Context: an optimization exercise on an open-source flow, tuned for small area and a short achievable clock period. The choices shown serve that exercise and are no tape-out recipe. The RTL was checked by simulation tests, not by an equivalence proof against the original design. The series may have gaps, and a smaller design here may also do less where the tests do not look. Power figures rest on the tool's default switching activity, not on a simulated workload.

==> run.sh <==
#!/bin/bash
# synth_recipe.tcl (not shown) runs the flow's synth.tcl, then flattens the netlist and writes it again
# the make line also repeats each setting of config.mk as NAME=value (left out here)
make -C /OpenROAD-flow-scripts/flow DESIGN_CONFIG=/design/flow/config.mk WORK_HOME=/design/flow/orfs CLKGATE_MAP_FILE= SYNTH_SCRIPT=/design/flow/synth_recipe.tcl finish
==> config.mk <==
export PLATFORM = sky130hd
export DESIGN_NAME = cse_bubble
export DESIGN_NICKNAME = cse_bubble
export VERILOG_FILES = /design/flow/design.v
export SDC_FILE = /design/flow/constraint.sdc
export NUM_CORES = 4
export LEC_CHECK = 0
export CAP_MARGIN = 20
export CORE_MARGIN = 2
export CORE_UTILIZATION = 40
export SETUP_SLACK_MARGIN = 0.8
export SLEW_MARGIN = 20
==> constraint.sdc <==
create_clock -name core_clock -period 11.0 [get_ports {clk}]
set_input_delay 2.2000 -clock core_clock [delete_from_list [all_inputs] [get_ports {clk}]]
set_output_delay 2.2000 -clock core_clock [all_outputs]
set_load 0.01 [all_outputs]
==> design.v <==
module adder (
    input [31:0] a, b,
    output [31:0] result
);
assign result = a + b ;
endmodule
module subtractor (
    input [31:0] a, b,
    input c_in,
output [31:0] result 
);
assign result = a - b;
endmodule
module and_gate (
input [31:0] a, b,
output [31:0] result
);
assign result = a & b;
endmodule
module or_gate (
input [31:0] a, b,
output [31:0] result
);
assign result = a | b;
endmodule
module slte (
input [31:0] a, b,
output [31:0] result
);
assign result = (a <= b) ? 1 : 0;
endmodule
module slt (
input [31:0] a, b,
output [31:0] result
);
assign result = (a < b) ? 1 : 0;
endmodule
module shift_left (
input [31:0] a,
input [4:0] b,
output [31:0] result
);
assign result = a << b;
endmodule
module shift_right (
input [31:0] a,
input [4:0] b,
output [31:0] result
);
assign result = a >> b;
endmodule
module alu (
    input [31:0] op1, op2,
    input [2:0] alu_ctrl,
    output reg [31:0] result
);
wire [31:0] adder_out;
wire [31:0] sub_out;
wire [31:0] and_out;
wire [31:0] or_out;
wire [31:0] slte_out;
wire [31:0] slt_out;
wire [31:0] shift_left_out;
wire [31:0] shift_right_out;
adder adder_inst (
    .a(op1),
    .b(op2),
    .result(adder_out)
);
subtractor sub_inst (
    .a(op1),
    .b(op2),
    .c_in(1'b1),
    .result(sub_out)
);
and_gate and_inst (
    .a(op1),
    .b(op2),
    .result(and_out)
);
or_gate or_inst (
    .a(op1),
    .b(op2),
    .result(or_out)
);
slte slte_inst (
    .a(op1),
    .b(op2),
    .result(slte_out)
);
slt slt_inst (
    .a(op1),
    .b(op2),
    .result(slt_out)
);
shift_left shift_left_inst (
    .a(op1),
    .b(op2[4:0]),
    .result(shift_left_out)
);
shift_right shift_right_inst (
    .a(op1),
    .b(op2[4:0]),
    .result(shift_right_out)
);
always @(*)
begin
    case (alu_ctrl)
        3'b000: result = adder_out;  
        3'b001: result = sub_out;  
        3'b010: result = and_out;  
        3'b011: result = or_out;  
        3'b100: result = slte_out;  
        3'b101: result = slt_out;  
        3'b110: result = shift_left_out;  
        3'b111: result = shift_right_out;  
        default: result = 32'h0;  
    endcase
end
endmodule
module register_veda(
    input[4:0] read_reg_num1,
    input[4:0] read_reg_num2,
    input[4:0] write_reg,
    input[31:0] write_data,
    output[31:0] read_data1,
    output[31:0] read_data2,
    input write_enable,
    input clock,
    input mode,
    input reset
);
function [31:0] init_value;
input [4:0] idx;
begin
case(idx)
5'd0: init_value=17;
5'd17: init_value=16;
5'd18: init_value=4;
5'd19: init_value=2;
5'd20: init_value=3;
5'd21: init_value=10;
5'd22: init_value=9;
5'd23: init_value=11;
5'd24: init_value=8;
5'd25: init_value=7;
5'd26: init_value=6;
5'd27: init_value=1;
5'd29: init_value=1;
5'd30: init_value=11;
default: init_value=0;
endcase
end
endfunction
wire [31:0] mem[31:0];
genvar g;
generate
for (g = 0; g < 32; g = g + 1) begin:regs
reg [31:0] r;
always @(posedge clock or posedge reset)
begin
  if (reset) begin:loop0
    r <= init_value(g);
  end
  else if (write_enable && write_reg == g) begin:loop1
    r <= write_data;
  end
end
assign mem[g] = r;
end
endgenerate
assign read_data1=mem[read_reg_num1];
assign read_data2=mem[read_reg_num2];
endmodule
module control(opcode,alu_control,regwrite_ctrl,brnch_ctrl,imm_ctrl,lw_ctrl,sw_ctrl);
input[5:0] opcode;
output reg[2:0] alu_control;
output reg regwrite_ctrl;
output reg brnch_ctrl;
output reg imm_ctrl;
output reg lw_ctrl;
output reg sw_ctrl;
parameter Add=6'b000000;
parameter sub=6'b000001;
parameter addu=6'b000010;
parameter subu=6'b000011;
parameter addi=6'b000100;
parameter addiu=6'b000101;
parameter And=6'b000110;
parameter OR=6'b000111;
parameter andi=6'b001000;
parameter ori=6'b001001;
parameter sll=6'b001010;
parameter srl=6'b001011;
parameter lw=6'b001100;
parameter sw=6'b001101;
parameter beq=6'b001110;
parameter bne=6'b001111;
parameter bgt=6'b010000;
parameter bgte=6'b010001;
parameter ble=6'b010010;
parameter bleq=6'b010011;
parameter j=6'b010100;
parameter jr=6'b010101;
parameter jal=6'b010110;
parameter slt=6'b010111;
parameter slti=6'b011000;
always@(*) begin
case(opcode)
  Add: begin
    alu_control = 3'b000;
    regwrite_ctrl = 1'b1;
    brnch_ctrl = 1'b0;
    imm_ctrl=1'b0;
    lw_ctrl=1'b0;
    sw_ctrl=1'b0;
  end
  sub:begin 
    alu_control=3'b001;
    regwrite_ctrl=1'b1;
    brnch_ctrl=1'b0;
    imm_ctrl=1'b0;
    lw_ctrl=1'b0;
    sw_ctrl=1'b0;
  end
  addu:begin
    alu_control=3'b000;
    regwrite_ctrl=1'b1;
    brnch_ctrl=1'b0;
    imm_ctrl=1'b0;
    lw_ctrl=1'b0;
    sw_ctrl=1'b0;
  end
  subu:begin
    alu_control=3'b001;
    regwrite_ctrl=1'b1;
    brnch_ctrl=1'b0;
    imm_ctrl=1'b0;
    lw_ctrl=1'b0;
    sw_ctrl=1'b0;
  end
  addi:begin
    alu_control = 3'b000;
    regwrite_ctrl = 1'b1;
    brnch_ctrl = 1'b0;
    imm_ctrl=1'b1;
    lw_ctrl=1'b0;
    sw_ctrl=1'b0;
  end
  addiu:begin
    alu_control = 3'b000;
    regwrite_ctrl = 1'b1;
    brnch_ctrl = 1'b0;
    imm_ctrl=1'b1;
    lw_ctrl=1'b0;
    sw_ctrl=1'b0;
  end
  And:begin
    alu_control=3'b010;
    regwrite_ctrl=1'b1;
    brnch_ctrl=1'b0;
    imm_ctrl=1'b0;
    lw_ctrl=1'b0;
    sw_ctrl=1'b0;
  end
  OR:begin
    alu_control = 3'b011;
    regwrite_ctrl = 1'b1;
    brnch_ctrl = 1'b0;
    imm_ctrl=1'b0;
    lw_ctrl=1'b0;
    sw_ctrl=1'b0;
  end
  andi:begin
    alu_control = 3'b010;
    regwrite_ctrl = 1'b1;
    brnch_ctrl = 1'b0;
    imm_ctrl=1'b1;
    lw_ctrl=1'b0;
    sw_ctrl=1'b0;
  end
  ori:begin
    alu_control = 3'b011;
    regwrite_ctrl = 1'b1;
    brnch_ctrl = 1'b0;
    imm_ctrl=1'b1;
    lw_ctrl=1'b0;
    sw_ctrl=1'b0;
  end
  sll:begin
    alu_control = 3'b110;
    regwrite_ctrl = 1'b1;
    brnch_ctrl = 1'b0;
    imm_ctrl=1'b0;
    lw_ctrl=1'b0;
    sw_ctrl=1'b0;
  end
  srl:begin
    alu_control = 3'b111;
    regwrite_ctrl = 1'b1;
    brnch_ctrl = 1'b0;
    imm_ctrl=1'b0;
    lw_ctrl=1'b0;
    sw_ctrl=1'b0;
  end
  lw:begin
    alu_control=3'b0;
    regwrite_ctrl=1'b1;
    brnch_ctrl=1'b0;
    imm_ctrl=1'b0;
    lw_ctrl=1'b1;
    sw_ctrl=1'b0;
  end
  sw:begin
    alu_control=3'b0;
    regwrite_ctrl=1'b1;
    brnch_ctrl=1'b0;
    imm_ctrl=1'b0;
    lw_ctrl=1'b0;
    sw_ctrl=1'b1;
  end
  beq:begin
    alu_control=3'b001;
    regwrite_ctrl=1'b0;
    brnch_ctrl=1'b1;
    imm_ctrl=1'b1;
    lw_ctrl=1'b0;
    sw_ctrl=1'b0;
  end
  bne:begin
    alu_control=3'b001;
    regwrite_ctrl=1'b0;
    brnch_ctrl=1'b1;
    imm_ctrl=1'b0;
    lw_ctrl=1'b0;
    sw_ctrl=1'b0;
  end
  bgt:begin
    alu_control=3'b001;
    regwrite_ctrl=1'b0;
    brnch_ctrl=1'b1;
    imm_ctrl=1'b0;
    lw_ctrl=1'b0;
    sw_ctrl=1'b0;
  end
  bgte:begin
    alu_control=3'b101;
    regwrite_ctrl=1'b0;
    brnch_ctrl=1'b1;
    imm_ctrl=1'b0;
    lw_ctrl=1'b0;
    sw_ctrl=1'b0;
  end
  ble:begin
    alu_control=3'b100;
    regwrite_ctrl=1'b0;
    brnch_ctrl=1'b1;
    imm_ctrl=1'b0;
    lw_ctrl=1'b0;
    sw_ctrl=1'b0;
  end
  bleq:begin
    alu_control=3'b101;
    regwrite_ctrl=1'b0;
    brnch_ctrl=1'b1;
    imm_ctrl=1'b0;
    lw_ctrl=1'b0;
    sw_ctrl=1'b0;
  end
  j:begin
    alu_control=3'b000;
    regwrite_ctrl=1'b0;
    brnch_ctrl=1'b1;
    imm_ctrl=1'b0;
    lw_ctrl=1'b0;
    sw_ctrl=1'b0;
  end
  jr:begin
    alu_control=3'b000;
    regwrite_ctrl=1'b0;
    brnch_ctrl=1'b1;
    imm_ctrl=1'b0;
    lw_ctrl=1'b0;
    sw_ctrl=1'b0;
  end
  jal:begin
    alu_control=3'b000;
    regwrite_ctrl=1'b0;
    brnch_ctrl=1'b1;
    imm_ctrl=1'b0;
    lw_ctrl=1'b0;
    sw_ctrl=1'b0;
  end
  slt:begin
    alu_control=3'b101;
    regwrite_ctrl=1'b1;
    brnch_ctrl=1'b1;
    imm_ctrl=1'b0;
    lw_ctrl=1'b0;
    sw_ctrl=1'b0;
  end
  slti:begin
    alu_control=3'b101;
    regwrite_ctrl=1'b1;
    brnch_ctrl=1'b0;
    imm_ctrl=1'b1;
    lw_ctrl=1'b0;
    sw_ctrl=1'b0;
  end
  default:begin
    alu_control=3'b000;
    regwrite_ctrl=1'b0;
    brnch_ctrl=1'b0;
    imm_ctrl=1'b0;
    lw_ctrl=1'b0;
    sw_ctrl=1'b0;
  end
  endcase
end
endmodule
module datapath(
    input[4:0] read_reg_num1,
    input[4:0] read_reg_num2,
    input[4:0] write_reg,
    input[2:0] alu_control,
    input write_enable,
    input clock,
    input reset,
    input mode,
    input [15:0] immediate,
    input imm_ctrl,
    input lw_ctrl,
    input sw_ctrl,
    output[31:0] result,
    output[31:0] jr_data,
    output[4:0] dest_reg
);
    wire [31:0]read_data1;
    wire [31:0]read_data2;
        wire[31:0] result2;
    wire[4:0] write_reg1;
    wire[31:0] read_data12;
    wire[31:0] read_data22;
   register_veda reg_file_module(
    read_reg_num1,
    read_reg_num2,
    write_reg1,
    result,
    read_data1,
    read_data2,
    write_enable,
    clock,
    mode,
    reset
    );
    reg[31:0] rdata2;
    reg[31:0] rdata1;
    reg[4:0]  reg_write;
    reg[31:0] result1;
    always@(*) begin
    rdata1=read_data1;
    rdata2=read_data2;
    reg_write=write_reg;
    if(imm_ctrl) begin:loop1
    rdata1=immediate;
    rdata2=read_data2;
    end
    if(lw_ctrl) begin:loop3
    reg_write=read_reg_num1;
    rdata1=32'b0;
    rdata2=read_data2;
    end
    if(sw_ctrl) begin:loop5
    reg_write=read_reg_num2;
    rdata1=read_data1;
    rdata2=32'b0;
    end
    end
    assign read_data12=rdata1;
    assign read_data22=rdata2;
    assign write_reg1=reg_write;
    alu alu_module(read_data12,read_data22, alu_control, result);
    assign jr_data=read_data1;
    assign dest_reg=write_reg1;
endmodule
module cse_bubble(
input clk,
input reset,
output [7:0] imem_addr,
input [31:0] imem_data,
output rf_we,
output [4:0] rf_waddr,
output [31:0] rf_wdata
);
reg[7:0] program_counter;
reg[31:0] instruction;
reg[7:0] new_pc;
assign imem_addr=program_counter;
always@(posedge clk,posedge reset) begin
   if(reset) begin
     program_counter<=8'b0;
     instruction<=32'b0;
   end
   else begin
     program_counter<=new_pc;
     instruction<=imem_data;
   end
end
wire[2:0] aluctrl;
wire regwrite_ctrl;
wire brnch_ctrl;
wire imm_ctrl;
wire lw_ctrl;
wire sw_ctrl;
control cntrl(instruction[31:26],aluctrl,regwrite_ctrl,brnch_ctrl,imm_ctrl,lw_ctrl,sw_ctrl);
wire[31:0] result;
wire[31:0] read_data1;
wire[4:0] dest_reg;
datapath dp1(
.read_reg_num1(instruction[25:21]),
.read_reg_num2(instruction[20:16]),
.write_reg(instruction[15:11]),
.alu_control(aluctrl),
.write_enable(regwrite_ctrl),
.clock(clk),
.reset(reset),
.mode(1'b0),
.lw_ctrl(lw_ctrl),
.sw_ctrl(sw_ctrl),
.imm_ctrl(imm_ctrl),
.immediate(instruction[15:0]),
.result(result),
.jr_data(read_data1),
.dest_reg(dest_reg)
);
assign rf_we=regwrite_ctrl;
assign rf_waddr=dest_reg;
assign rf_wdata=result;
always @(*) begin
    if(brnch_ctrl) begin:loop1
    case(instruction[31:26])
    6'b001110:begin
    if(result==0) begin:loop2
    new_pc=program_counter+1+instruction[15:0];
    end
    else begin:loop3
    new_pc=program_counter+1;
    end
    end
    6'b001111:begin
    if(result==0) begin:loop4
    new_pc=program_counter+1;
    end
    else begin:loop5
    new_pc=program_counter+1+instruction[15:0];
    end
    end
    6'b01000:begin
    if(result==0) begin:loop6
    new_pc=program_counter+1+instruction[15:0];
    end
    else begin:loop7
    new_pc=program_counter+instruction[15:0];
    end
    end
    6'b010001:begin
    if(result==0) begin:loop8
    new_pc=program_counter+1+instruction[15:0];
    end
    else begin:loop9
    new_pc=program_counter+1;
    end
    end
    6'b010010:begin
     if(result== 1) begin:loop13
    new_pc=program_counter+1+instruction[15:0];
    end
    else begin:loop14
    new_pc=program_counter+1;
    end
    end
    6'b010011:begin
    if(result==1) begin:loop10
    new_pc=program_counter+1+instruction[15:0];
    end
    else begin:loop11
    new_pc=program_counter+1;
    end
    end
    6'b010100:begin
    new_pc=instruction[7:0];
    end
    6'b010101:begin
    new_pc=read_data1[7:0];
    end
    6'b010110:begin
    new_pc=program_counter+1;
    new_pc=instruction[7:0];
    end
    default:new_pc=program_counter+1;
    endcase
    end
    else begin:loop12
       new_pc = program_counter+1;
    end
end
endmodule
==> reports/summary.json, run 1 <==
{
  "clk_latency": {"value": 0.83, "unit": "ns"},
  "layout-drive-gt1-share": {"value": 0.143},
  "synth_simple_gate_area_frac": {"value": 0.254},
  "crit_cells": {"value": 19},
  "critical_path.max_stage_delay": {"value": 0.65, "unit": "ns"},
  "synth_cells": {"value": 7885},
  "detail_route.vias_per_cell": {"value": 7.20},
  "power.net_switching": {"value": 5.74, "unit": "mW"},
  "core_region_area": {"value": 158000, "unit": "µm²"},
  "pwr-share-comb": {"value": 0.312},
  "yosys_warnings": {"value": 5},
  "power.sequential.fraction": {"value": 0.375},
  "power.density_cell_area": {"value": 188, "unit": "nW/µm²"},
  "cts_setup_buffers": {"value": 49},
  "top_layer": {"value": "met5"},
  "p_clk": {"value": 4.38, "unit": "mW"},
  "grt_overflow": {"value": 0},
  "place.detailed.hpwl": {"value": 283000, "unit": "µm"},
  "synth_top_family_by_area": {"value": "simple AND/OR/NAND/NOR gates"},
  "cts_tree": {"value": "done"},
  "setup_total_negative_slack": {"value": 0, "unit": "ns"},
  "layout.filler_cells": {"value": 15500},
  "finish.instance_area": {"value": 74400, "unit": "µm²"},
  "io_buffers": {"value": 79},
  "routed-wl-met2": {"value": 167000, "unit": "µm"},
  "regArea": {"value": 26700, "unit": "µm²"},
  "clk_path_buf_depth": {"value": 3},
  "synth.area.mux_share": {"value": 0.0319},
  "yosys.area_share.xor_xnor": {"value": 0.00536},
  "synth.avg_cell_area": {"value": 8.07, "unit": "µm²"},
  "slew-limit-headroom": {"value": 0.112},
  "n_clock_buffer": {"value": 156},
  "dr_total_vias": {"value": 72800},
  "placement.cell_area": {"value": 68500, "unit": "µm²"},
  "power.clock.fraction": {"value": 0.313},
  "largestPowerGroup": {"value": "sequential cells"},
  "internal_power": {"value": 8.27, "unit": "mW"},
  "endpoint": {"value": "rf_wdata[0]"},
  "num_rows": {"value": 146},
  "ff2ff_setup_slack": {"value": 1.85, "unit": "ns"},
  "clk_root_buffer_cell": {"value": "sky130_fd_sc_hd__clkbuf_16"},
  "multi_input_logic_area": {"value": 35200, "unit": "µm²"},
  "cp_slowest_cell": {"value": "sky130_fd_sc_hd__a21oi_2"},
  "rr_startpoint": {"value": "instruction[18]"},
  "arrival": {"value": 8.10, "unit": "ns"},
  "layout.nonclk_buf_frac": {"value": 0.0684},
  "cts.sinks": {"value": 1064},
  "power.switching_fraction": {"value": 0.410},
  "status": {"value": "timing/DRC/antenna clean"},
  "crit_chain": {"value": "buf_6, nor2b_4, buf_4, buf_6, nand3_1, nand4_1, nor4_1, a21oi_2, ha_1, inv_1, nand4_1, nor3_1, nand4_1, o21ai_0, a41oi_1, nand3_1, nor4_1, a32oi_2, clkdlybuf4s50_1"},
  "pg_comb": {"value": 4.38, "unit": "mW"},
  "gp_congestion": {"value": 1.09},
  "compound_cell_area_share_of_the_yosys_netlist": {"value": 0.215},
  "number_of_cells_on_the_worst_hold_path": {"value": 2}
}
run 1: Yosys cell counts, drive strengths merged, types with 18 or more instances:
master / number / area [µm²]
dfrtp: 1039 / 26000
xnor2: 31 / 272
dfstp: 25 / 657
a221o: 21 / 210
a31oi: 19 / 119
o22ai: 45 / 282
or3: 18 / 113
o211ai: 33 / 248
clkbuf: 586 / 2200
a32oi: 27 / 236
nand2b: 27 / 169
a2111oi: 75 / 676
a22o: 47 / 412
and3b: 20 / 175
nand3b: 24 / 180
nor3b: 18 / 140
nand2: 1901 / 7140
a22oi: 439 / 3310
a221oi: 64 / 579
buf: 112 / 539
nor2: 293 / 1100
a21o: 21 / 158
nor4: 82 / 538
mux2: 90 / 1010
inv: 144 / 543
o21ai: 821 / 4110
nand4: 181 / 1140
ha: 111 / 1390
a21oi: 243 / 1220
and3: 226 / 1410
nor3: 118 / 643
nand3: 510 / 2550
a211oi: 50 / 380
o221ai: 22 / 193
mux2i: 96 / 973
nor2b: 26 / 163
run 1: state kept, by name (all words and copies together), names as in the netlist:
| signal | count |
|---|---|
| dp1.reg_file_module.regs.r | 1024 |
| instruction | 32 |
| program_counter | 8 |
### Routing congestion, run 1

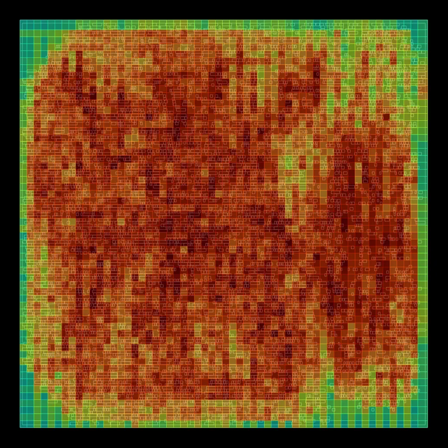
most used routing layer in global routing: met2
GRT Overall Usage: 0.507
routed wire length per instance: 42.1 µm
met2 layer usage reported by global route: 0.696
post-layout utilization of the core: 0.471

### Worst path highlighted, run 1

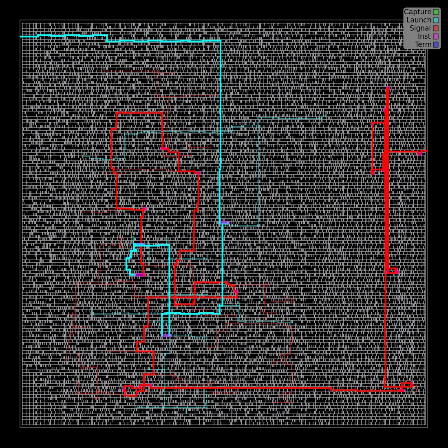
minimum clock period: 10.30 ns
slack of the critical path: 0.703 ns

### M4 wires, run 1

Drawn at 1 px/µm.
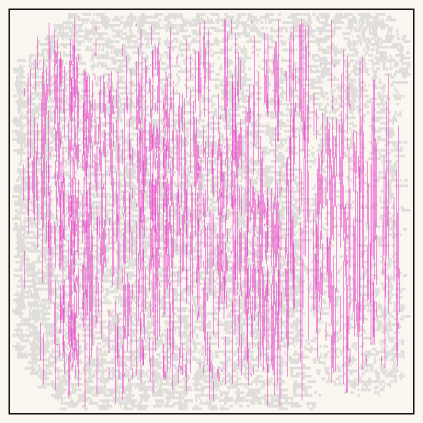
longest straight run = 258 µm
main direction = vertical
share of all routed wire = 10%
wire length on this layer = 43.4 mm

### Where the registers sit, run 1

Drawn at 1 px/µm.
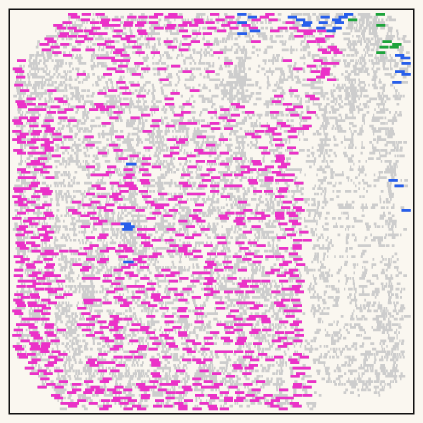
dp1.reg_file_module.regs.r -> magenta  # placed flops 1024, where all over the die
instruction -> blue  # placed flops 32
program_counter -> green  # placed flops 8, where north-east

### Met2 routing, run 1

Drawn at 1.5 px/µm.
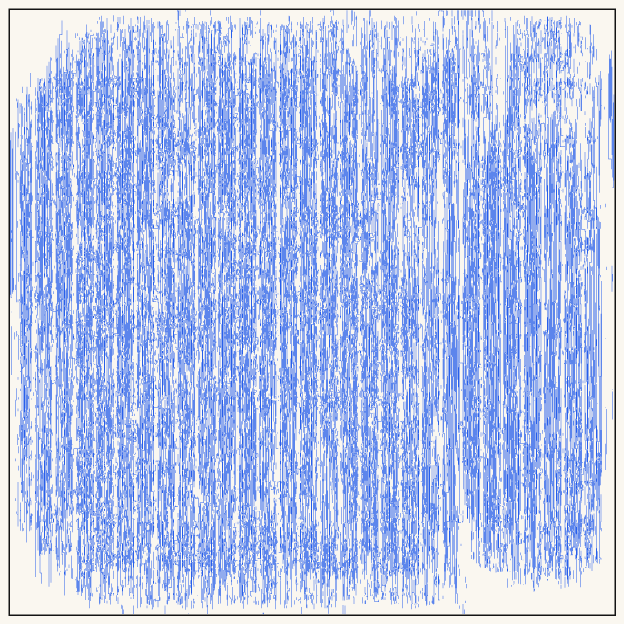

--- run 2 (changed files replaced; the others as in run 1) ---
==> design.v <==
module alu (
    input  [31:0] a,
    input  [31:0] b,
    input         sub,       
    input         lu_ka,     
    input         lu_kb,
    input         s_sum,
    input         s_lu,
    input         s_sll,
    input         s_srl,
    input         s_lt,
    output [31:0] result,
    output        lt,        
    output        eq         
);
wire [32:0] sum = {1'b0, a} + {1'b0, b ^ {32{sub}}} + {32'b0, sub};
assign lt = ~sum[32];
assign eq = (a == b);
wire [31:0] lu  = (a & ({32{lu_ka}} | b)) | (b & {32{lu_kb}});
wire [31:0] shl = a << b[4:0];
wire [31:0] shr = a >> b[4:0];
assign result = ({32{s_sum}} & sum[31:0]) |
                ({32{s_lu}}  & lu) |
                ({32{s_sll}} & shl) |
                ({32{s_srl}} & shr) |
                {31'b0, s_lt & lt};
endmodule
module register_veda(
    input         clock,
    input         reset,
    input  [4:0]  read_reg_num1,
    input  [4:0]  read_reg_num2,
    input         write_enable,
    input  [4:0]  write_reg,
    input  [31:0] write_data,
    output [31:0] read_data1,
    output [31:0] read_data2
);
function [31:0] init_value;
input [4:0] idx;
begin
case(idx)
5'd0: init_value=17;
5'd17: init_value=16;
5'd18: init_value=4;
5'd19: init_value=2;
5'd20: init_value=3;
5'd21: init_value=10;
5'd22: init_value=9;
5'd23: init_value=11;
5'd24: init_value=8;
5'd25: init_value=7;
5'd26: init_value=6;
5'd27: init_value=1;
5'd29: init_value=1;
5'd30: init_value=11;
default: init_value=0;
endcase
end
endfunction
wire [31:0] bus0 = write_data & {32{~reset}};    
wire [31:0] bus1 = write_data | {32{reset}};     
wire [31:0] mem [31:0];
wire [31:0] sel1, sel2;
genvar g, b;
generate
for (g = 0; g < 32; g = g + 1) begin : regs
  localparam [31:0] IV = init_value(g);
  wire wr = reset | (write_enable & (write_reg == g));
  reg [31:0] r;
  for (b = 0; b < 32; b = b + 1) begin : bits
    always @(posedge clock)
      if (wr) r[b] <= IV[b] ? bus1[b] : bus0[b];
  end
  assign mem[g] = r;
  assign sel1[g] = (read_reg_num1 == g);
  assign sel2[g] = (read_reg_num2 == g);
end
endgenerate
function [31:0] rd;
input [31:0] sel;
input [1023:0] flat;
integer i;
begin
  rd = 32'b0;
  for (i = 0; i < 32; i = i + 1)
    rd = rd | (flat[i*32 +: 32] & {32{sel[i]}});
end
endfunction
wire [1023:0] flat;
generate
for (g = 0; g < 32; g = g + 1) begin : fl
  assign flat[g*32 +: 32] = mem[g];
end
endgenerate
assign read_data1 = rd(sel1, flat);
assign read_data2 = rd(sel2, flat);
endmodule
module control(
    input  [5:0] op,
    output       we,
    output       imm_a,      
    output       dst_rs,     
    output       dst_rt,     
    output       sub,
    output       lu_ka,
    output       lu_kb,
    output       s_sum,
    output       s_lu,
    output       s_sll,
    output       s_srl,
    output       s_lt,
    output       b_eq,       
    output       b_ne,       
    output       b_ge,       
    output       b_le,       
    output       b_lt,       
    output       jmp_abs,    
    output       jmp_reg     
);
wire o_add  = (op == 6'd0) | (op == 6'd2) | (op == 6'd4) | (op == 6'd5);
wire o_sub  = (op == 6'd1) | (op == 6'd3);
wire o_and  = (op == 6'd6) | (op == 6'd8);
wire o_or   = (op == 6'd7) | (op == 6'd9);
wire o_sll  = (op == 6'd10);
wire o_srl  = (op == 6'd11);
wire o_lw   = (op == 6'd12);
wire o_sw   = (op == 6'd13);
wire o_slt  = (op == 6'd23) | (op == 6'd24);
assign we      = o_add | o_sub | o_and | o_or | o_sll | o_srl | o_lw | o_sw | o_slt;
assign imm_a   = (op == 6'd4) | (op == 6'd5) | (op == 6'd8) | (op == 6'd9) |
                 (op == 6'd14) | (op == 6'd24);
assign dst_rs  = o_lw;
assign dst_rt  = o_sw;
assign sub     = ~(o_add);
assign lu_ka   = o_or | o_sw;
assign lu_kb   = o_or | o_lw;
assign s_sum   = o_add | o_sub;
assign s_lu    = o_and | o_or | o_lw | o_sw;
assign s_sll   = o_sll;
assign s_srl   = o_srl;
assign s_lt    = o_slt;
assign b_eq    = (op == 6'd14);
assign b_ne    = (op == 6'd15);
assign b_ge    = (op == 6'd17);
assign b_le    = (op == 6'd18);
assign b_lt    = (op == 6'd19);
assign jmp_abs = (op == 6'd20) | (op == 6'd22);
assign jmp_reg = (op == 6'd21);
endmodule
module datapath(
    input         clock,
    input         reset,
    input  [31:0] instr,
    input         wb_we,
    input  [4:0]  wb_waddr,
    input  [31:0] wb_data,
    output        we,
    output [4:0]  waddr,
    output [31:0] result,
    output        taken,
    output        rel,       
    output [7:0]  tgt
);
wire [4:0] rs = instr[25:21];
wire [4:0] rt = instr[20:16];
wire [4:0] rd = instr[15:11];
wire imm_a, dst_rs, dst_rt, sub, lu_ka, lu_kb, s_sum, s_lu, s_sll, s_srl, s_lt;
wire b_eq, b_ne, b_ge, b_le, b_lt, jmp_abs, jmp_reg;
control cntrl(
    .op(instr[31:26]), .we(we), .imm_a(imm_a), .dst_rs(dst_rs), .dst_rt(dst_rt),
    .sub(sub), .lu_ka(lu_ka), .lu_kb(lu_kb), .s_sum(s_sum), .s_lu(s_lu),
    .s_sll(s_sll), .s_srl(s_srl), .s_lt(s_lt), .b_eq(b_eq), .b_ne(b_ne),
    .b_ge(b_ge), .b_le(b_le), .b_lt(b_lt), .jmp_abs(jmp_abs), .jmp_reg(jmp_reg));
wire [31:0] rd1, rd2;
register_veda reg_file_module(
    .clock(clock), .reset(reset),
    .read_reg_num1(rs), .read_reg_num2(rt),
    .write_enable(wb_we), .write_reg(wb_waddr), .write_data(wb_data),
    .read_data1(rd1), .read_data2(rd2));
wire fwd1 = wb_we & (wb_waddr == rs);
wire fwd2 = wb_we & (wb_waddr == rt);
wire [31:0] r1 = fwd1 ? wb_data : rd1;
wire [31:0] r2 = fwd2 ? wb_data : rd2;
wire [31:0] a = imm_a ? {16'b0, instr[15:0]} : r1;
wire [31:0] b = r2;
wire lt, eq;
alu alu_module(
    .a(a), .b(b), .sub(sub), .lu_ka(lu_ka), .lu_kb(lu_kb),
    .s_sum(s_sum), .s_lu(s_lu), .s_sll(s_sll), .s_srl(s_srl), .s_lt(s_lt),
    .result(result), .lt(lt), .eq(eq));
assign waddr = dst_rs ? rs : dst_rt ? rt : rd;
assign taken = (b_eq & eq) | (b_ne & ~eq) | (b_ge & ~lt) | (b_le & (lt | eq)) |
               (b_lt & lt) | jmp_abs | jmp_reg;
assign rel   = ~(jmp_abs | jmp_reg);
assign tgt   = jmp_reg ? r1[7:0] : instr[7:0];
endmodule
module cse_bubble(
input clk,
input reset,
output [7:0] imem_addr,
input [31:0] imem_data,
output rf_we,
output [4:0] rf_waddr,
output [31:0] rf_wdata
);
reg [7:0]  program_counter;
reg        we_r;
reg [4:0]  waddr_r;
reg [31:0] result_r;
reg        taken_r;
reg        rel_r;
reg [7:0]  tgt_r;
wire        we;
wire [4:0]  waddr;
wire [31:0] result;
wire        taken, rel;
wire [7:0]  tgt;
datapath dp1(
    .clock(clk), .reset(reset), .instr(imem_data),
    .wb_we(we_r), .wb_waddr(waddr_r), .wb_data(result_r),
    .we(we), .waddr(waddr), .result(result),
    .taken(taken), .rel(rel), .tgt(tgt));
wire [7:0] pc1 = program_counter + 8'd1;
wire [7:0] new_pc = ~taken_r ? pc1 : rel_r ? pc1 + tgt_r : tgt_r;
always @(posedge clk, posedge reset) begin
  if (reset) begin
    program_counter <= 8'd0;
    we_r     <= 1'b1;
    waddr_r  <= 5'd0;
    result_r <= 32'd34;
    taken_r  <= 1'b0;
    rel_r    <= 1'b1;
    tgt_r    <= 8'd0;
  end else begin
    program_counter <= new_pc;
    we_r     <= we;
    waddr_r  <= waddr;
    result_r <= result;
    taken_r  <= taken;
    rel_r    <= rel;
    tgt_r    <= tgt;
  end
end
assign imem_addr = program_counter;
assign rf_we     = we_r;
assign rf_waddr  = waddr_r;
assign rf_wdata  = result_r;
endmodule
### Met2 routing, run 2

Drawn at 2 px/µm.
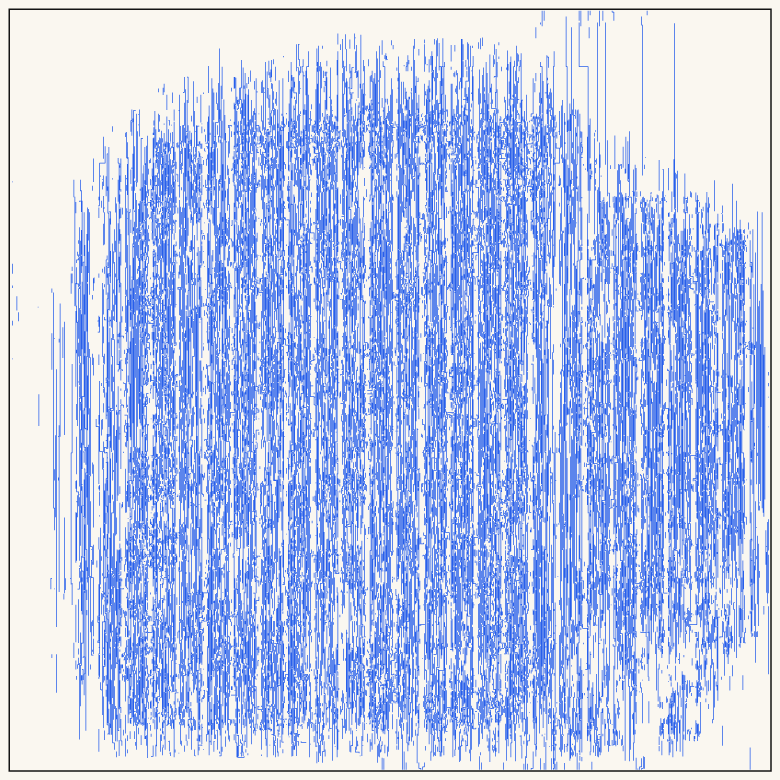
share of all routed wire = 39%
longest straight run = 148 µm
wire length on this layer = 126 mm
main direction = vertical
nets with wire on the layer = 4300

### Wiring by layer, run 2

Drawn at 1.5 px/µm. Only two layers are drawn.
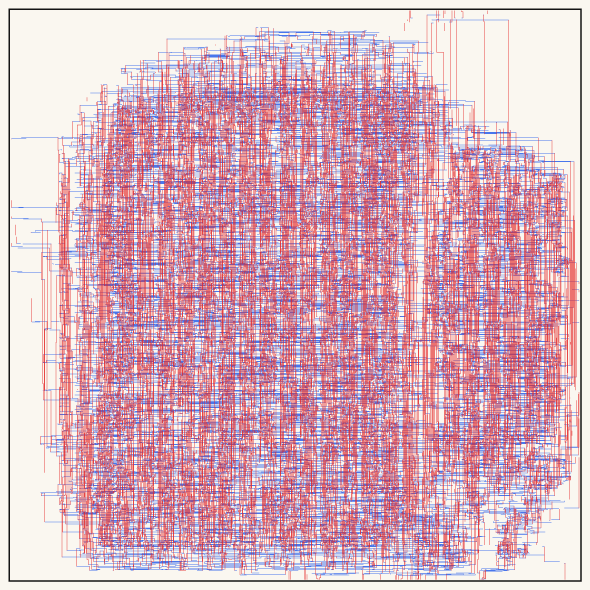
met2 -> red  # wire length 126 mm
met1 -> blue  # wire length 105 mm

==> reports/summary.json, run 2 <==
{
  "status": {"value": "timing/DRC/antenna clean"},
  "top_register": {"value": "dp1.reg_file_module.regs.r"},
  "cts_tree": {"value": "done"},
  "clk_path_buf_depth": {"value": 3},
  "regArea": {"value": 32200, "unit": "µm²"},
  "multi_input_logic_area": {"value": 23300, "unit": "µm²"},
  "largest_register_ff_count": {"value": 1024},
  "clk_latency": {"value": 0.81, "unit": "ns"},
  "core_region_area": {"value": 141000, "unit": "µm²"},
  "gp_congestion": {"value": 1.06},
  "synth_cells": {"value": 4998},
  "power.density_cell_area": {"value": 187, "unit": "nW/µm²"},
  "layout-drive-gt1-share": {"value": 0.129},
  "route.detailed.wl_per_inst": {"value": 45.4, "unit": "µm"},
  "layout.filler_cells": {"value": 12800},
  "rr_startpoint": {"value": "waddr_r[1]"},
  "synth.avg_cell_area": {"value": 11.3, "unit": "µm²"},
  "synth_common_cells": {"value": "sky130_fd_sc_hd__edfxtp_1 (1024), sky130_fd_sc_hd__and3_1 (577), sky130_fd_sc_hd__nand3_1 (416), sky130_fd_sc_hd__a22oi_1 (373), sky130_fd_sc_hd__clkbuf_1 (317)"},
  "yosys.cell_count.top_type": {"value": "sky130_fd_sc_hd__edfxtp_1"},
  "synth_largest_area_cell": {"value": "sky130_fd_sc_hd__edfxtp_1"},
  "cts.sinks": {"value": 1080},
  "critical_path.max_stage_delay": {"value": 0.95, "unit": "ns"},
  "synth_area_leaders": {"value": "sky130_fd_sc_hd__edfxtp_1 (54%), sky130_fd_sc_hd__and3_1 (6.4%), sky130_fd_sc_hd__a22oi_1 (4.9%), sky130_fd_sc_hd__nand3_1 (3.7%), sky130_fd_sc_hd__a2111oi_0 (2.4%)"},
  "clk_root_buffer_cell": {"value": "sky130_fd_sc_hd__clkbuf_16"},
  "global_route.usage.total": {"value": 0.427},
  "yosys_warnings": {"value": 2},
  "number_of_cells_on_the_worst_hold_path": {"value": 1}
}
### Worst path highlighted, run 2

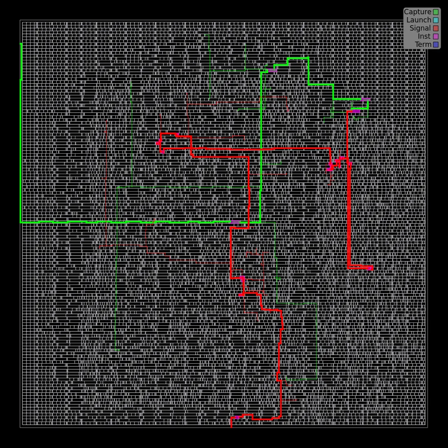
minimum clock period: 8.96 ns
Total Neg Setup Slack: 0 ns
post-layout utilization of the core: 0.459
number of cells in the finished layout apart from fillers: 7052

## run 2: changes by cell type after synthesis, sizes merged, moves of 66 or more
cell and delta:
ha -71, and3 +352, o21ai -663, a2111oi +86
nand3 -93, mux2 -76, nand2 -1671, a21oi -96
inv -99, clkbuf -267, a22oi -66, dfrtp -987
nor2 -96, edfxtp +1024
## run 2: kinds of logic (layout without fill, tap and decap cells)
logic type / Yosys count / count (layout) / share of synthesized area
flops: 1080 / 1080 / 0.568
fa+ha+maj: 42 / 42 / 0.00955
other cells: 0 / 40 / 0
buf+inv: 473 / 597 / 0.0350
mux: 67 / 67 / 0.0122
compound gates: 1312 / 1312 / 0.172
simple gates: 1928 / 1928 / 0.188
xor+xnor: 96 / 96 / 0.0149
## run 2: metal layers
metal | track usage | up-vias | share of wire
li1 | - | 20200 | -
met3 | 0.217 | 1947 | 0.18
met1 | 0.499 | 26200 | 0.33
met2 | 0.593 | 6264 | 0.39
met5 | 0.0172 | - | 0.0011
met4 | 0.326 | 12 | 0.10
## run 2: report_power, final
group          total (mW)  switching (mW)  internal [mW]  leakage [nW]
registers            5.27           0.328           4.94          11.3
logic                2.80            1.99          0.802          11.7
clock network        4.03            1.78           2.26          1.83
### Routing congestion, run 2

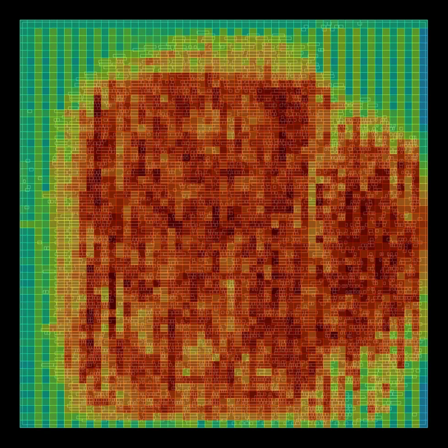

## Run 3: what changed since run 2
--- a/design.v
+++ b/design.v
@@ -79,12 +79,2 @@
 endgenerate
-function [31:0] rd;
-input [31:0] sel;
-input [1023:0] flat;
-integer i;
-begin
-  rd = 32'b0;
-  for (i = 0; i < 32; i = i + 1)
-    rd = rd | (flat[i*32 +: 32] & {32{sel[i]}});
-end
-endfunction
 wire [1023:0] flat;
@@ -94,5 +84,14 @@
 end
+for (b = 0; b < 32; b = b + 1) begin : rp
+  wire [31:0] col;
+  for (g = 0; g < 32; g = g + 1) begin : c
+    assign col[g] = flat[g*32 + b];
+  end
+  rdcol p1(.sel(sel1), .d(col), .y(read_data1[b]));
+  rdcol p2(.sel(sel2), .d(col), .y(read_data2[b]));
+end
 endgenerate
-assign read_data1 = rd(sel1, flat);
-assign read_data2 = rd(sel2, flat);
+endmodule
+module rdcol(input [31:0] sel, input [31:0] d, output y);
+assign y = |(sel & d);
 endmodule
--- a/config.mk
+++ b/config.mk
@@ -9,4 +9,8 @@
 export CORE_MARGIN = 2
-export CORE_UTILIZATION = 40
-export SETUP_SLACK_MARGIN = 0.8
+export CORE_UTILIZATION = 55
+export CTS_BUF_LIST = sky130_fd_sc_hd__clkbuf_4
+export CTS_CLUSTER_SIZE = 30
+export SETUP_SLACK_MARGIN = 5
 export SLEW_MARGIN = 20
+export SYNTH_HIERARCHICAL = 1
+export SYNTH_MINIMUM_KEEP_SIZE = 0
### Routing congestion, run 3

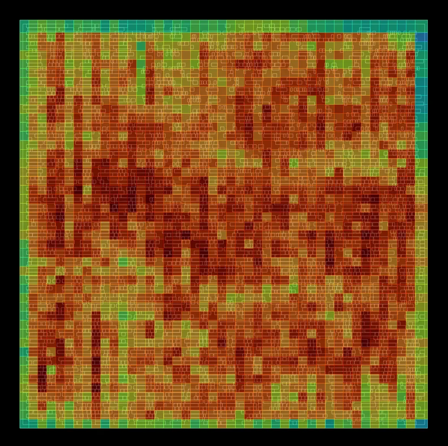
met2 layer usage reported by global route: 0.665
met3 usage in global routing: 0.151
met1 capacity usage during global routing: 0.582
post-layout utilization of the core: 0.650

### Worst path highlighted, run 3

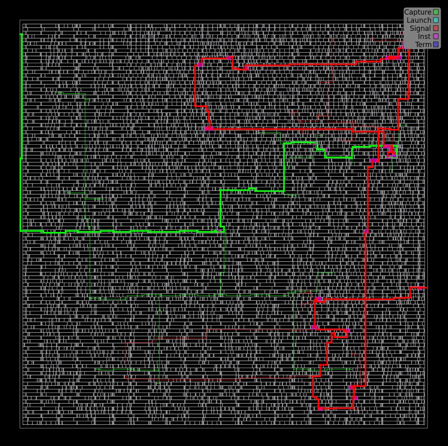
minimum clock period: 6.04 ns
slack of the critical path: 4.96 ns

### Where the registers sit, run 3

Drawn at 1 px/µm.
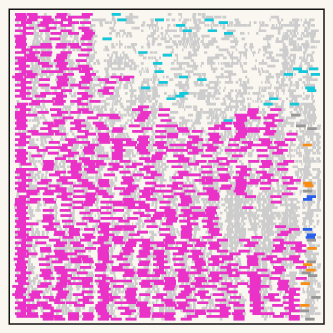
dp1.reg_file_module.regs.r -> magenta  # placed flops 1024, where all over the die
result_r -> cyan  # placed flops 32
waddr_r -> blue  # placed flops 5
tgt_r -> orange  # placed flops 8, where south-east
not colored = 11

==> reports/summary.json, run 3 <==
{
  "route.detailed.wl_per_inst": {"value": 38.9, "unit": "µm"},
  "n_clock_buffer": {"value": 405},
  "cts_setup_buffers": {"value": 90},
  "gp_congestion": {"value": 1.08},
  "dr_total_vias": {"value": 45400},
  "number_of_cells_on_the_worst_hold_path": {"value": 2},
  "rr_startpoint": {"value": "waddr_r[1]"},
  "internal_power": {"value": 7.61, "unit": "mW"},
  "grt_overflow": {"value": 0},
  "synth_simple_gate_area_frac": {"value": 0.0927},
  "io_buffers": {"value": 79},
  "yosys_warnings": {"value": 8},
  "power.net_switching": {"value": 3.65, "unit": "mW"},
  "num_rows": {"value": 113},
  "endpoint": {"value": "taken_r"},
  "status": {"value": "timing/DRC/antenna clean"},
  "multi_input_logic_area": {"value": 21200, "unit": "µm²"},
  "synth_common_cells": {"value": "sky130_fd_sc_hd__edfxtp_1 (1024), sky130_fd_sc_hd__a22oi_1 (963), sky130_fd_sc_hd__nand4_1 (273), sky130_fd_sc_hd__nor2_1 (183), sky130_fd_sc_hd__nand2_1 (159)"},
  "synth_top_family_by_area": {"value": "compound AO/OA/AOI/OAI gates"},
  "finalNonFillerCells": {"value": 5889},
  "layout-drive-gt1-share": {"value": 0.253},
  "compound_cell_area_share_of_the_yosys_netlist": {"value": 0.206},
  "layout.filler_cells": {"value": 7012},
  "detail_route.vias_per_cell": {"value": 7.72},
  "synth.area.mux_share": {"value": 0.0439},
  "power.clock.fraction": {"value": 0.306},
  "clk_latency": {"value": 1.22, "unit": "ns"},
  "synthAdderAreaFrac": {"value": 0.0124},
  "place.detailed.hpwl": {"value": 143000, "unit": "µm"},
  "reg.largest.list": {"value": "dp1.reg_file_module.regs.r x1024, result_r x32"},
  "cts_tree": {"value": "done"},
  "synth_cells": {"value": 3890},
  "pwr-share-comb": {"value": 0.235},
  "largestPowerGroup": {"value": "sequential cells"}
}
## run 3: worst max-delay path: stages
cell                      delay, ns
sky130_fd_sc_hd__buf_2         0.19
sky130_fd_sc_hd__or3b_4        0.33
sky130_fd_sc_hd__nor2_4        0.09
sky130_fd_sc_hd__buf_4         0.21
sky130_fd_sc_hd__buf_4         0.17
sky130_fd_sc_hd__a22oi_1       0.17
sky130_fd_sc_hd__nand4_1       0.31
sky130_fd_sc_hd__or4_1         0.58
sky130_fd_sc_hd__mux2_4        0.47
sky130_fd_sc_hd__xor2_1        0.20
sky130_fd_sc_hd__ha_1          0.39
sky130_fd_sc_hd__nand4_1       0.15
sky130_fd_sc_hd__a21oi_4       0.26
sky130_fd_sc_hd__o21ai_1       0.16
sky130_fd_sc_hd__a21o_1        0.21
sky130_fd_sc_hd__a21bo_2       0.26
sky130_fd_sc_hd__a21oi_4       0.31
sky130_fd_sc_hd__o22ai_2       0.15
sky130_fd_sc_hd__o21ai_0       0.10
sky130_fd_sc_hd__nand4_1       0.11
## run 3: metal layers
layer	routed length (µm)	up-vias
li1	-	17800
met1	77000	22200
met2	97200	4488
met3	35200	942
met4	19600	6
met5	46	-
### M4 wires, run 3

Drawn at 1.5 px/µm.
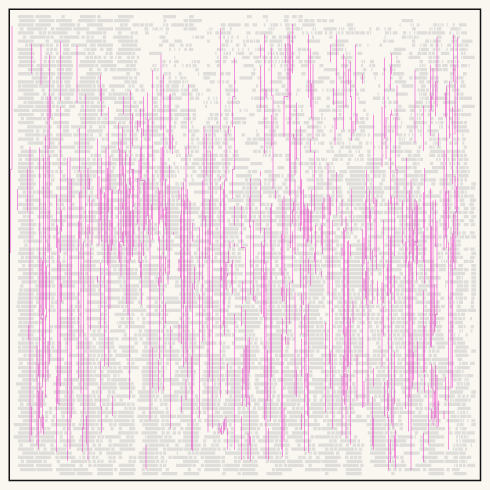

## Run 4: what changed since run 3
--- a/config.mk
+++ b/config.mk
@@ -10,4 +10,2 @@
 export CORE_UTILIZATION = 55
-export CTS_BUF_LIST = sky130_fd_sc_hd__clkbuf_4
-export CTS_CLUSTER_SIZE = 30
 export SETUP_SLACK_MARGIN = 5
### M4 wires, run 4

Drawn at 1.5 px/µm.
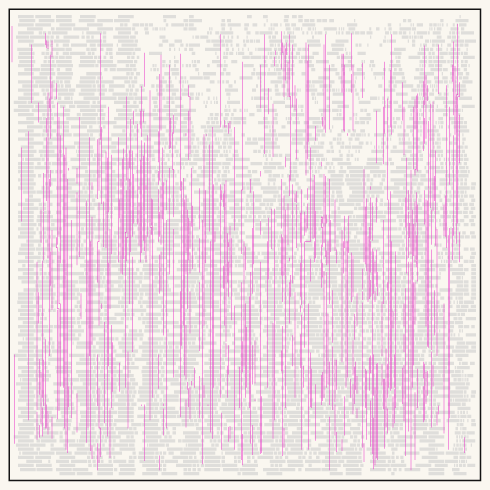
wire length on this layer = 21.6 mm
share of all routed wire = 9.1%
main direction = vertical
longest straight run = 207 µm
nets with wire on the layer = 376

### Wiring by layer, run 4

Drawn at 2 px/µm. Only two layers are drawn.
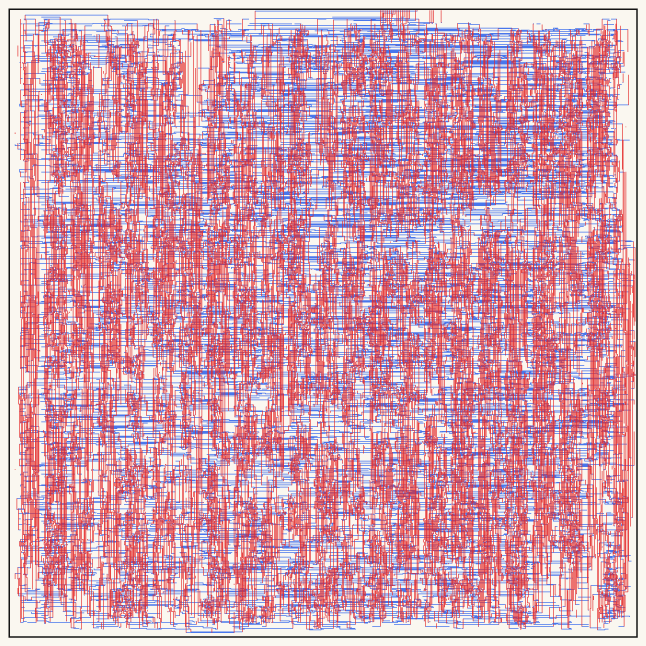
met2 -> red  # wire length 100 mm
met1 -> blue  # wire length 77.8 mm

==> reports/summary.json, run 4 <==
{
  "status": {"value": "timing/DRC/antenna clean"},
  "largestPowerGroup": {"value": "sequential cells"},
  "cts_tree": {"value": "done"},
  "grt_util_met2": {"value": 0.677},
  "power.switching_fraction": {"value": 0.310},
  "internal_power": {"value": 8.41, "unit": "mW"},
  "synth_top_family_by_area": {"value": "compound AO/OA/AOI/OAI gates"},
  "arrival": {"value": 6.88, "unit": "ns"},
  "route.detailed.wl_per_inst": {"value": 41.4, "unit": "µm"},
  "synth_largest_area_cell": {"value": "sky130_fd_sc_hd__edfxtp_1"},
  "cts_setup_buffers": {"value": 185},
  "p_clk": {"value": 4.06, "unit": "mW"},
  "cp_slowest_cell": {"value": "sky130_fd_sc_hd__a222oi_1"},
  "detail_route.vias_per_cell": {"value": 7.91},
  "synth_cells": {"value": 3890},
  "synth_common_cells": {"value": "sky130_fd_sc_hd__edfxtp_1 (1024), sky130_fd_sc_hd__a22oi_1 (963), sky130_fd_sc_hd__nand4_1 (273), sky130_fd_sc_hd__nor2_1 (183), sky130_fd_sc_hd__nand2_1 (159)"},
  "largest_register_ff_count": {"value": 1024},
  "layout-drive-gt1-share": {"value": 0.266},
  "top_register": {"value": "dp1.reg_file_module.regs.r"},
  "met1_capacity_usage_during_global_routing": {"value": 0.587},
  "placement.cell_area": {"value": 56200, "unit": "µm²"},
  "power.density_cell_area": {"value": 187, "unit": "nW/µm²"},
  "slew-limit-headroom": {"value": 0.164},
  "grtUsageMet3": {"value": 0.166},
  "crit_chain": {"value": "buf_12, or3b_4, buf_6, nor2_4, buf_12, a22oi_2, nand4_1, or4_4, nand2b_1, a21oi_1, a221o_2, buf_6, mux4_2, mux2i_4, o22ai_2, a222oi_1, nand4_1"},
  "finalNonFillerCells": {"value": 5766},
  "finish.instance_area": {"value": 65200, "unit": "µm²"},
  "clk_latency": {"value": 0.74, "unit": "ns"},
  "cts.sinks": {"value": 1080},
  "timing.final.ws_setup": {"value": 4.65, "unit": "ns"}
}
### Where the registers sit, run 4

Drawn at 1 px/µm.
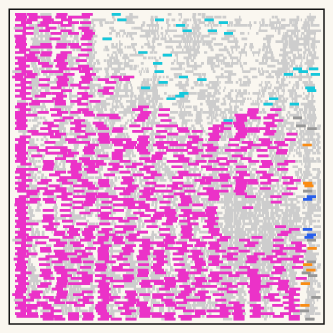
dp1.reg_file_module.regs.r -> magenta  # placed flops 1024, where all over the die
waddr_r -> blue  # placed flops 5
result_r -> cyan  # placed flops 32
tgt_r -> orange  # placed flops 8, where south-east
not colored = 11

-- run 4: path summary, 6_finish.rpt --
| check | depth (start not counted) | end | from | slack [ns] |
|---|---|---|---|---|
| setup reg to reg | 14 | result_r[31] | waddr_r[1] | 5.98 |
| hold / removal | 2 | program_counter[0] | tgt_r[0] | 0.61 |
| setup / recovery | 17 | result_r[26] | imem_data[25] | 4.65 |
| max in group asynchronous | 3 | program_counter[1] | reset | 8.06 |
| min in group asynchronous | 2 | taken_r | reset | 1.79 |
| hold reg to reg | 2 | program_counter[0] | tgt_r[0] | 0.61 |
-- run 4: layout make-up --
class / instances / area [µm²]
diodes: 13 / 32.5
clock buffers: 123 / 2810
clock inverters: 78 / 1080
fillers: 6528 / 29700
inverters: 23 / 88.8
multi-input cells: 2666 / 22100
flip-flops and latches: 1080 / 32200
well taps: 1265 / 1580
repair buffers: 518 / 5330
-- run 4: critical path: cells and delay by family --
family | cells | cell delay [ns]
AO/OA/AOI/OAI | 5 | 1.69
buffers and inverters | 4 | 0.58
multiplexers | 2 | 0.70
AND/OR/NAND/NOR | 6 | 1.69
### Met2 routing, run 4

Drawn at 2 px/µm.
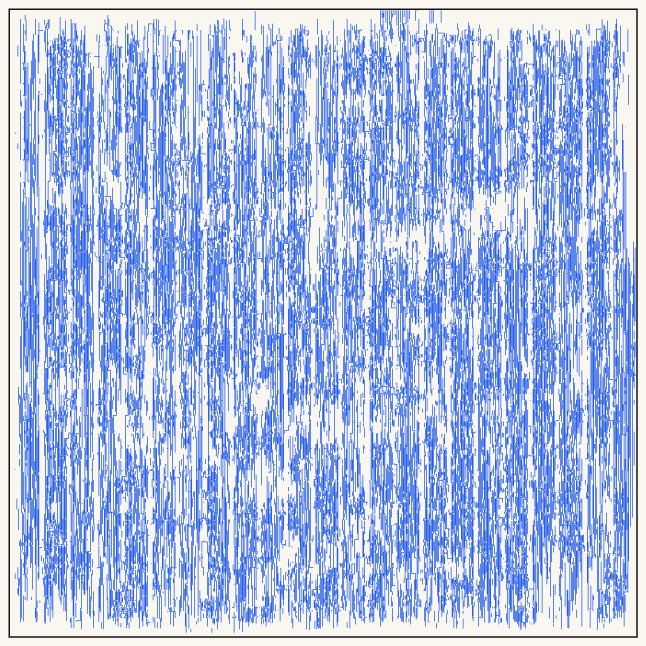

## Run 5: what changed since run 4
--- a/design.v
+++ b/design.v
@@ -15,8 +15,36 @@
 );
-wire [32:0] sum = {1'b0, a} + {1'b0, b ^ {32{sub}}} + {32'b0, sub};
-assign lt = ~sum[32];
-assign eq = (a == b);
+wire [31:0] bx = b ^ {32{sub}};
+wire [31:0] p;
+wire [31:0] c;             
+wire        cout;
+genvar i;
+generate
+for (i = 0; i < 32; i = i + 1) begin : px
+  g_xor2 u(.a(a[i]), .b(bx[i]), .y(p[i]));
+end
+endgenerate
+prefix32 pf(.g(a & bx), .p(p), .cin(sub), .c(c), .cout(cout));
+wire [31:0] sum;
+generate
+for (i = 0; i < 32; i = i + 1) begin : sx
+  g_xor2 u(.a(p[i]), .b(c[i]), .y(sum[i]));
+end
+endgenerate
+assign lt = ~cout;
+assign eq = &p;
 wire [31:0] lu  = (a & ({32{lu_ka}} | b)) | (b & {32{lu_kb}});
-wire [31:0] shl = a << b[4:0];
-wire [31:0] shr = a >> b[4:0];
+wire [31:0] arev, trev;
+generate
+for (i = 0; i < 32; i = i + 1) begin : rv
+  assign arev[i] = a[31-i];
+end
+endgenerate
+wire [31:0] t = (s_srl ? arev : a) << b[4:0];
+generate
+for (i = 0; i < 32; i = i + 1) begin : rt
+  assign trev[i] = t[31-i];
+end
+endgenerate
+wire [31:0] shl = t;
+wire [31:0] shr = trev;
 assign result = ({32{s_sum}} & sum[31:0]) |
@@ -26,2 +54,27 @@
                 {31'b0, s_lt & lt};
+endmodule
+module prefix32(input [31:0] g, input [31:0] p, input cin, output [31:0] c, output cout);
+wire [32:0] G [0:6];
+wire [32:0] P [0:6];
+assign G[0] = {g, cin};
+assign P[0] = {p, 1'b0};
+genvar l, k;
+generate
+for (l = 0; l < 6; l = l + 1) begin : lv
+  for (k = 0; k < 33; k = k + 1) begin : bt
+    if ((k >> l) & 1) begin : op
+      assign G[l+1][k] = G[l][k] | (P[l][k] & G[l][((k >> l) << l) - 1]);
+      assign P[l+1][k] = P[l][k] & P[l][((k >> l) << l) - 1];
+    end else begin : pass
+      assign G[l+1][k] = G[l][k];
+      assign P[l+1][k] = P[l][k];
+    end
+  end
+end
+endgenerate
+assign c = G[6][31:0];
+assign cout = G[6][32];
+endmodule
+module g_xor2(input a, b, output y);
+assign y = a ^ b;
 endmodule
--- a/config.mk
+++ b/config.mk
@@ -10,2 +10,4 @@
 export CORE_UTILIZATION = 55
+export CTS_BUF_LIST = sky130_fd_sc_hd__clkbuf_4
+export CTS_CLUSTER_SIZE = 30
 export SETUP_SLACK_MARGIN = 5
### Met2 routing, run 5

Drawn at 2 px/µm.
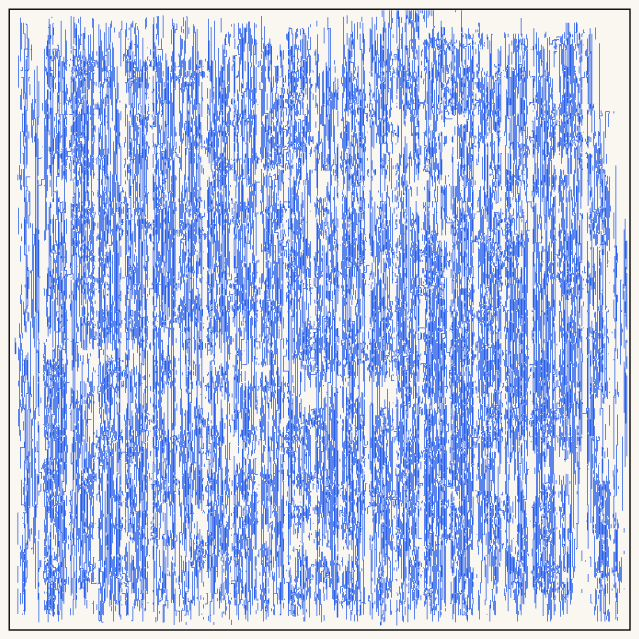
nets with wire on the layer = 4036
share of all routed wire = 41%

### Routing congestion, run 5

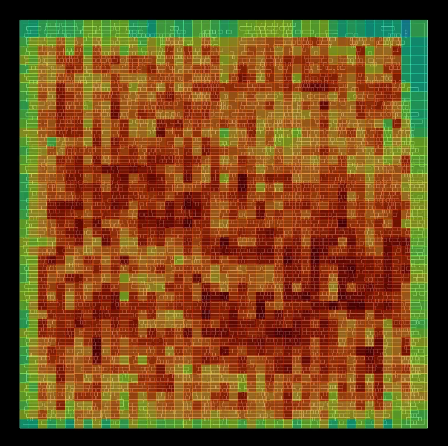
met2 layer usage reported by global route: 0.651
post-layout utilization of the core: 0.678

==> reports/summary.json, run 5 <==
{
  "synth_simple_gate_area_frac": {"value": 0.0907},
  "cp_slowest_cell": {"value": "sky130_fd_sc_hd__or4_4"},
  "largest_register_ff_count": {"value": 1024},
  "ff2ff_setup_slack": {"value": 5.61, "unit": "ns"},
  "worst_min_delay_path_category": {"value": "register to register"},
  "core_region_area": {"value": 92900, "unit": "µm²"},
  "yosys.cell_count.top_type": {"value": "sky130_fd_sc_hd__edfxtp_1"},
  "crit_chain": {"value": "buf_6, nand3b_1, buf_4, nor2_4, buf_6, a22oi_2, nand4_1, or4_4, mux2_4, xor2_2, xor2_4, and3_4, a22oi_4, o22ai_4, buf_12, o311ai_4, nand2_1, xor2_1, a22o_4, a2111oi_4, o211ai_1"},
  "proportion_of_cell_area_occupied_by_multi_input_gates": {"value": 0.329},
  "power.density_cell_area": {"value": 175, "unit": "nW/µm²"},
  "placement.cell_area": {"value": 55200, "unit": "µm²"},
  "design.seq.count": {"value": 1080},
  "met1_capacity_usage_during_global_routing": {"value": 0.580},
  "compound_cell_area_share_of_the_yosys_netlist": {"value": 0.210},
  "synth_top_family_by_area": {"value": "compound AO/OA/AOI/OAI gates"},
  "drt-met1-wl": {"value": 75100, "unit": "µm"},
  "io_buffers": {"value": 79},
  "cp.buffers_inverters": {"value": 4},
  "layout.nonclk_buf_frac": {"value": 0.0795},
  "regArea": {"value": 32200, "unit": "µm²"},
  "route.detailed.wl_per_inst": {"value": 39.4, "unit": "µm"},
  "clk_root_buffer_cell": {"value": "sky130_fd_sc_hd__clkbuf_4"},
  "sh_seq_area": {"value": 0.510},
  "layout-drive-gt1-share": {"value": 0.299},
  "cts.sinks": {"value": 1080},
  "place.detailed.hpwl": {"value": 139000, "unit": "µm"},
  "met3RoutedLength": {"value": 37200, "unit": "µm"},
  "layout.filler_cells": {"value": 6581},
  "synth_largest_area_cell": {"value": "sky130_fd_sc_hd__edfxtp_1"},
  "gr-max-usage-layer": {"value": "met2"},
  "cts_setup_buffers": {"value": 149},
  "slew-limit-headroom": {"value": 0.203},
  "arrival": {"value": 7.45, "unit": "ns"},
  "repair_and_plain_buffers": {"value": 474},
  "maxClockFrequency": {"value": 0.153, "unit": "GHz"},
  "synth_area_leaders": {"value": "sky130_fd_sc_hd__edfxtp_1 (60%), sky130_fd_sc_hd__a22oi_1 (14%), sky130_fd_sc_hd__nand4_1 (3.3%), sky130_fd_sc_hd__dfrtp_1 (2.5%), sky130_fd_sc_hd__xor2_1 (1.8%)"},
  "clk_path_buf_depth": {"value": 4},
  "layout.non_clock_inverters": {"value": 23},
  "finalNonFillerCells": {"value": 5823},
  "synth_top_area_frac": {"value": 0.599},
  "reg.largest.list": {"value": "dp1.reg_file_module.regs.r x1024, result_r x32"},
  "cts_tree": {"value": "done"},
  "global_route.usage.total": {"value": 0.463},
  "area_dominant_class": {"value": "registers"},
  "multi_input_gates": {"value": 2486},
  "critical_path.max_stage_delay": {"value": 0.76, "unit": "ns"},
  "n_clock_buffer": {"value": 409},
  "clk_latency": {"value": 1.24, "unit": "ns"},
  "grtUsageMet3": {"value": 0.166},
  "status": {"value": "timing/DRC/antenna clean"},
  "detail_route.vias_per_cell": {"value": 7.72},
  "routed-wl-met2": {"value": 94900, "unit": "µm"},
  "min_period": {"value": 6.52, "unit": "ns"},
  "multi_input_logic_area": {"value": 20700, "unit": "µm²"},
  "num_rows": {"value": 112},
  "antenna_cells_inserted": {"value": 14},
  "finish.instance_area": {"value": 63000, "unit": "µm²"},
  "setup_total_negative_slack": {"value": 0, "unit": "ns"},
  "yosys.area_share.xor_xnor": {"value": 0.0209},
  "synth.avg_cell_area": {"value": 14.0, "unit": "µm²"}
}
### Wiring by layer, run 5

Drawn at 2 px/µm. Only two layers are drawn.
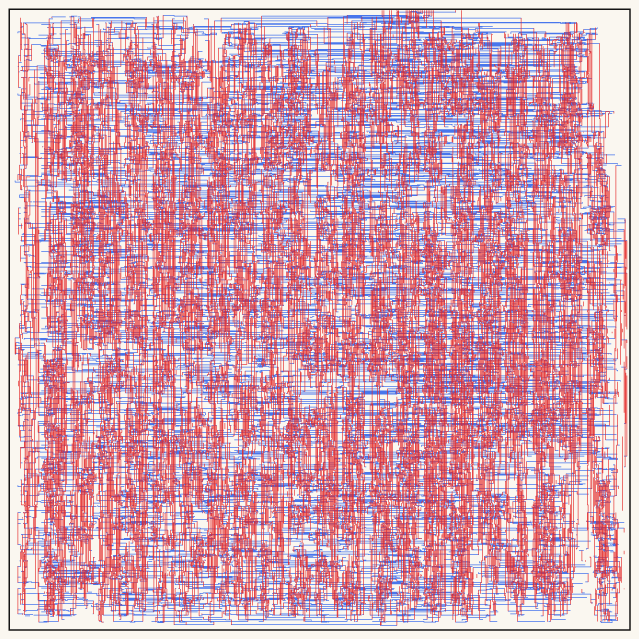
met1 -> blue  # wire length 75.1 mm
met2 -> red  # wire length 94.9 mm

==> run 5: cell types whose count changed after synthesis, sizes merged, moves of 29 or more <==
cell / delta
a21oi: -35
and2: +31
clkbuf: -33
ha: -40
nand2: -29
nor2: -71
o21ai: -46
xor2: +34
==> run 5: path summary, 6_finish.rpt <==
path / from / end / cells after the start
hold reg to reg: tgt_r[7] / program_counter[7] / 1
setup / recovery: imem_data[19] / result_r[27] / 21
setup reg to reg: waddr_r[1] / result_r[27] / 17
max in group asynchronous: reset / rel_r / 4
hold / removal: tgt_r[7] / program_counter[7] / 1
min in group asynchronous: reset / result_r[2] / 3
==> run 5: modules after synthesis (local to each module, per instance) <==
module,cells inside,cell area [µm²],flops+latches,copies in the design
register_veda,1211,31800,1024,1
alu,530,4060,0,1
cse_bubble,137,1980,56,1
datapath,218,1710,0,1
prefix32,119,810,0,1
control,46,299,0,1
rdcol,21,158,0,64
g_xor2,1,8.76,0,64
==> run 5: where the power goes <==
part / leakage [nW] / internal, mW / total [mW] / switching (mW)
sequential: 11.3 / 4.91 / 5.16 / 0.255
combinational: 8.62 / 0.892 / 2.43 / 1.54
clock: 2.06 / 1.75 / 3.43 / 1.68
### Where the registers sit, run 5

Drawn at 1 px/µm.
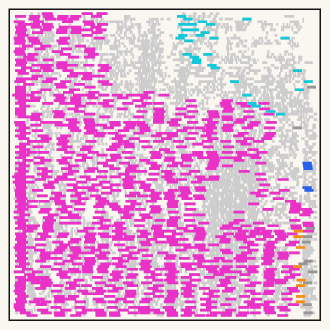

==> run 6: a larger rewrite; changed files in full <==
==> design.v <==
module alu (
    input  [31:0] a,
    input  [31:0] b,
    input         reset,
    input         sub,       
    input         lu_ka,     
    input         lu_kb,
    input         s_sum,
    input         s_lu,
    input         s_sll,
    input         s_srl,
    input         s_lt,
    output [31:0] bus0,      
    output [31:0] bus1,      
    output        lt,        
    output        eq         
);
wire [31:0] bx = b ^ {32{sub}};
wire [31:0] p;
wire [31:0] c;             
wire        cout;
genvar i;
generate
for (i = 0; i < 32; i = i + 1) begin : px
  g_xor2 u(.a(a[i]), .b(bx[i]), .y(p[i]));
end
endgenerate
prefix32 pf(.g(a & bx), .p(p), .cin(sub), .c(c), .cout(cout));
wire [31:0] sum;
generate
for (i = 0; i < 32; i = i + 1) begin : sx
  g_xor2 u(.a(p[i]), .b(c[i]), .y(sum[i]));
end
endgenerate
assign lt = ~cout;
assign eq = &p;
wire [31:0] lu  = (a & ({32{lu_ka}} | b)) | (b & {32{lu_kb}});
wire [31:0] shl = a << b[4:0];
wire [31:0] shr = a >> b[4:0];
wire k_sum = s_sum & ~reset;
wire k_lu  = s_lu  & ~reset;
wire k_sll = s_sll & ~reset;
wire k_srl = s_srl & ~reset;
wire k_lt  = s_lt  & ~reset;
wire [31:0] result;
generate
for (i = 0; i < 32; i = i + 1) begin : rm
  if (i == 0) begin : b0
    wire [4:0] n;
    g_nand2 n0(.a(k_sum), .b(sum[i]), .y(n[0]));
    g_nand2 n1(.a(k_sll), .b(shl[i]), .y(n[1]));
    g_nand2 n2(.a(k_srl), .b(shr[i]), .y(n[2]));
    g_nand2 n3(.a(k_lu),  .b(lu[i]),  .y(n[3]));
    g_nand2 n4(.a(k_lt),  .b(lt),     .y(n[4]));
    assign result[i] = ~&n;
  end else begin : bn
    wire [3:0] n;
    g_nand2 n0(.a(k_sum), .b(sum[i]), .y(n[0]));
    g_nand2 n1(.a(k_sll), .b(shl[i]), .y(n[1]));
    g_nand2 n2(.a(k_srl), .b(shr[i]), .y(n[2]));
    g_nand2 n3(.a(k_lu),  .b(lu[i]),  .y(n[3]));
    g_nand4 o(.a(n[0]), .b(n[1]), .c(n[2]), .d(n[3]), .y(result[i]));
  end
end
endgenerate
assign bus0 = result;
assign bus1 = result | {32{reset}};
endmodule
module prefix32(input [31:0] g, input [31:0] p, input cin, output [31:0] c, output cout);
reg [32:0] G [0:6];
reg [32:0] P [0:6];
integer l, k, j;
always @(*) begin
  G[0] = {g, cin};
  P[0] = {p, 1'b0};
  for (l = 0; l < 6; l = l + 1) begin
    for (k = 0; k < 33; k = k + 1) begin
      if ((k >> l) & 1) begin
        j = ((k >> l) << l) - 1;
        G[l+1][k] = G[l][k] | (P[l][k] & G[l][j]);
        P[l+1][k] = P[l][k] & P[l][j];
      end else begin
        G[l+1][k] = G[l][k];
        P[l+1][k] = P[l][k];
      end
    end
  end
end
assign c = G[6][31:0];
assign cout = G[6][32];
endmodule
module g_nand4(input a, b, c, d, output y);
assign y = ~(a & b & c & d);
endmodule
module g_xor2(input a, b, output y);
assign y = a ^ b;
endmodule
module register_veda(
    input         clock,
    input         reset,
    input  [31:0] sel1,        
    input  [31:0] sel2,        
    input         imm_a,       
    input  [15:0] imm,
    input  [31:0] wr,          
    input  [31:0] bus0,
    input  [31:0] bus1,
    output [31:0] read_data1,
    output [31:0] read_data2
);
function [31:0] init_value;
input [4:0] idx;
begin
case(idx)
5'd0: init_value=34;
5'd17: init_value=16;
5'd18: init_value=4;
5'd19: init_value=2;
5'd20: init_value=3;
5'd21: init_value=10;
5'd22: init_value=9;
5'd23: init_value=11;
5'd24: init_value=8;
5'd25: init_value=7;
5'd26: init_value=6;
5'd27: init_value=1;
5'd29: init_value=1;
5'd30: init_value=11;
default: init_value=0;
endcase
end
endfunction
wire [31:0] col [31:0];    
genvar g, b;
generate
for (g = 0; g < 32; g = g + 1) begin : regs
  localparam [31:0] IV = init_value(g);
  reg [31:0] r;
  for (b = 0; b < 32; b = b + 1) begin : bits
    always @(posedge clock)
      if (wr[g]) r[b] <= IV[b] ? bus1[b] : bus0[b];
    assign col[b][g] = r[b];
  end
end
for (b = 0; b < 32; b = b + 1) begin : rp
  if (b < 16) begin : lo
    rdcolx p1(.sel(sel1), .d(col[b]), .u(~imm_a), .k(imm_a & ~imm[b]), .y(read_data1[b]));
  end else begin : hi
    rdcolz p1(.sel(sel1), .d(col[b]), .z(imm_a), .y(read_data1[b]));
  end
  rdcol p2(.sel(sel2), .d(col[b]), .y(read_data2[b]));
end
endgenerate
endmodule
module rdcol(input [31:0] sel, input [31:0] d, output y);
wire [3:0] m;
wire [1:0] o;
genvar k;
generate
for (k = 0; k < 4; k = k + 1) begin : q
  rd8 u(.s(sel[8*k +: 8]), .d(d[8*k +: 8]), .y(m[k]));
end
endgenerate
g_nor2 o0(.a(m[0]), .b(m[1]), .y(o[0]));
g_nor2 o1(.a(m[2]), .b(m[3]), .y(o[1]));
g_nand2 oy(.a(o[0]), .b(o[1]), .y(y));
endmodule
module rdcolx(input [31:0] sel, input [31:0] d, input u, input k, output y);
wire [3:0] m;
wire [1:0] o;
genvar q;
generate
for (q = 0; q < 4; q = q + 1) begin : r
  rd8 v(.s(sel[8*q +: 8]), .d(d[8*q +: 8]), .y(m[q]));
end
endgenerate
g_nor2 o0(.a(m[0]), .b(m[1]), .y(o[0]));
g_nor2 o1(.a(m[2]), .b(m[3]), .y(o[1]));
g_a31oi oy(.a(o[0]), .b(o[1]), .c(u), .d(k), .y(y));
endmodule
module rdcolz(input [31:0] sel, input [31:0] d, input z, output y);
wire [3:0] m;
wire [1:0] o;
genvar q;
generate
for (q = 0; q < 4; q = q + 1) begin : r
  rd8 v(.s(sel[8*q +: 8]), .d(d[8*q +: 8]), .y(m[q]));
end
endgenerate
g_nor2 o0(.a(m[0]), .b(m[1]), .y(o[0]));
g_nor2 o1(.a(m[2]), .b(m[3]), .y(o[1]));
g_a21oi oy(.a(o[0]), .b(o[1]), .c(z), .y(y));
endmodule
module rd8(input [7:0] s, input [7:0] d, output y);
assign y = |(s & d);
endmodule
module g_a31oi(input a, b, c, d, output y);
assign y = ~((a & b & c) | d);
endmodule
module g_a21oi(input a, b, c, output y);
assign y = ~((a & b) | c);
endmodule
module g_nand2(input a, b, output y);
assign y = ~(a & b);
endmodule
module g_nor2(input a, b, output y);
assign y = ~(a | b);
endmodule
module control(
    input  [5:0] op,
    output       we,
    output       imm_a,      
    output       dst_rs,     
    output       dst_rt,     
    output       sub,
    output       lu_ka,
    output       lu_kb,
    output       s_sum,
    output       s_lu,
    output       s_sll,
    output       s_srl,
    output       s_lt,
    output       b_eq,       
    output       b_ne,       
    output       b_ge,       
    output       b_le,       
    output       b_lt,       
    output       jmp_abs,    
    output       jmp_reg     
);
wire o_add  = (op == 6'd0) | (op == 6'd2) | (op == 6'd4) | (op == 6'd5);
wire o_sub  = (op == 6'd1) | (op == 6'd3);
wire o_and  = (op == 6'd6) | (op == 6'd8);
wire o_or   = (op == 6'd7) | (op == 6'd9);
wire o_sll  = (op == 6'd10);
wire o_srl  = (op == 6'd11);
wire o_lw   = (op == 6'd12);
wire o_sw   = (op == 6'd13);
wire o_slt  = (op == 6'd23) | (op == 6'd24);
assign we      = o_add | o_sub | o_and | o_or | o_sll | o_srl | o_lw | o_sw | o_slt;
assign imm_a   = (op == 6'd4) | (op == 6'd5) | (op == 6'd8) | (op == 6'd9) |
                 (op == 6'd14) | (op == 6'd24);
assign dst_rs  = o_lw;
assign dst_rt  = o_sw;
assign sub     = ~(o_add);
assign lu_ka   = o_or | o_sw;
assign lu_kb   = o_or | o_lw;
assign s_sum   = o_add | o_sub;
assign s_lu    = o_and | o_or | o_lw | o_sw;
assign s_sll   = o_sll;
assign s_srl   = o_srl;
assign s_lt    = o_slt;
assign b_eq    = (op == 6'd14);
assign b_ne    = (op == 6'd15);
assign b_ge    = (op == 6'd17);
assign b_le    = (op == 6'd18);
assign b_lt    = (op == 6'd19);
assign jmp_abs = (op == 6'd20) | (op == 6'd22);
assign jmp_reg = (op == 6'd21);
endmodule
module datapath(
    input         clock,
    input         reset,
    input  [31:0] instr,
    output        we,
    output [4:0]  waddr,
    output [31:0] result,
    output        taken,
    output        rel,       
    output [7:0]  tgt
);
wire [4:0] rs = instr[25:21];
wire [4:0] rt = instr[20:16];
wire [4:0] rd = instr[15:11];
wire imm_a, dst_rs, dst_rt, sub, lu_ka, lu_kb, s_sum, s_lu, s_sll, s_srl, s_lt;
wire b_eq, b_ne, b_ge, b_le, b_lt, jmp_abs, jmp_reg;
control cntrl(
    .op(instr[31:26]), .we(we), .imm_a(imm_a), .dst_rs(dst_rs), .dst_rt(dst_rt),
    .sub(sub), .lu_ka(lu_ka), .lu_kb(lu_kb), .s_sum(s_sum), .s_lu(s_lu),
    .s_sll(s_sll), .s_srl(s_srl), .s_lt(s_lt), .b_eq(b_eq), .b_ne(b_ne),
    .b_ge(b_ge), .b_le(b_le), .b_lt(b_lt), .jmp_abs(jmp_abs), .jmp_reg(jmp_reg));
wire [3:0] hi1 = 4'b0001 << rs[4:3];
wire [7:0] lo1 = 8'b00000001 << rs[2:0];
wire [3:0] hi2 = 4'b0001 << rt[4:3];
wire [7:0] lo2 = 8'b00000001 << rt[2:0];
wire [31:0] sel1, sel2;
genvar i;
generate
for (i = 0; i < 32; i = i + 1) begin : sl
  assign sel1[i] = hi1[i >> 3] & lo1[i & 7];
  assign sel2[i] = hi2[i >> 3] & lo2[i & 7];
end
endgenerate
assign waddr = dst_rs ? rs : dst_rt ? rt : rd;
wire [31:0] wr = {32{reset}} | ({32{we}} & (32'd1 << waddr));
wire [31:0] a, b, bus0, bus1;
register_veda reg_file_module(
    .clock(clock), .reset(reset),
    .sel1(sel1), .sel2(sel2), .imm_a(imm_a), .imm(instr[15:0]),
    .wr(wr), .bus0(bus0), .bus1(bus1),
    .read_data1(a), .read_data2(b));
wire lt, eq;
alu alu_module(
    .a(a), .b(b), .reset(reset), .sub(sub), .lu_ka(lu_ka), .lu_kb(lu_kb),
    .s_sum(s_sum), .s_lu(s_lu), .s_sll(s_sll), .s_srl(s_srl), .s_lt(s_lt),
    .bus0(bus0), .bus1(bus1), .lt(lt), .eq(eq));
assign result = bus0;
assign taken = (b_eq & eq) | (b_ne & ~eq) | (b_ge & ~lt) | (b_le & (lt | eq)) |
               (b_lt & lt) | jmp_abs | jmp_reg;
assign rel   = ~(jmp_abs | jmp_reg);
assign tgt   = jmp_reg ? a[7:0] : instr[7:0];
endmodule
module cse_bubble(
input clk,
input reset,
output [7:0] imem_addr,
input [31:0] imem_data,
output rf_we,
output [4:0] rf_waddr,
output [31:0] rf_wdata
);
reg [7:0]  program_counter;
reg        we_r;
reg [4:0]  waddr_r;
reg [31:0] result_r;
reg        taken_r;
reg        rel_r;
reg [7:0]  tgt_r;
wire        we;
wire [4:0]  waddr;
wire [31:0] result;
wire        taken, rel;
wire [7:0]  tgt;
datapath dp1(
    .clock(clk), .reset(reset), .instr(imem_data),
    .we(we), .waddr(waddr), .result(result),
    .taken(taken), .rel(rel), .tgt(tgt));
wire [7:0] pc1 = program_counter + 8'd1;
wire [7:0] new_pc = ~taken_r ? pc1 : rel_r ? pc1 + tgt_r : tgt_r;
always @(posedge clk, posedge reset) begin
  if (reset) begin
    program_counter <= 8'd0;
    we_r     <= 1'b1;
    waddr_r  <= 5'd0;
    result_r <= 32'd34;
    taken_r  <= 1'b0;
    rel_r    <= 1'b1;
    tgt_r    <= 8'd0;
  end else begin
    program_counter <= new_pc;
    we_r     <= we;
    waddr_r  <= waddr;
    result_r <= result;
    taken_r  <= taken;
    rel_r    <= rel;
    tgt_r    <= tgt;
  end
end
assign imem_addr = program_counter;
assign rf_we     = we_r;
assign rf_waddr  = waddr_r;
assign rf_wdata  = result_r;
endmodule
### Where the registers sit, run 6

Drawn at 1 px/µm.
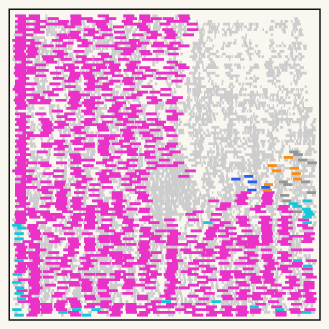
tgt_r -> orange  # placed flops 8, where east
waddr_r -> blue  # placed flops 5, where east
dp1.reg_file_module.regs.r -> magenta  # placed flops 1024, where all over the die
result_r -> cyan  # placed flops 32
not colored = 11

### Met2 routing, run 6

Drawn at 2 px/µm.
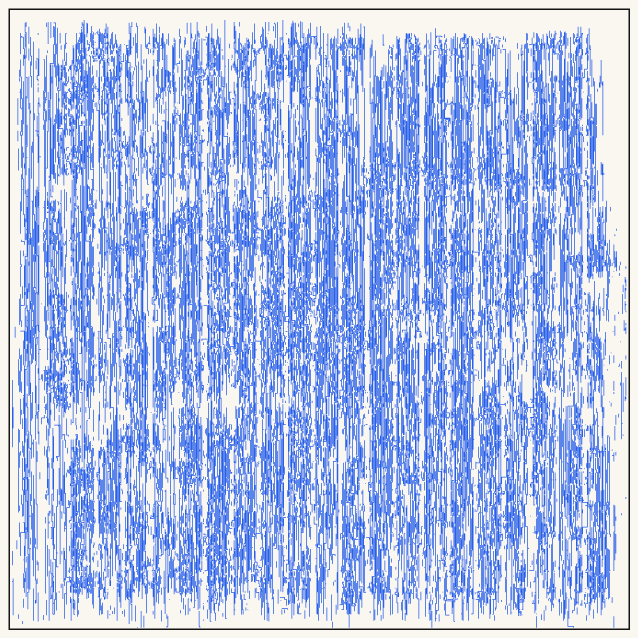
share of all routed wire = 40%
main direction = vertical
nets with wire on the layer = 4168

### M4 wires, run 6

Drawn at 1.5 px/µm.
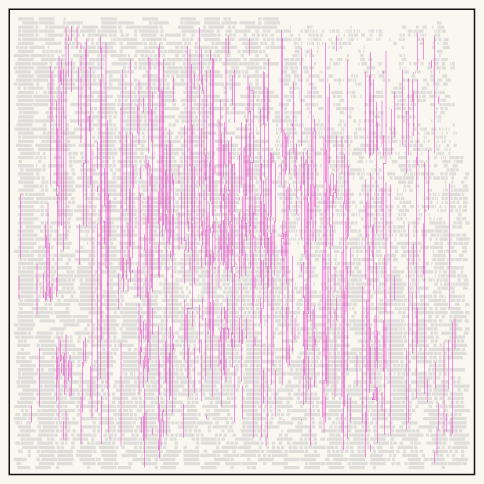
nets with wire on the layer = 381
main direction = vertical

==> reports/summary.json, run 6 <==
{
  "grt_overflow": {"value": 0},
  "crit_family": {"value": "simple AND/OR/NAND/NOR gates"},
  "yosys_warnings": {"value": 11},
  "largest_register_ff_count": {"value": 1024},
  "endpoint": {"value": "dp1.reg_file_module.regs[9].r[28]"},
  "status": {"value": "timing/DRC/antenna clean"},
  "num_rows": {"value": 111},
  "whs_endpoint": {"value": "program_counter[7]"},
  "synth_cells": {"value": 3927},
  "arrival": {"value": 7.08, "unit": "ns"},
  "dr_total_vias": {"value": 45900},
  "clk_root_buffer_cell": {"value": "sky130_fd_sc_hd__clkbuf_4"},
  "crit_cells": {"value": 23},
  "core_region_area": {"value": 91900, "unit": "µm²"},
  "clk_path_buf_depth": {"value": 4},
  "crit-reg2reg-capture": {"value": "dp1.reg_file_module.regs[9].r[28]"},
  "source_of_the_worst_hold_timing_path": {"value": "tgt_r[7]"},
  "reg.largest.list": {"value": "dp1.reg_file_module.regs.r x1024, result_r x32"},
  "clk_latency": {"value": 1.29, "unit": "ns"},
  "placement.cell_area": {"value": 54700, "unit": "µm²"},
  "power.sequential.fraction": {"value": 0.457},
  "detail_route.vias_per_cell": {"value": 7.58},
  "rr_startpoint": {"value": "dp1.reg_file_module.regs[3].r[6]"},
  "route.detailed.wl_per_inst": {"value": 38.4, "unit": "µm"},
  "cp_slowest_cell": {"value": "sky130_fd_sc_hd__nand4_1"},
  "crit_chain": {"value": "clkbuf_2, nand3b_1, buf_12, nor2_4, buf_12, buf_4, a22oi_1, nand4_1, nor2_4, a31oi_1, buf_4, xor2_4, a21oi_2, o21a_1, o22ai_4, buf_6, o311ai_4, a31oi_2, xor2_1, nand2_1, nand4_1, buf_6, clkbuf_16"},
  "layout-drive-gt1-share": {"value": 0.261},
  "ff2ff_setup_slack": {"value": 6.34, "unit": "ns"},
  "slew-limit-headroom": {"value": 0.196},
  "number_of_cells_on_the_worst_hold_path": {"value": 1},
  "power.density_cell_area": {"value": 179, "unit": "nW/µm²"},
  "pwr-share-comb": {"value": 0.231},
  "timing.final.ws_setup": {"value": 4.80, "unit": "ns"},
  "place.detailed.hpwl": {"value": 134000, "unit": "µm"},
  "maxClockFrequency": {"value": 0.161, "unit": "GHz"},
  "global_route.usage.total": {"value": 0.479},
  "setup_total_negative_slack": {"value": 0, "unit": "ns"},
  "internal_power": {"value": 7.54, "unit": "mW"},
  "cts_tree": {"value": "done"},
  "finish.instance_area": {"value": 62200, "unit": "µm²"},
  "layout.filler_cells": {"value": 6726}
}
==> run 6: layer usage <==
| metal | vias to the layer above | global-route usage | routed length [µm] |
|---|---|---|---|
| li1 | 17900 | - | - |
| met2 | 4813 | 0.654 | 93400 |
| met4 | 22 | 0.324 | 20200 |
| met1 | 22100 | 0.593 | 75600 |
| met5 | - | 0.0359 | 575 |
| met3 | 1079 | 0.236 | 42600 |
==> run 6: final cells by class <==
type	count	area, µm²	share of cell area
Sequential cell	1080	32200	0.517
Multi-Input combinational cell	2757	20400	0.328
Timing Repair Buffer	460	4470	0.0719
Clock buffer	415	3120	0.0501
Tap cell	1243	1560	0.0250
Clock inverter	65	365	0.00587
Inverter	25	108	0.00173
Antenna cell	11	27.5	0.000442
==> run 6: repair_timing <==
action | CTS | global route
setup endpoints to repair | 1057 | 1013
resized for setup | 240 | 144
pin swaps | 90 | 40
hold endpoints to repair | 0 | 0
buffers inserted | 197 | 37
gates cloned | 29 | 6
==> run 6: power groups by stage <==
stage                     registers, mW  logic, mW  clock network [mW]
after CTS                          5.07       2.36                3.47
after global placement             5.13       2.19                   0
after detailed placement           5.15       2.20                   0
after floorplan                    5.11       1.39                   0
final                              5.08       2.56                3.47
after global routing               5.11       2.63                3.70
### Wiring by layer, run 6

Drawn at 2 px/µm. Only two layers are drawn.
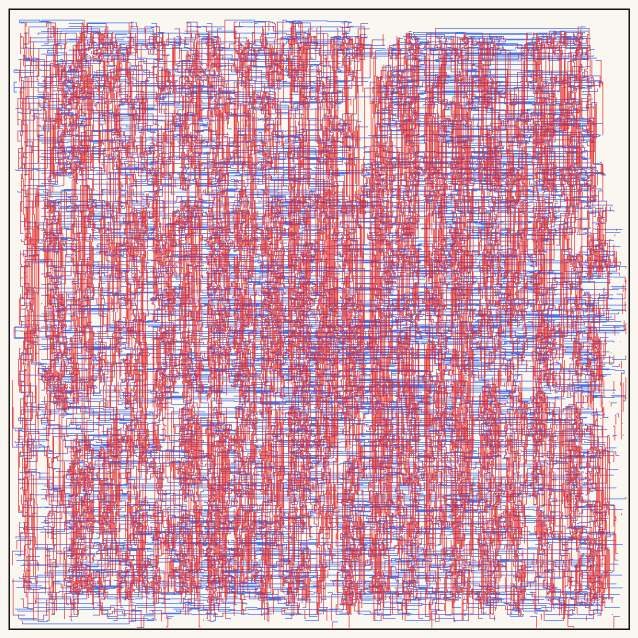

## Run 7: what changed since run 6
--- a/design.v
+++ b/design.v
@@ -37,4 +37,16 @@
 wire [31:0] lu  = (a & ({32{lu_ka}} | b)) | (b & {32{lu_kb}});
-wire [31:0] shl = a << b[4:0];
-wire [31:0] shr = a >> b[4:0];
+wire [31:0] arev, trev;
+generate
+for (i = 0; i < 32; i = i + 1) begin : rv
+  assign arev[i] = a[31-i];
+end
+endgenerate
+wire [31:0] t   = (s_srl ? arev : a) << b[4:0];
+generate
+for (i = 0; i < 32; i = i + 1) begin : rt
+  assign trev[i] = t[31-i];
+end
+endgenerate
+wire [31:0] shl = t;
+wire [31:0] shr = trev;
 wire k_sum = s_sum & ~reset;
### Wiring by layer, run 7

Drawn at 2 px/µm. Only two layers are drawn.
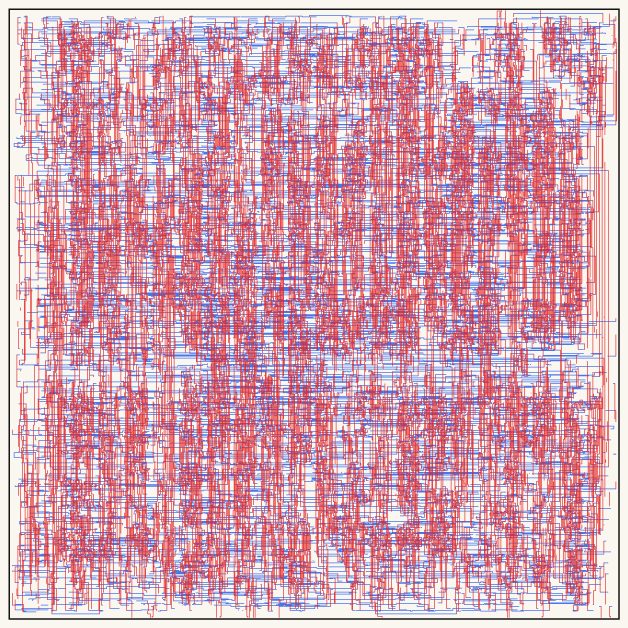
met1 -> blue  # wire length 69.9 mm
met2 -> red  # wire length 89.7 mm

### Routing congestion, run 7

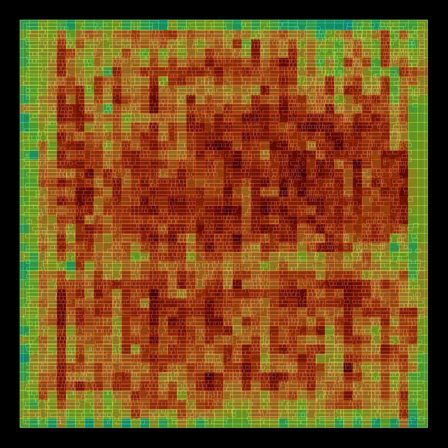
met2 layer usage reported by global route: 0.650
met1 capacity usage during global routing: 0.566
routed wire length per instance: 37.1 µm

==> reports/summary.json, run 7 <==
{
  "slew-limit-headroom": {"value": 0.186},
  "rr_startpoint": {"value": "dp1.reg_file_module.regs[19].r[1]"},
  "repair_and_plain_buffers": {"value": 458},
  "whs_endpoint": {"value": "program_counter[7]"},
  "worst_r2r_path_depth": {"value": 16},
  "global_route.usage.total": {"value": 0.451},
  "layout.filler_cells": {"value": 6387},
  "dr_total_vias": {"value": 42500},
  "finish.instance_area": {"value": 60400, "unit": "µm²"},
  "crit_chain": {"value": "clkdlybuf4s18_2, or3b_4, buf_4, nor2_4, buf_4, a22oi_1, nand4_1, nor2_2, nand2_1, buf_6, xor2_2, xor2_2, and3_4, a22oi_4, o21ai_2, a31oi_1, o21ai_0, xor2_1, nand2_1, nand4_1, buf_4"},
  "power.density_cell_area": {"value": 176, "unit": "nW/µm²"},
  "sh_seq_area": {"value": 0.532},
  "clk_latency": {"value": 1.20, "unit": "ns"},
  "finalCritPeriodShare": {"value": 0.557},
  "well_tap_count": {"value": 1176},
  "synth_cells": {"value": 3638},
  "clk_path_buf_depth": {"value": 4},
  "worst_min_delay_path_category": {"value": "register to register"},
  "synth.avg_cell_area": {"value": 13.6, "unit": "µm²"},
  "cp.buffers_inverters": {"value": 5},
  "largest_register_ff_count": {"value": 1024},
  "clock_area_frac": {"value": 0.0574},
  "number_of_cells_on_the_worst_hold_path": {"value": 1},
  "grtUsageMet3": {"value": 0.168},
  "io_buffers": {"value": 79},
  "ff2ff_setup_slack": {"value": 6.50, "unit": "ns"},
  "cts.sinks": {"value": 1080},
  "proportion_of_cell_area_occupied_by_multi_input_gates": {"value": 0.313},
  "clk_root_buffer_cell": {"value": "sky130_fd_sc_hd__clkbuf_4"},
  "multi_input_gates": {"value": 2489},
  "source_of_the_worst_hold_timing_path": {"value": "tgt_r[7]"},
  "commonest_cells_after_routing_fill_and_taps_aside": {"value": "sky130_fd_sc_hd__edfxtp_1 (1024), sky130_fd_sc_hd__a22oi_1 (1023), sky130_fd_sc_hd__clkbuf_4 (405)"},
  "core_region_area": {"value": 89600, "unit": "µm²"},
  "yosys_warnings": {"value": 11},
  "crit-reg2reg-capture": {"value": "dp1.reg_file_module.regs[2].r[14]"},
  "cp_slowest_cell": {"value": "sky130_fd_sc_hd__or3b_4"},
  "status": {"value": "timing/DRC/antenna clean"},
  "layout.nonclk_buf_frac": {"value": 0.0709},
  "detail_route.vias_per_cell": {"value": 7.44},
  "post_place_cells": {"value": 4977},
  "timing.final.ws_setup": {"value": 4.87, "unit": "ns"},
  "grt_overflow": {"value": 0},
  "setup_total_negative_slack": {"value": 0, "unit": "ns"},
  "cts_tree": {"value": "done"},
  "antenna_found_initial": {"value": 13},
  "place.detailed.hpwl": {"value": 127000, "unit": "µm"},
  "n_clock_buffer": {"value": 405},
  "finalSetupViolations": {"value": 0},
  "regArea": {"value": 32200, "unit": "µm²"},
  "num_rows": {"value": 110},
  "design.seq.count": {"value": 1080},
  "crit_family": {"value": "simple AND/OR/NAND/NOR gates"},
  "maxClockFrequency": {"value": 0.163, "unit": "GHz"},
  "die_area": {"value": 92500, "unit": "µm²"},
  "placement.cell_area": {"value": 53200, "unit": "µm²"},
  "top_register": {"value": "dp1.reg_file_module.regs.r"}
}
### Worst path highlighted, run 7

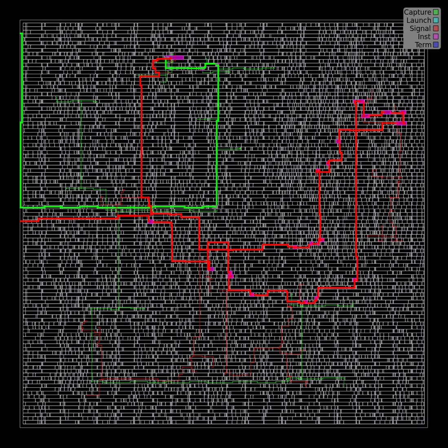
minimum clock period: 6.13 ns
number of cells in the finished layout apart from fillers: 5722
post-layout utilization of the core: 0.674

==> run 7: worst max path at each step <==
stage	endpoint	slack [ns]	cells past startpoint
floorplan	dp1.reg_file_module.regs[0].r[29]	4.32	16
global placement	dp1.reg_file_module.regs[27].r[29]	1.33	18
detailed placement	dp1.reg_file_module.regs[24].r[15]	1.73	19
CTS	dp1.reg_file_module.regs[20].r[0]	5.01	22
global route	dp1.reg_file_module.regs[1].r[30]	4.93	22
finish	dp1.reg_file_module.regs[2].r[14]	4.87	21
==> run 7: what timing repair did <==
action	CTS	global route
gates resized for setup	234	94
buffers inserted	208	26
endpoints found under the setup margin	1057	678
pin swaps	95	47
cloned	14	2
==> run 7: metal layers <==
| layer | vias to the layer above | routed length, µm | part of all wire |
|---|---|---|---|
| li1 | 16800 | - | - |
| met1 | 20600 | 69900 | 0.33 |
| met2 | 4153 | 89700 | 0.42 |
| met3 | 960 | 34500 | 0.16 |
| met4 | 10 | 18500 | 0.087 |
| met5 | - | 66 | 0.00031 |
==> run 7: report_power, final <==
group	total [mW]	switching, mW	internal, mW
Sequential	5.08	0.187	4.89
Clock	3.44	1.65	1.79
Combinational	2.15	1.42	0.729
### Met2 routing, run 7

Drawn at 2 px/µm.
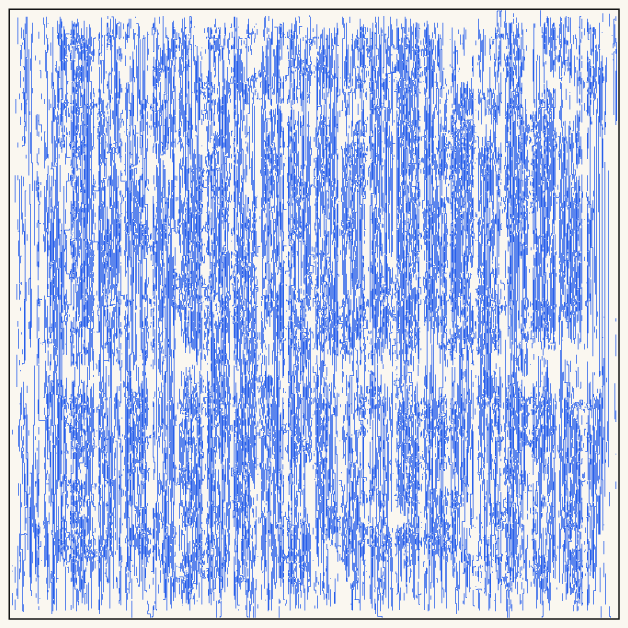

## Run 8: what changed since run 7
--- a/config.mk
+++ b/config.mk
@@ -10,4 +10,2 @@
 export CORE_UTILIZATION = 55
-export CTS_BUF_LIST = sky130_fd_sc_hd__clkbuf_4
-export CTS_CLUSTER_SIZE = 30
 export SETUP_SLACK_MARGIN = 5
### Met2 routing, run 8

Drawn at 2 px/µm.
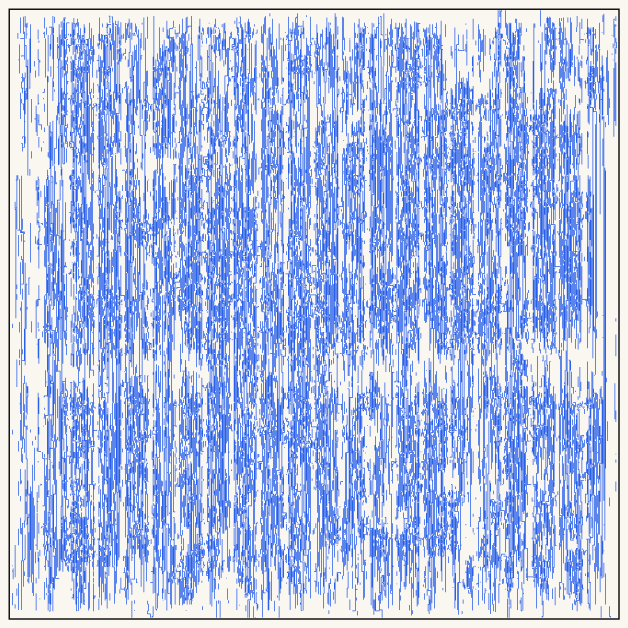
nets with wire on the layer = 3915
share of all routed wire = 42%
longest straight run = 192 µm

### Wiring by layer, run 8

Drawn at 2 px/µm. Only two layers are drawn.
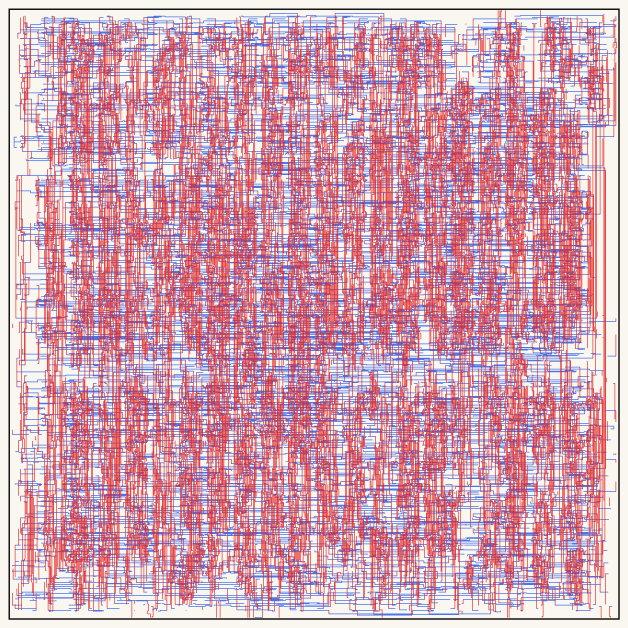
met2 -> red  # wire length 90.8 mm
met1 -> blue  # wire length 70.8 mm

### Where the registers sit, run 8

Drawn at 1 px/µm.
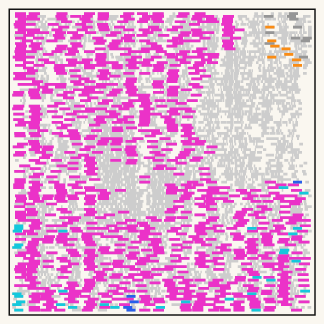
tgt_r -> orange  # placed flops 8, where north-east
dp1.reg_file_module.regs.r -> magenta  # placed flops 1024, where all over the die
result_r -> cyan  # placed flops 32
waddr_r -> blue  # placed flops 5
not colored = 11

==> reports/summary.json, run 8 <==
{
  "status": {"value": "timing/DRC/antenna clean"},
  "well_tap_count": {"value": 1176},
  "rr_startpoint": {"value": "dp1.reg_file_module.regs[19].r[1]"},
  "clk_root_buffer_cell": {"value": "sky130_fd_sc_hd__clkbuf_16"},
  "finalCritPeriodShare": {"value": 0.563},
  "largestPowerGroup": {"value": "sequential cells"},
  "slew-limit-headroom": {"value": 0.201},
  "post_place_cells": {"value": 4977},
  "power.clock.fraction": {"value": 0.339},
  "sequential_cell_power": {"value": 5.09, "unit": "mW"},
  "min_period": {"value": 6.20, "unit": "ns"},
  "setup_total_negative_slack": {"value": 0, "unit": "ns"},
  "route.detailed.wl_per_inst": {"value": 39.3, "unit": "µm"},
  "n_clock_buffer": {"value": 143},
  "number_of_cells_on_the_worst_hold_path": {"value": 1},
  "layout-drive-gt1-share": {"value": 0.270},
  "clock_area_frac": {"value": 0.0582},
  "arrival": {"value": 6.73, "unit": "ns"},
  "gp_congestion": {"value": 1.05},
  "finish.instance_area": {"value": 63100, "unit": "µm²"},
  "sh_seq_area": {"value": 0.510},
  "endpoint": {"value": "dp1.reg_file_module.regs[1].r[21]"},
  "whs_endpoint": {"value": "program_counter[7]"},
  "area_dominant_class": {"value": "registers"},
  "worst_min_delay_path_category": {"value": "register to register"},
  "internal_power": {"value": 8.03, "unit": "mW"},
  "timing.final.ws_setup": {"value": 4.80, "unit": "ns"},
  "crit-reg2reg-capture": {"value": "dp1.reg_file_module.regs[18].r[21]"},
  "reg.largest.list": {"value": "dp1.reg_file_module.regs.r x1024, result_r x32"},
  "placement.cell_area": {"value": 53200, "unit": "µm²"},
  "power.density_cell_area": {"value": 180, "unit": "nW/µm²"},
  "cp_slowest_cell": {"value": "sky130_fd_sc_hd__or3_4"},
  "pg_comb": {"value": 2.41, "unit": "mW"},
  "top_register": {"value": "dp1.reg_file_module.regs.r"},
  "cp.buffers_inverters": {"value": 7},
  "multi_input_logic_area": {"value": 19400, "unit": "µm²"},
  "die_area": {"value": 92500, "unit": "µm²"},
  "synth.avg_cell_area": {"value": 13.6, "unit": "µm²"},
  "repair_and_plain_buffers": {"value": 594},
  "maxClockFrequency": {"value": 0.161, "unit": "GHz"}
}
[run 8: changes by cell type in the layout (fill, tap and decap cells not counted), moves of 13 or more]
cell / change
sky130_fd_sc_hd__clkbuf_16: +119
sky130_fd_sc_hd__buf_4: +54
sky130_fd_sc_hd__a22oi_2: +15
sky130_fd_sc_hd__clkinv_1: -49
sky130_fd_sc_hd__clkbuf_1: +21
sky130_fd_sc_hd__clkbuf_8: +15
sky130_fd_sc_hd__nor2_4: +13
sky130_fd_sc_hd__clkbuf_4: -405
sky130_fd_sc_hd__buf_6: +24
sky130_fd_sc_hd__a22oi_1: -15
sky130_fd_sc_hd__buf_12: +42
sky130_fd_sc_hd__nand2_1: -14
[run 8: per-layer routing]
metal	GRT usage	share of wire	vias to the layer above
li1	-	-	16600
met2	0.657	0.42	4278
met5	0	0.00057	-
met1	0.575	0.32	20800
met4	0.318	0.095	6
met3	0.164	0.17	995
[run 8: through the flow]
stage / utilization / total power [mW]
2_1_floorplan: - / 6.24
3_3_place_gp: 0.593 / 6.95
3_5_place_dp: 0.594 / 6.99
4_1_cts: 0.684 / 11.0
5_1_grt: 0.704 / 11.6
6_report: 0.704 / 11.3

==> notes/layouts.md <==
Pictures saved along the way, in no particular order.

Routing congestion.
image #1
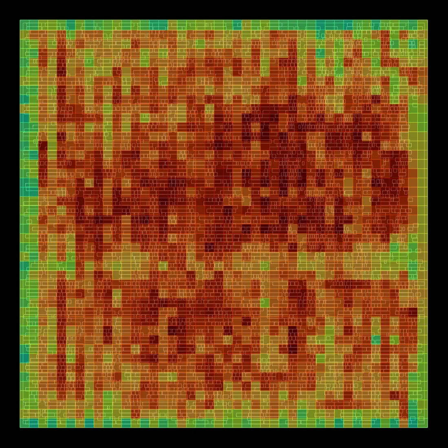
image #2
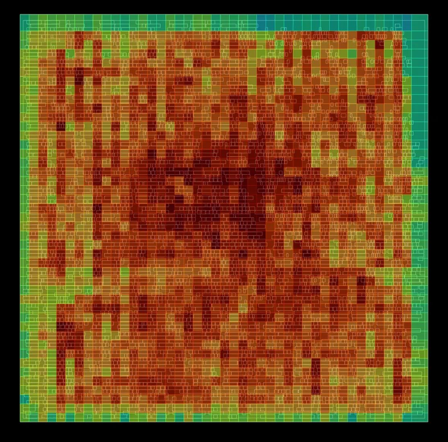
image #3
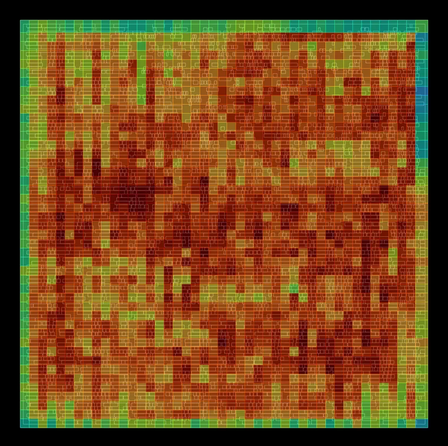
image #3: run 4
image #1: run 8
image #2: run 6


==> gallery <==
Worst path highlighted.
(a)
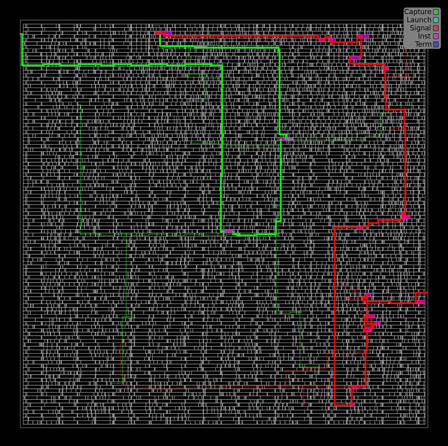
(b)
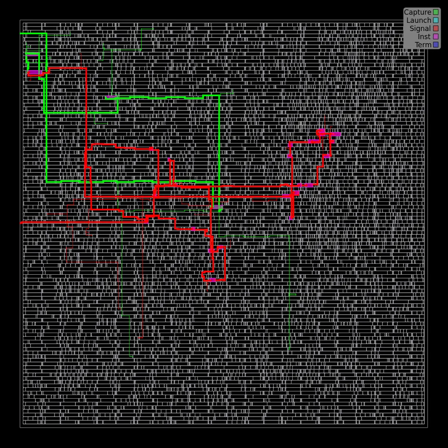
| from | picture |
|---|---|
| run 8 | (b) |
| run 4 | (a) |

port drivers added, routing unchanged:
How much do the figures lean on ideal ports? The routed layouts below were timed once more, with nothing changed but the port constraints.
Step 1, drivers: a clkbuf_16 drives clk and a buf_2 each remaining input, both assumed.
Step 2 adds t to the input delays and takes it off the output delays; t is the mean of the earliest and latest rising clock arrival at the registers after step 1. Input paths then give back, and output paths get back, about the clock's delay inside the block.
Slacks: no drivers / after step 1 / after step 2; pairs: no drivers / after step 1.
| run | t (ns) | setup slack, ns | worst data-port slew with drivers (ns) |
|---|---|---|---|
| run 1 | 0.873 | 0.703 / 0.608 / 1.481 | 0.07 |
| run 2 | 0.856 | 2.040 / 2.090 / 1.234 | 0.06 |
| run 3 | 1.236 | 4.962 / 5.007 / 3.772 | 0.05 |
| run 4 | 0.789 | 4.652 / 4.638 / 3.849 | 0.12 |
| run 5 | 1.251 | 4.475 / 4.494 / 3.244 | 0.14 |
| run 6 | 1.261 | 4.799 / 4.852 / 3.591 | 0.08 |
| run 7 | 1.219 | 4.869 / 4.783 / 3.564 | 0.17 |
| run 8 | 0.772 | 4.802 / 4.744 / 3.973 | 0.18 |
After both steps every run listed still meets setup and hold. The setup slack of run 7, which loses most, moves by -0.086 ns with the drivers and by -1.305 ns with both steps.
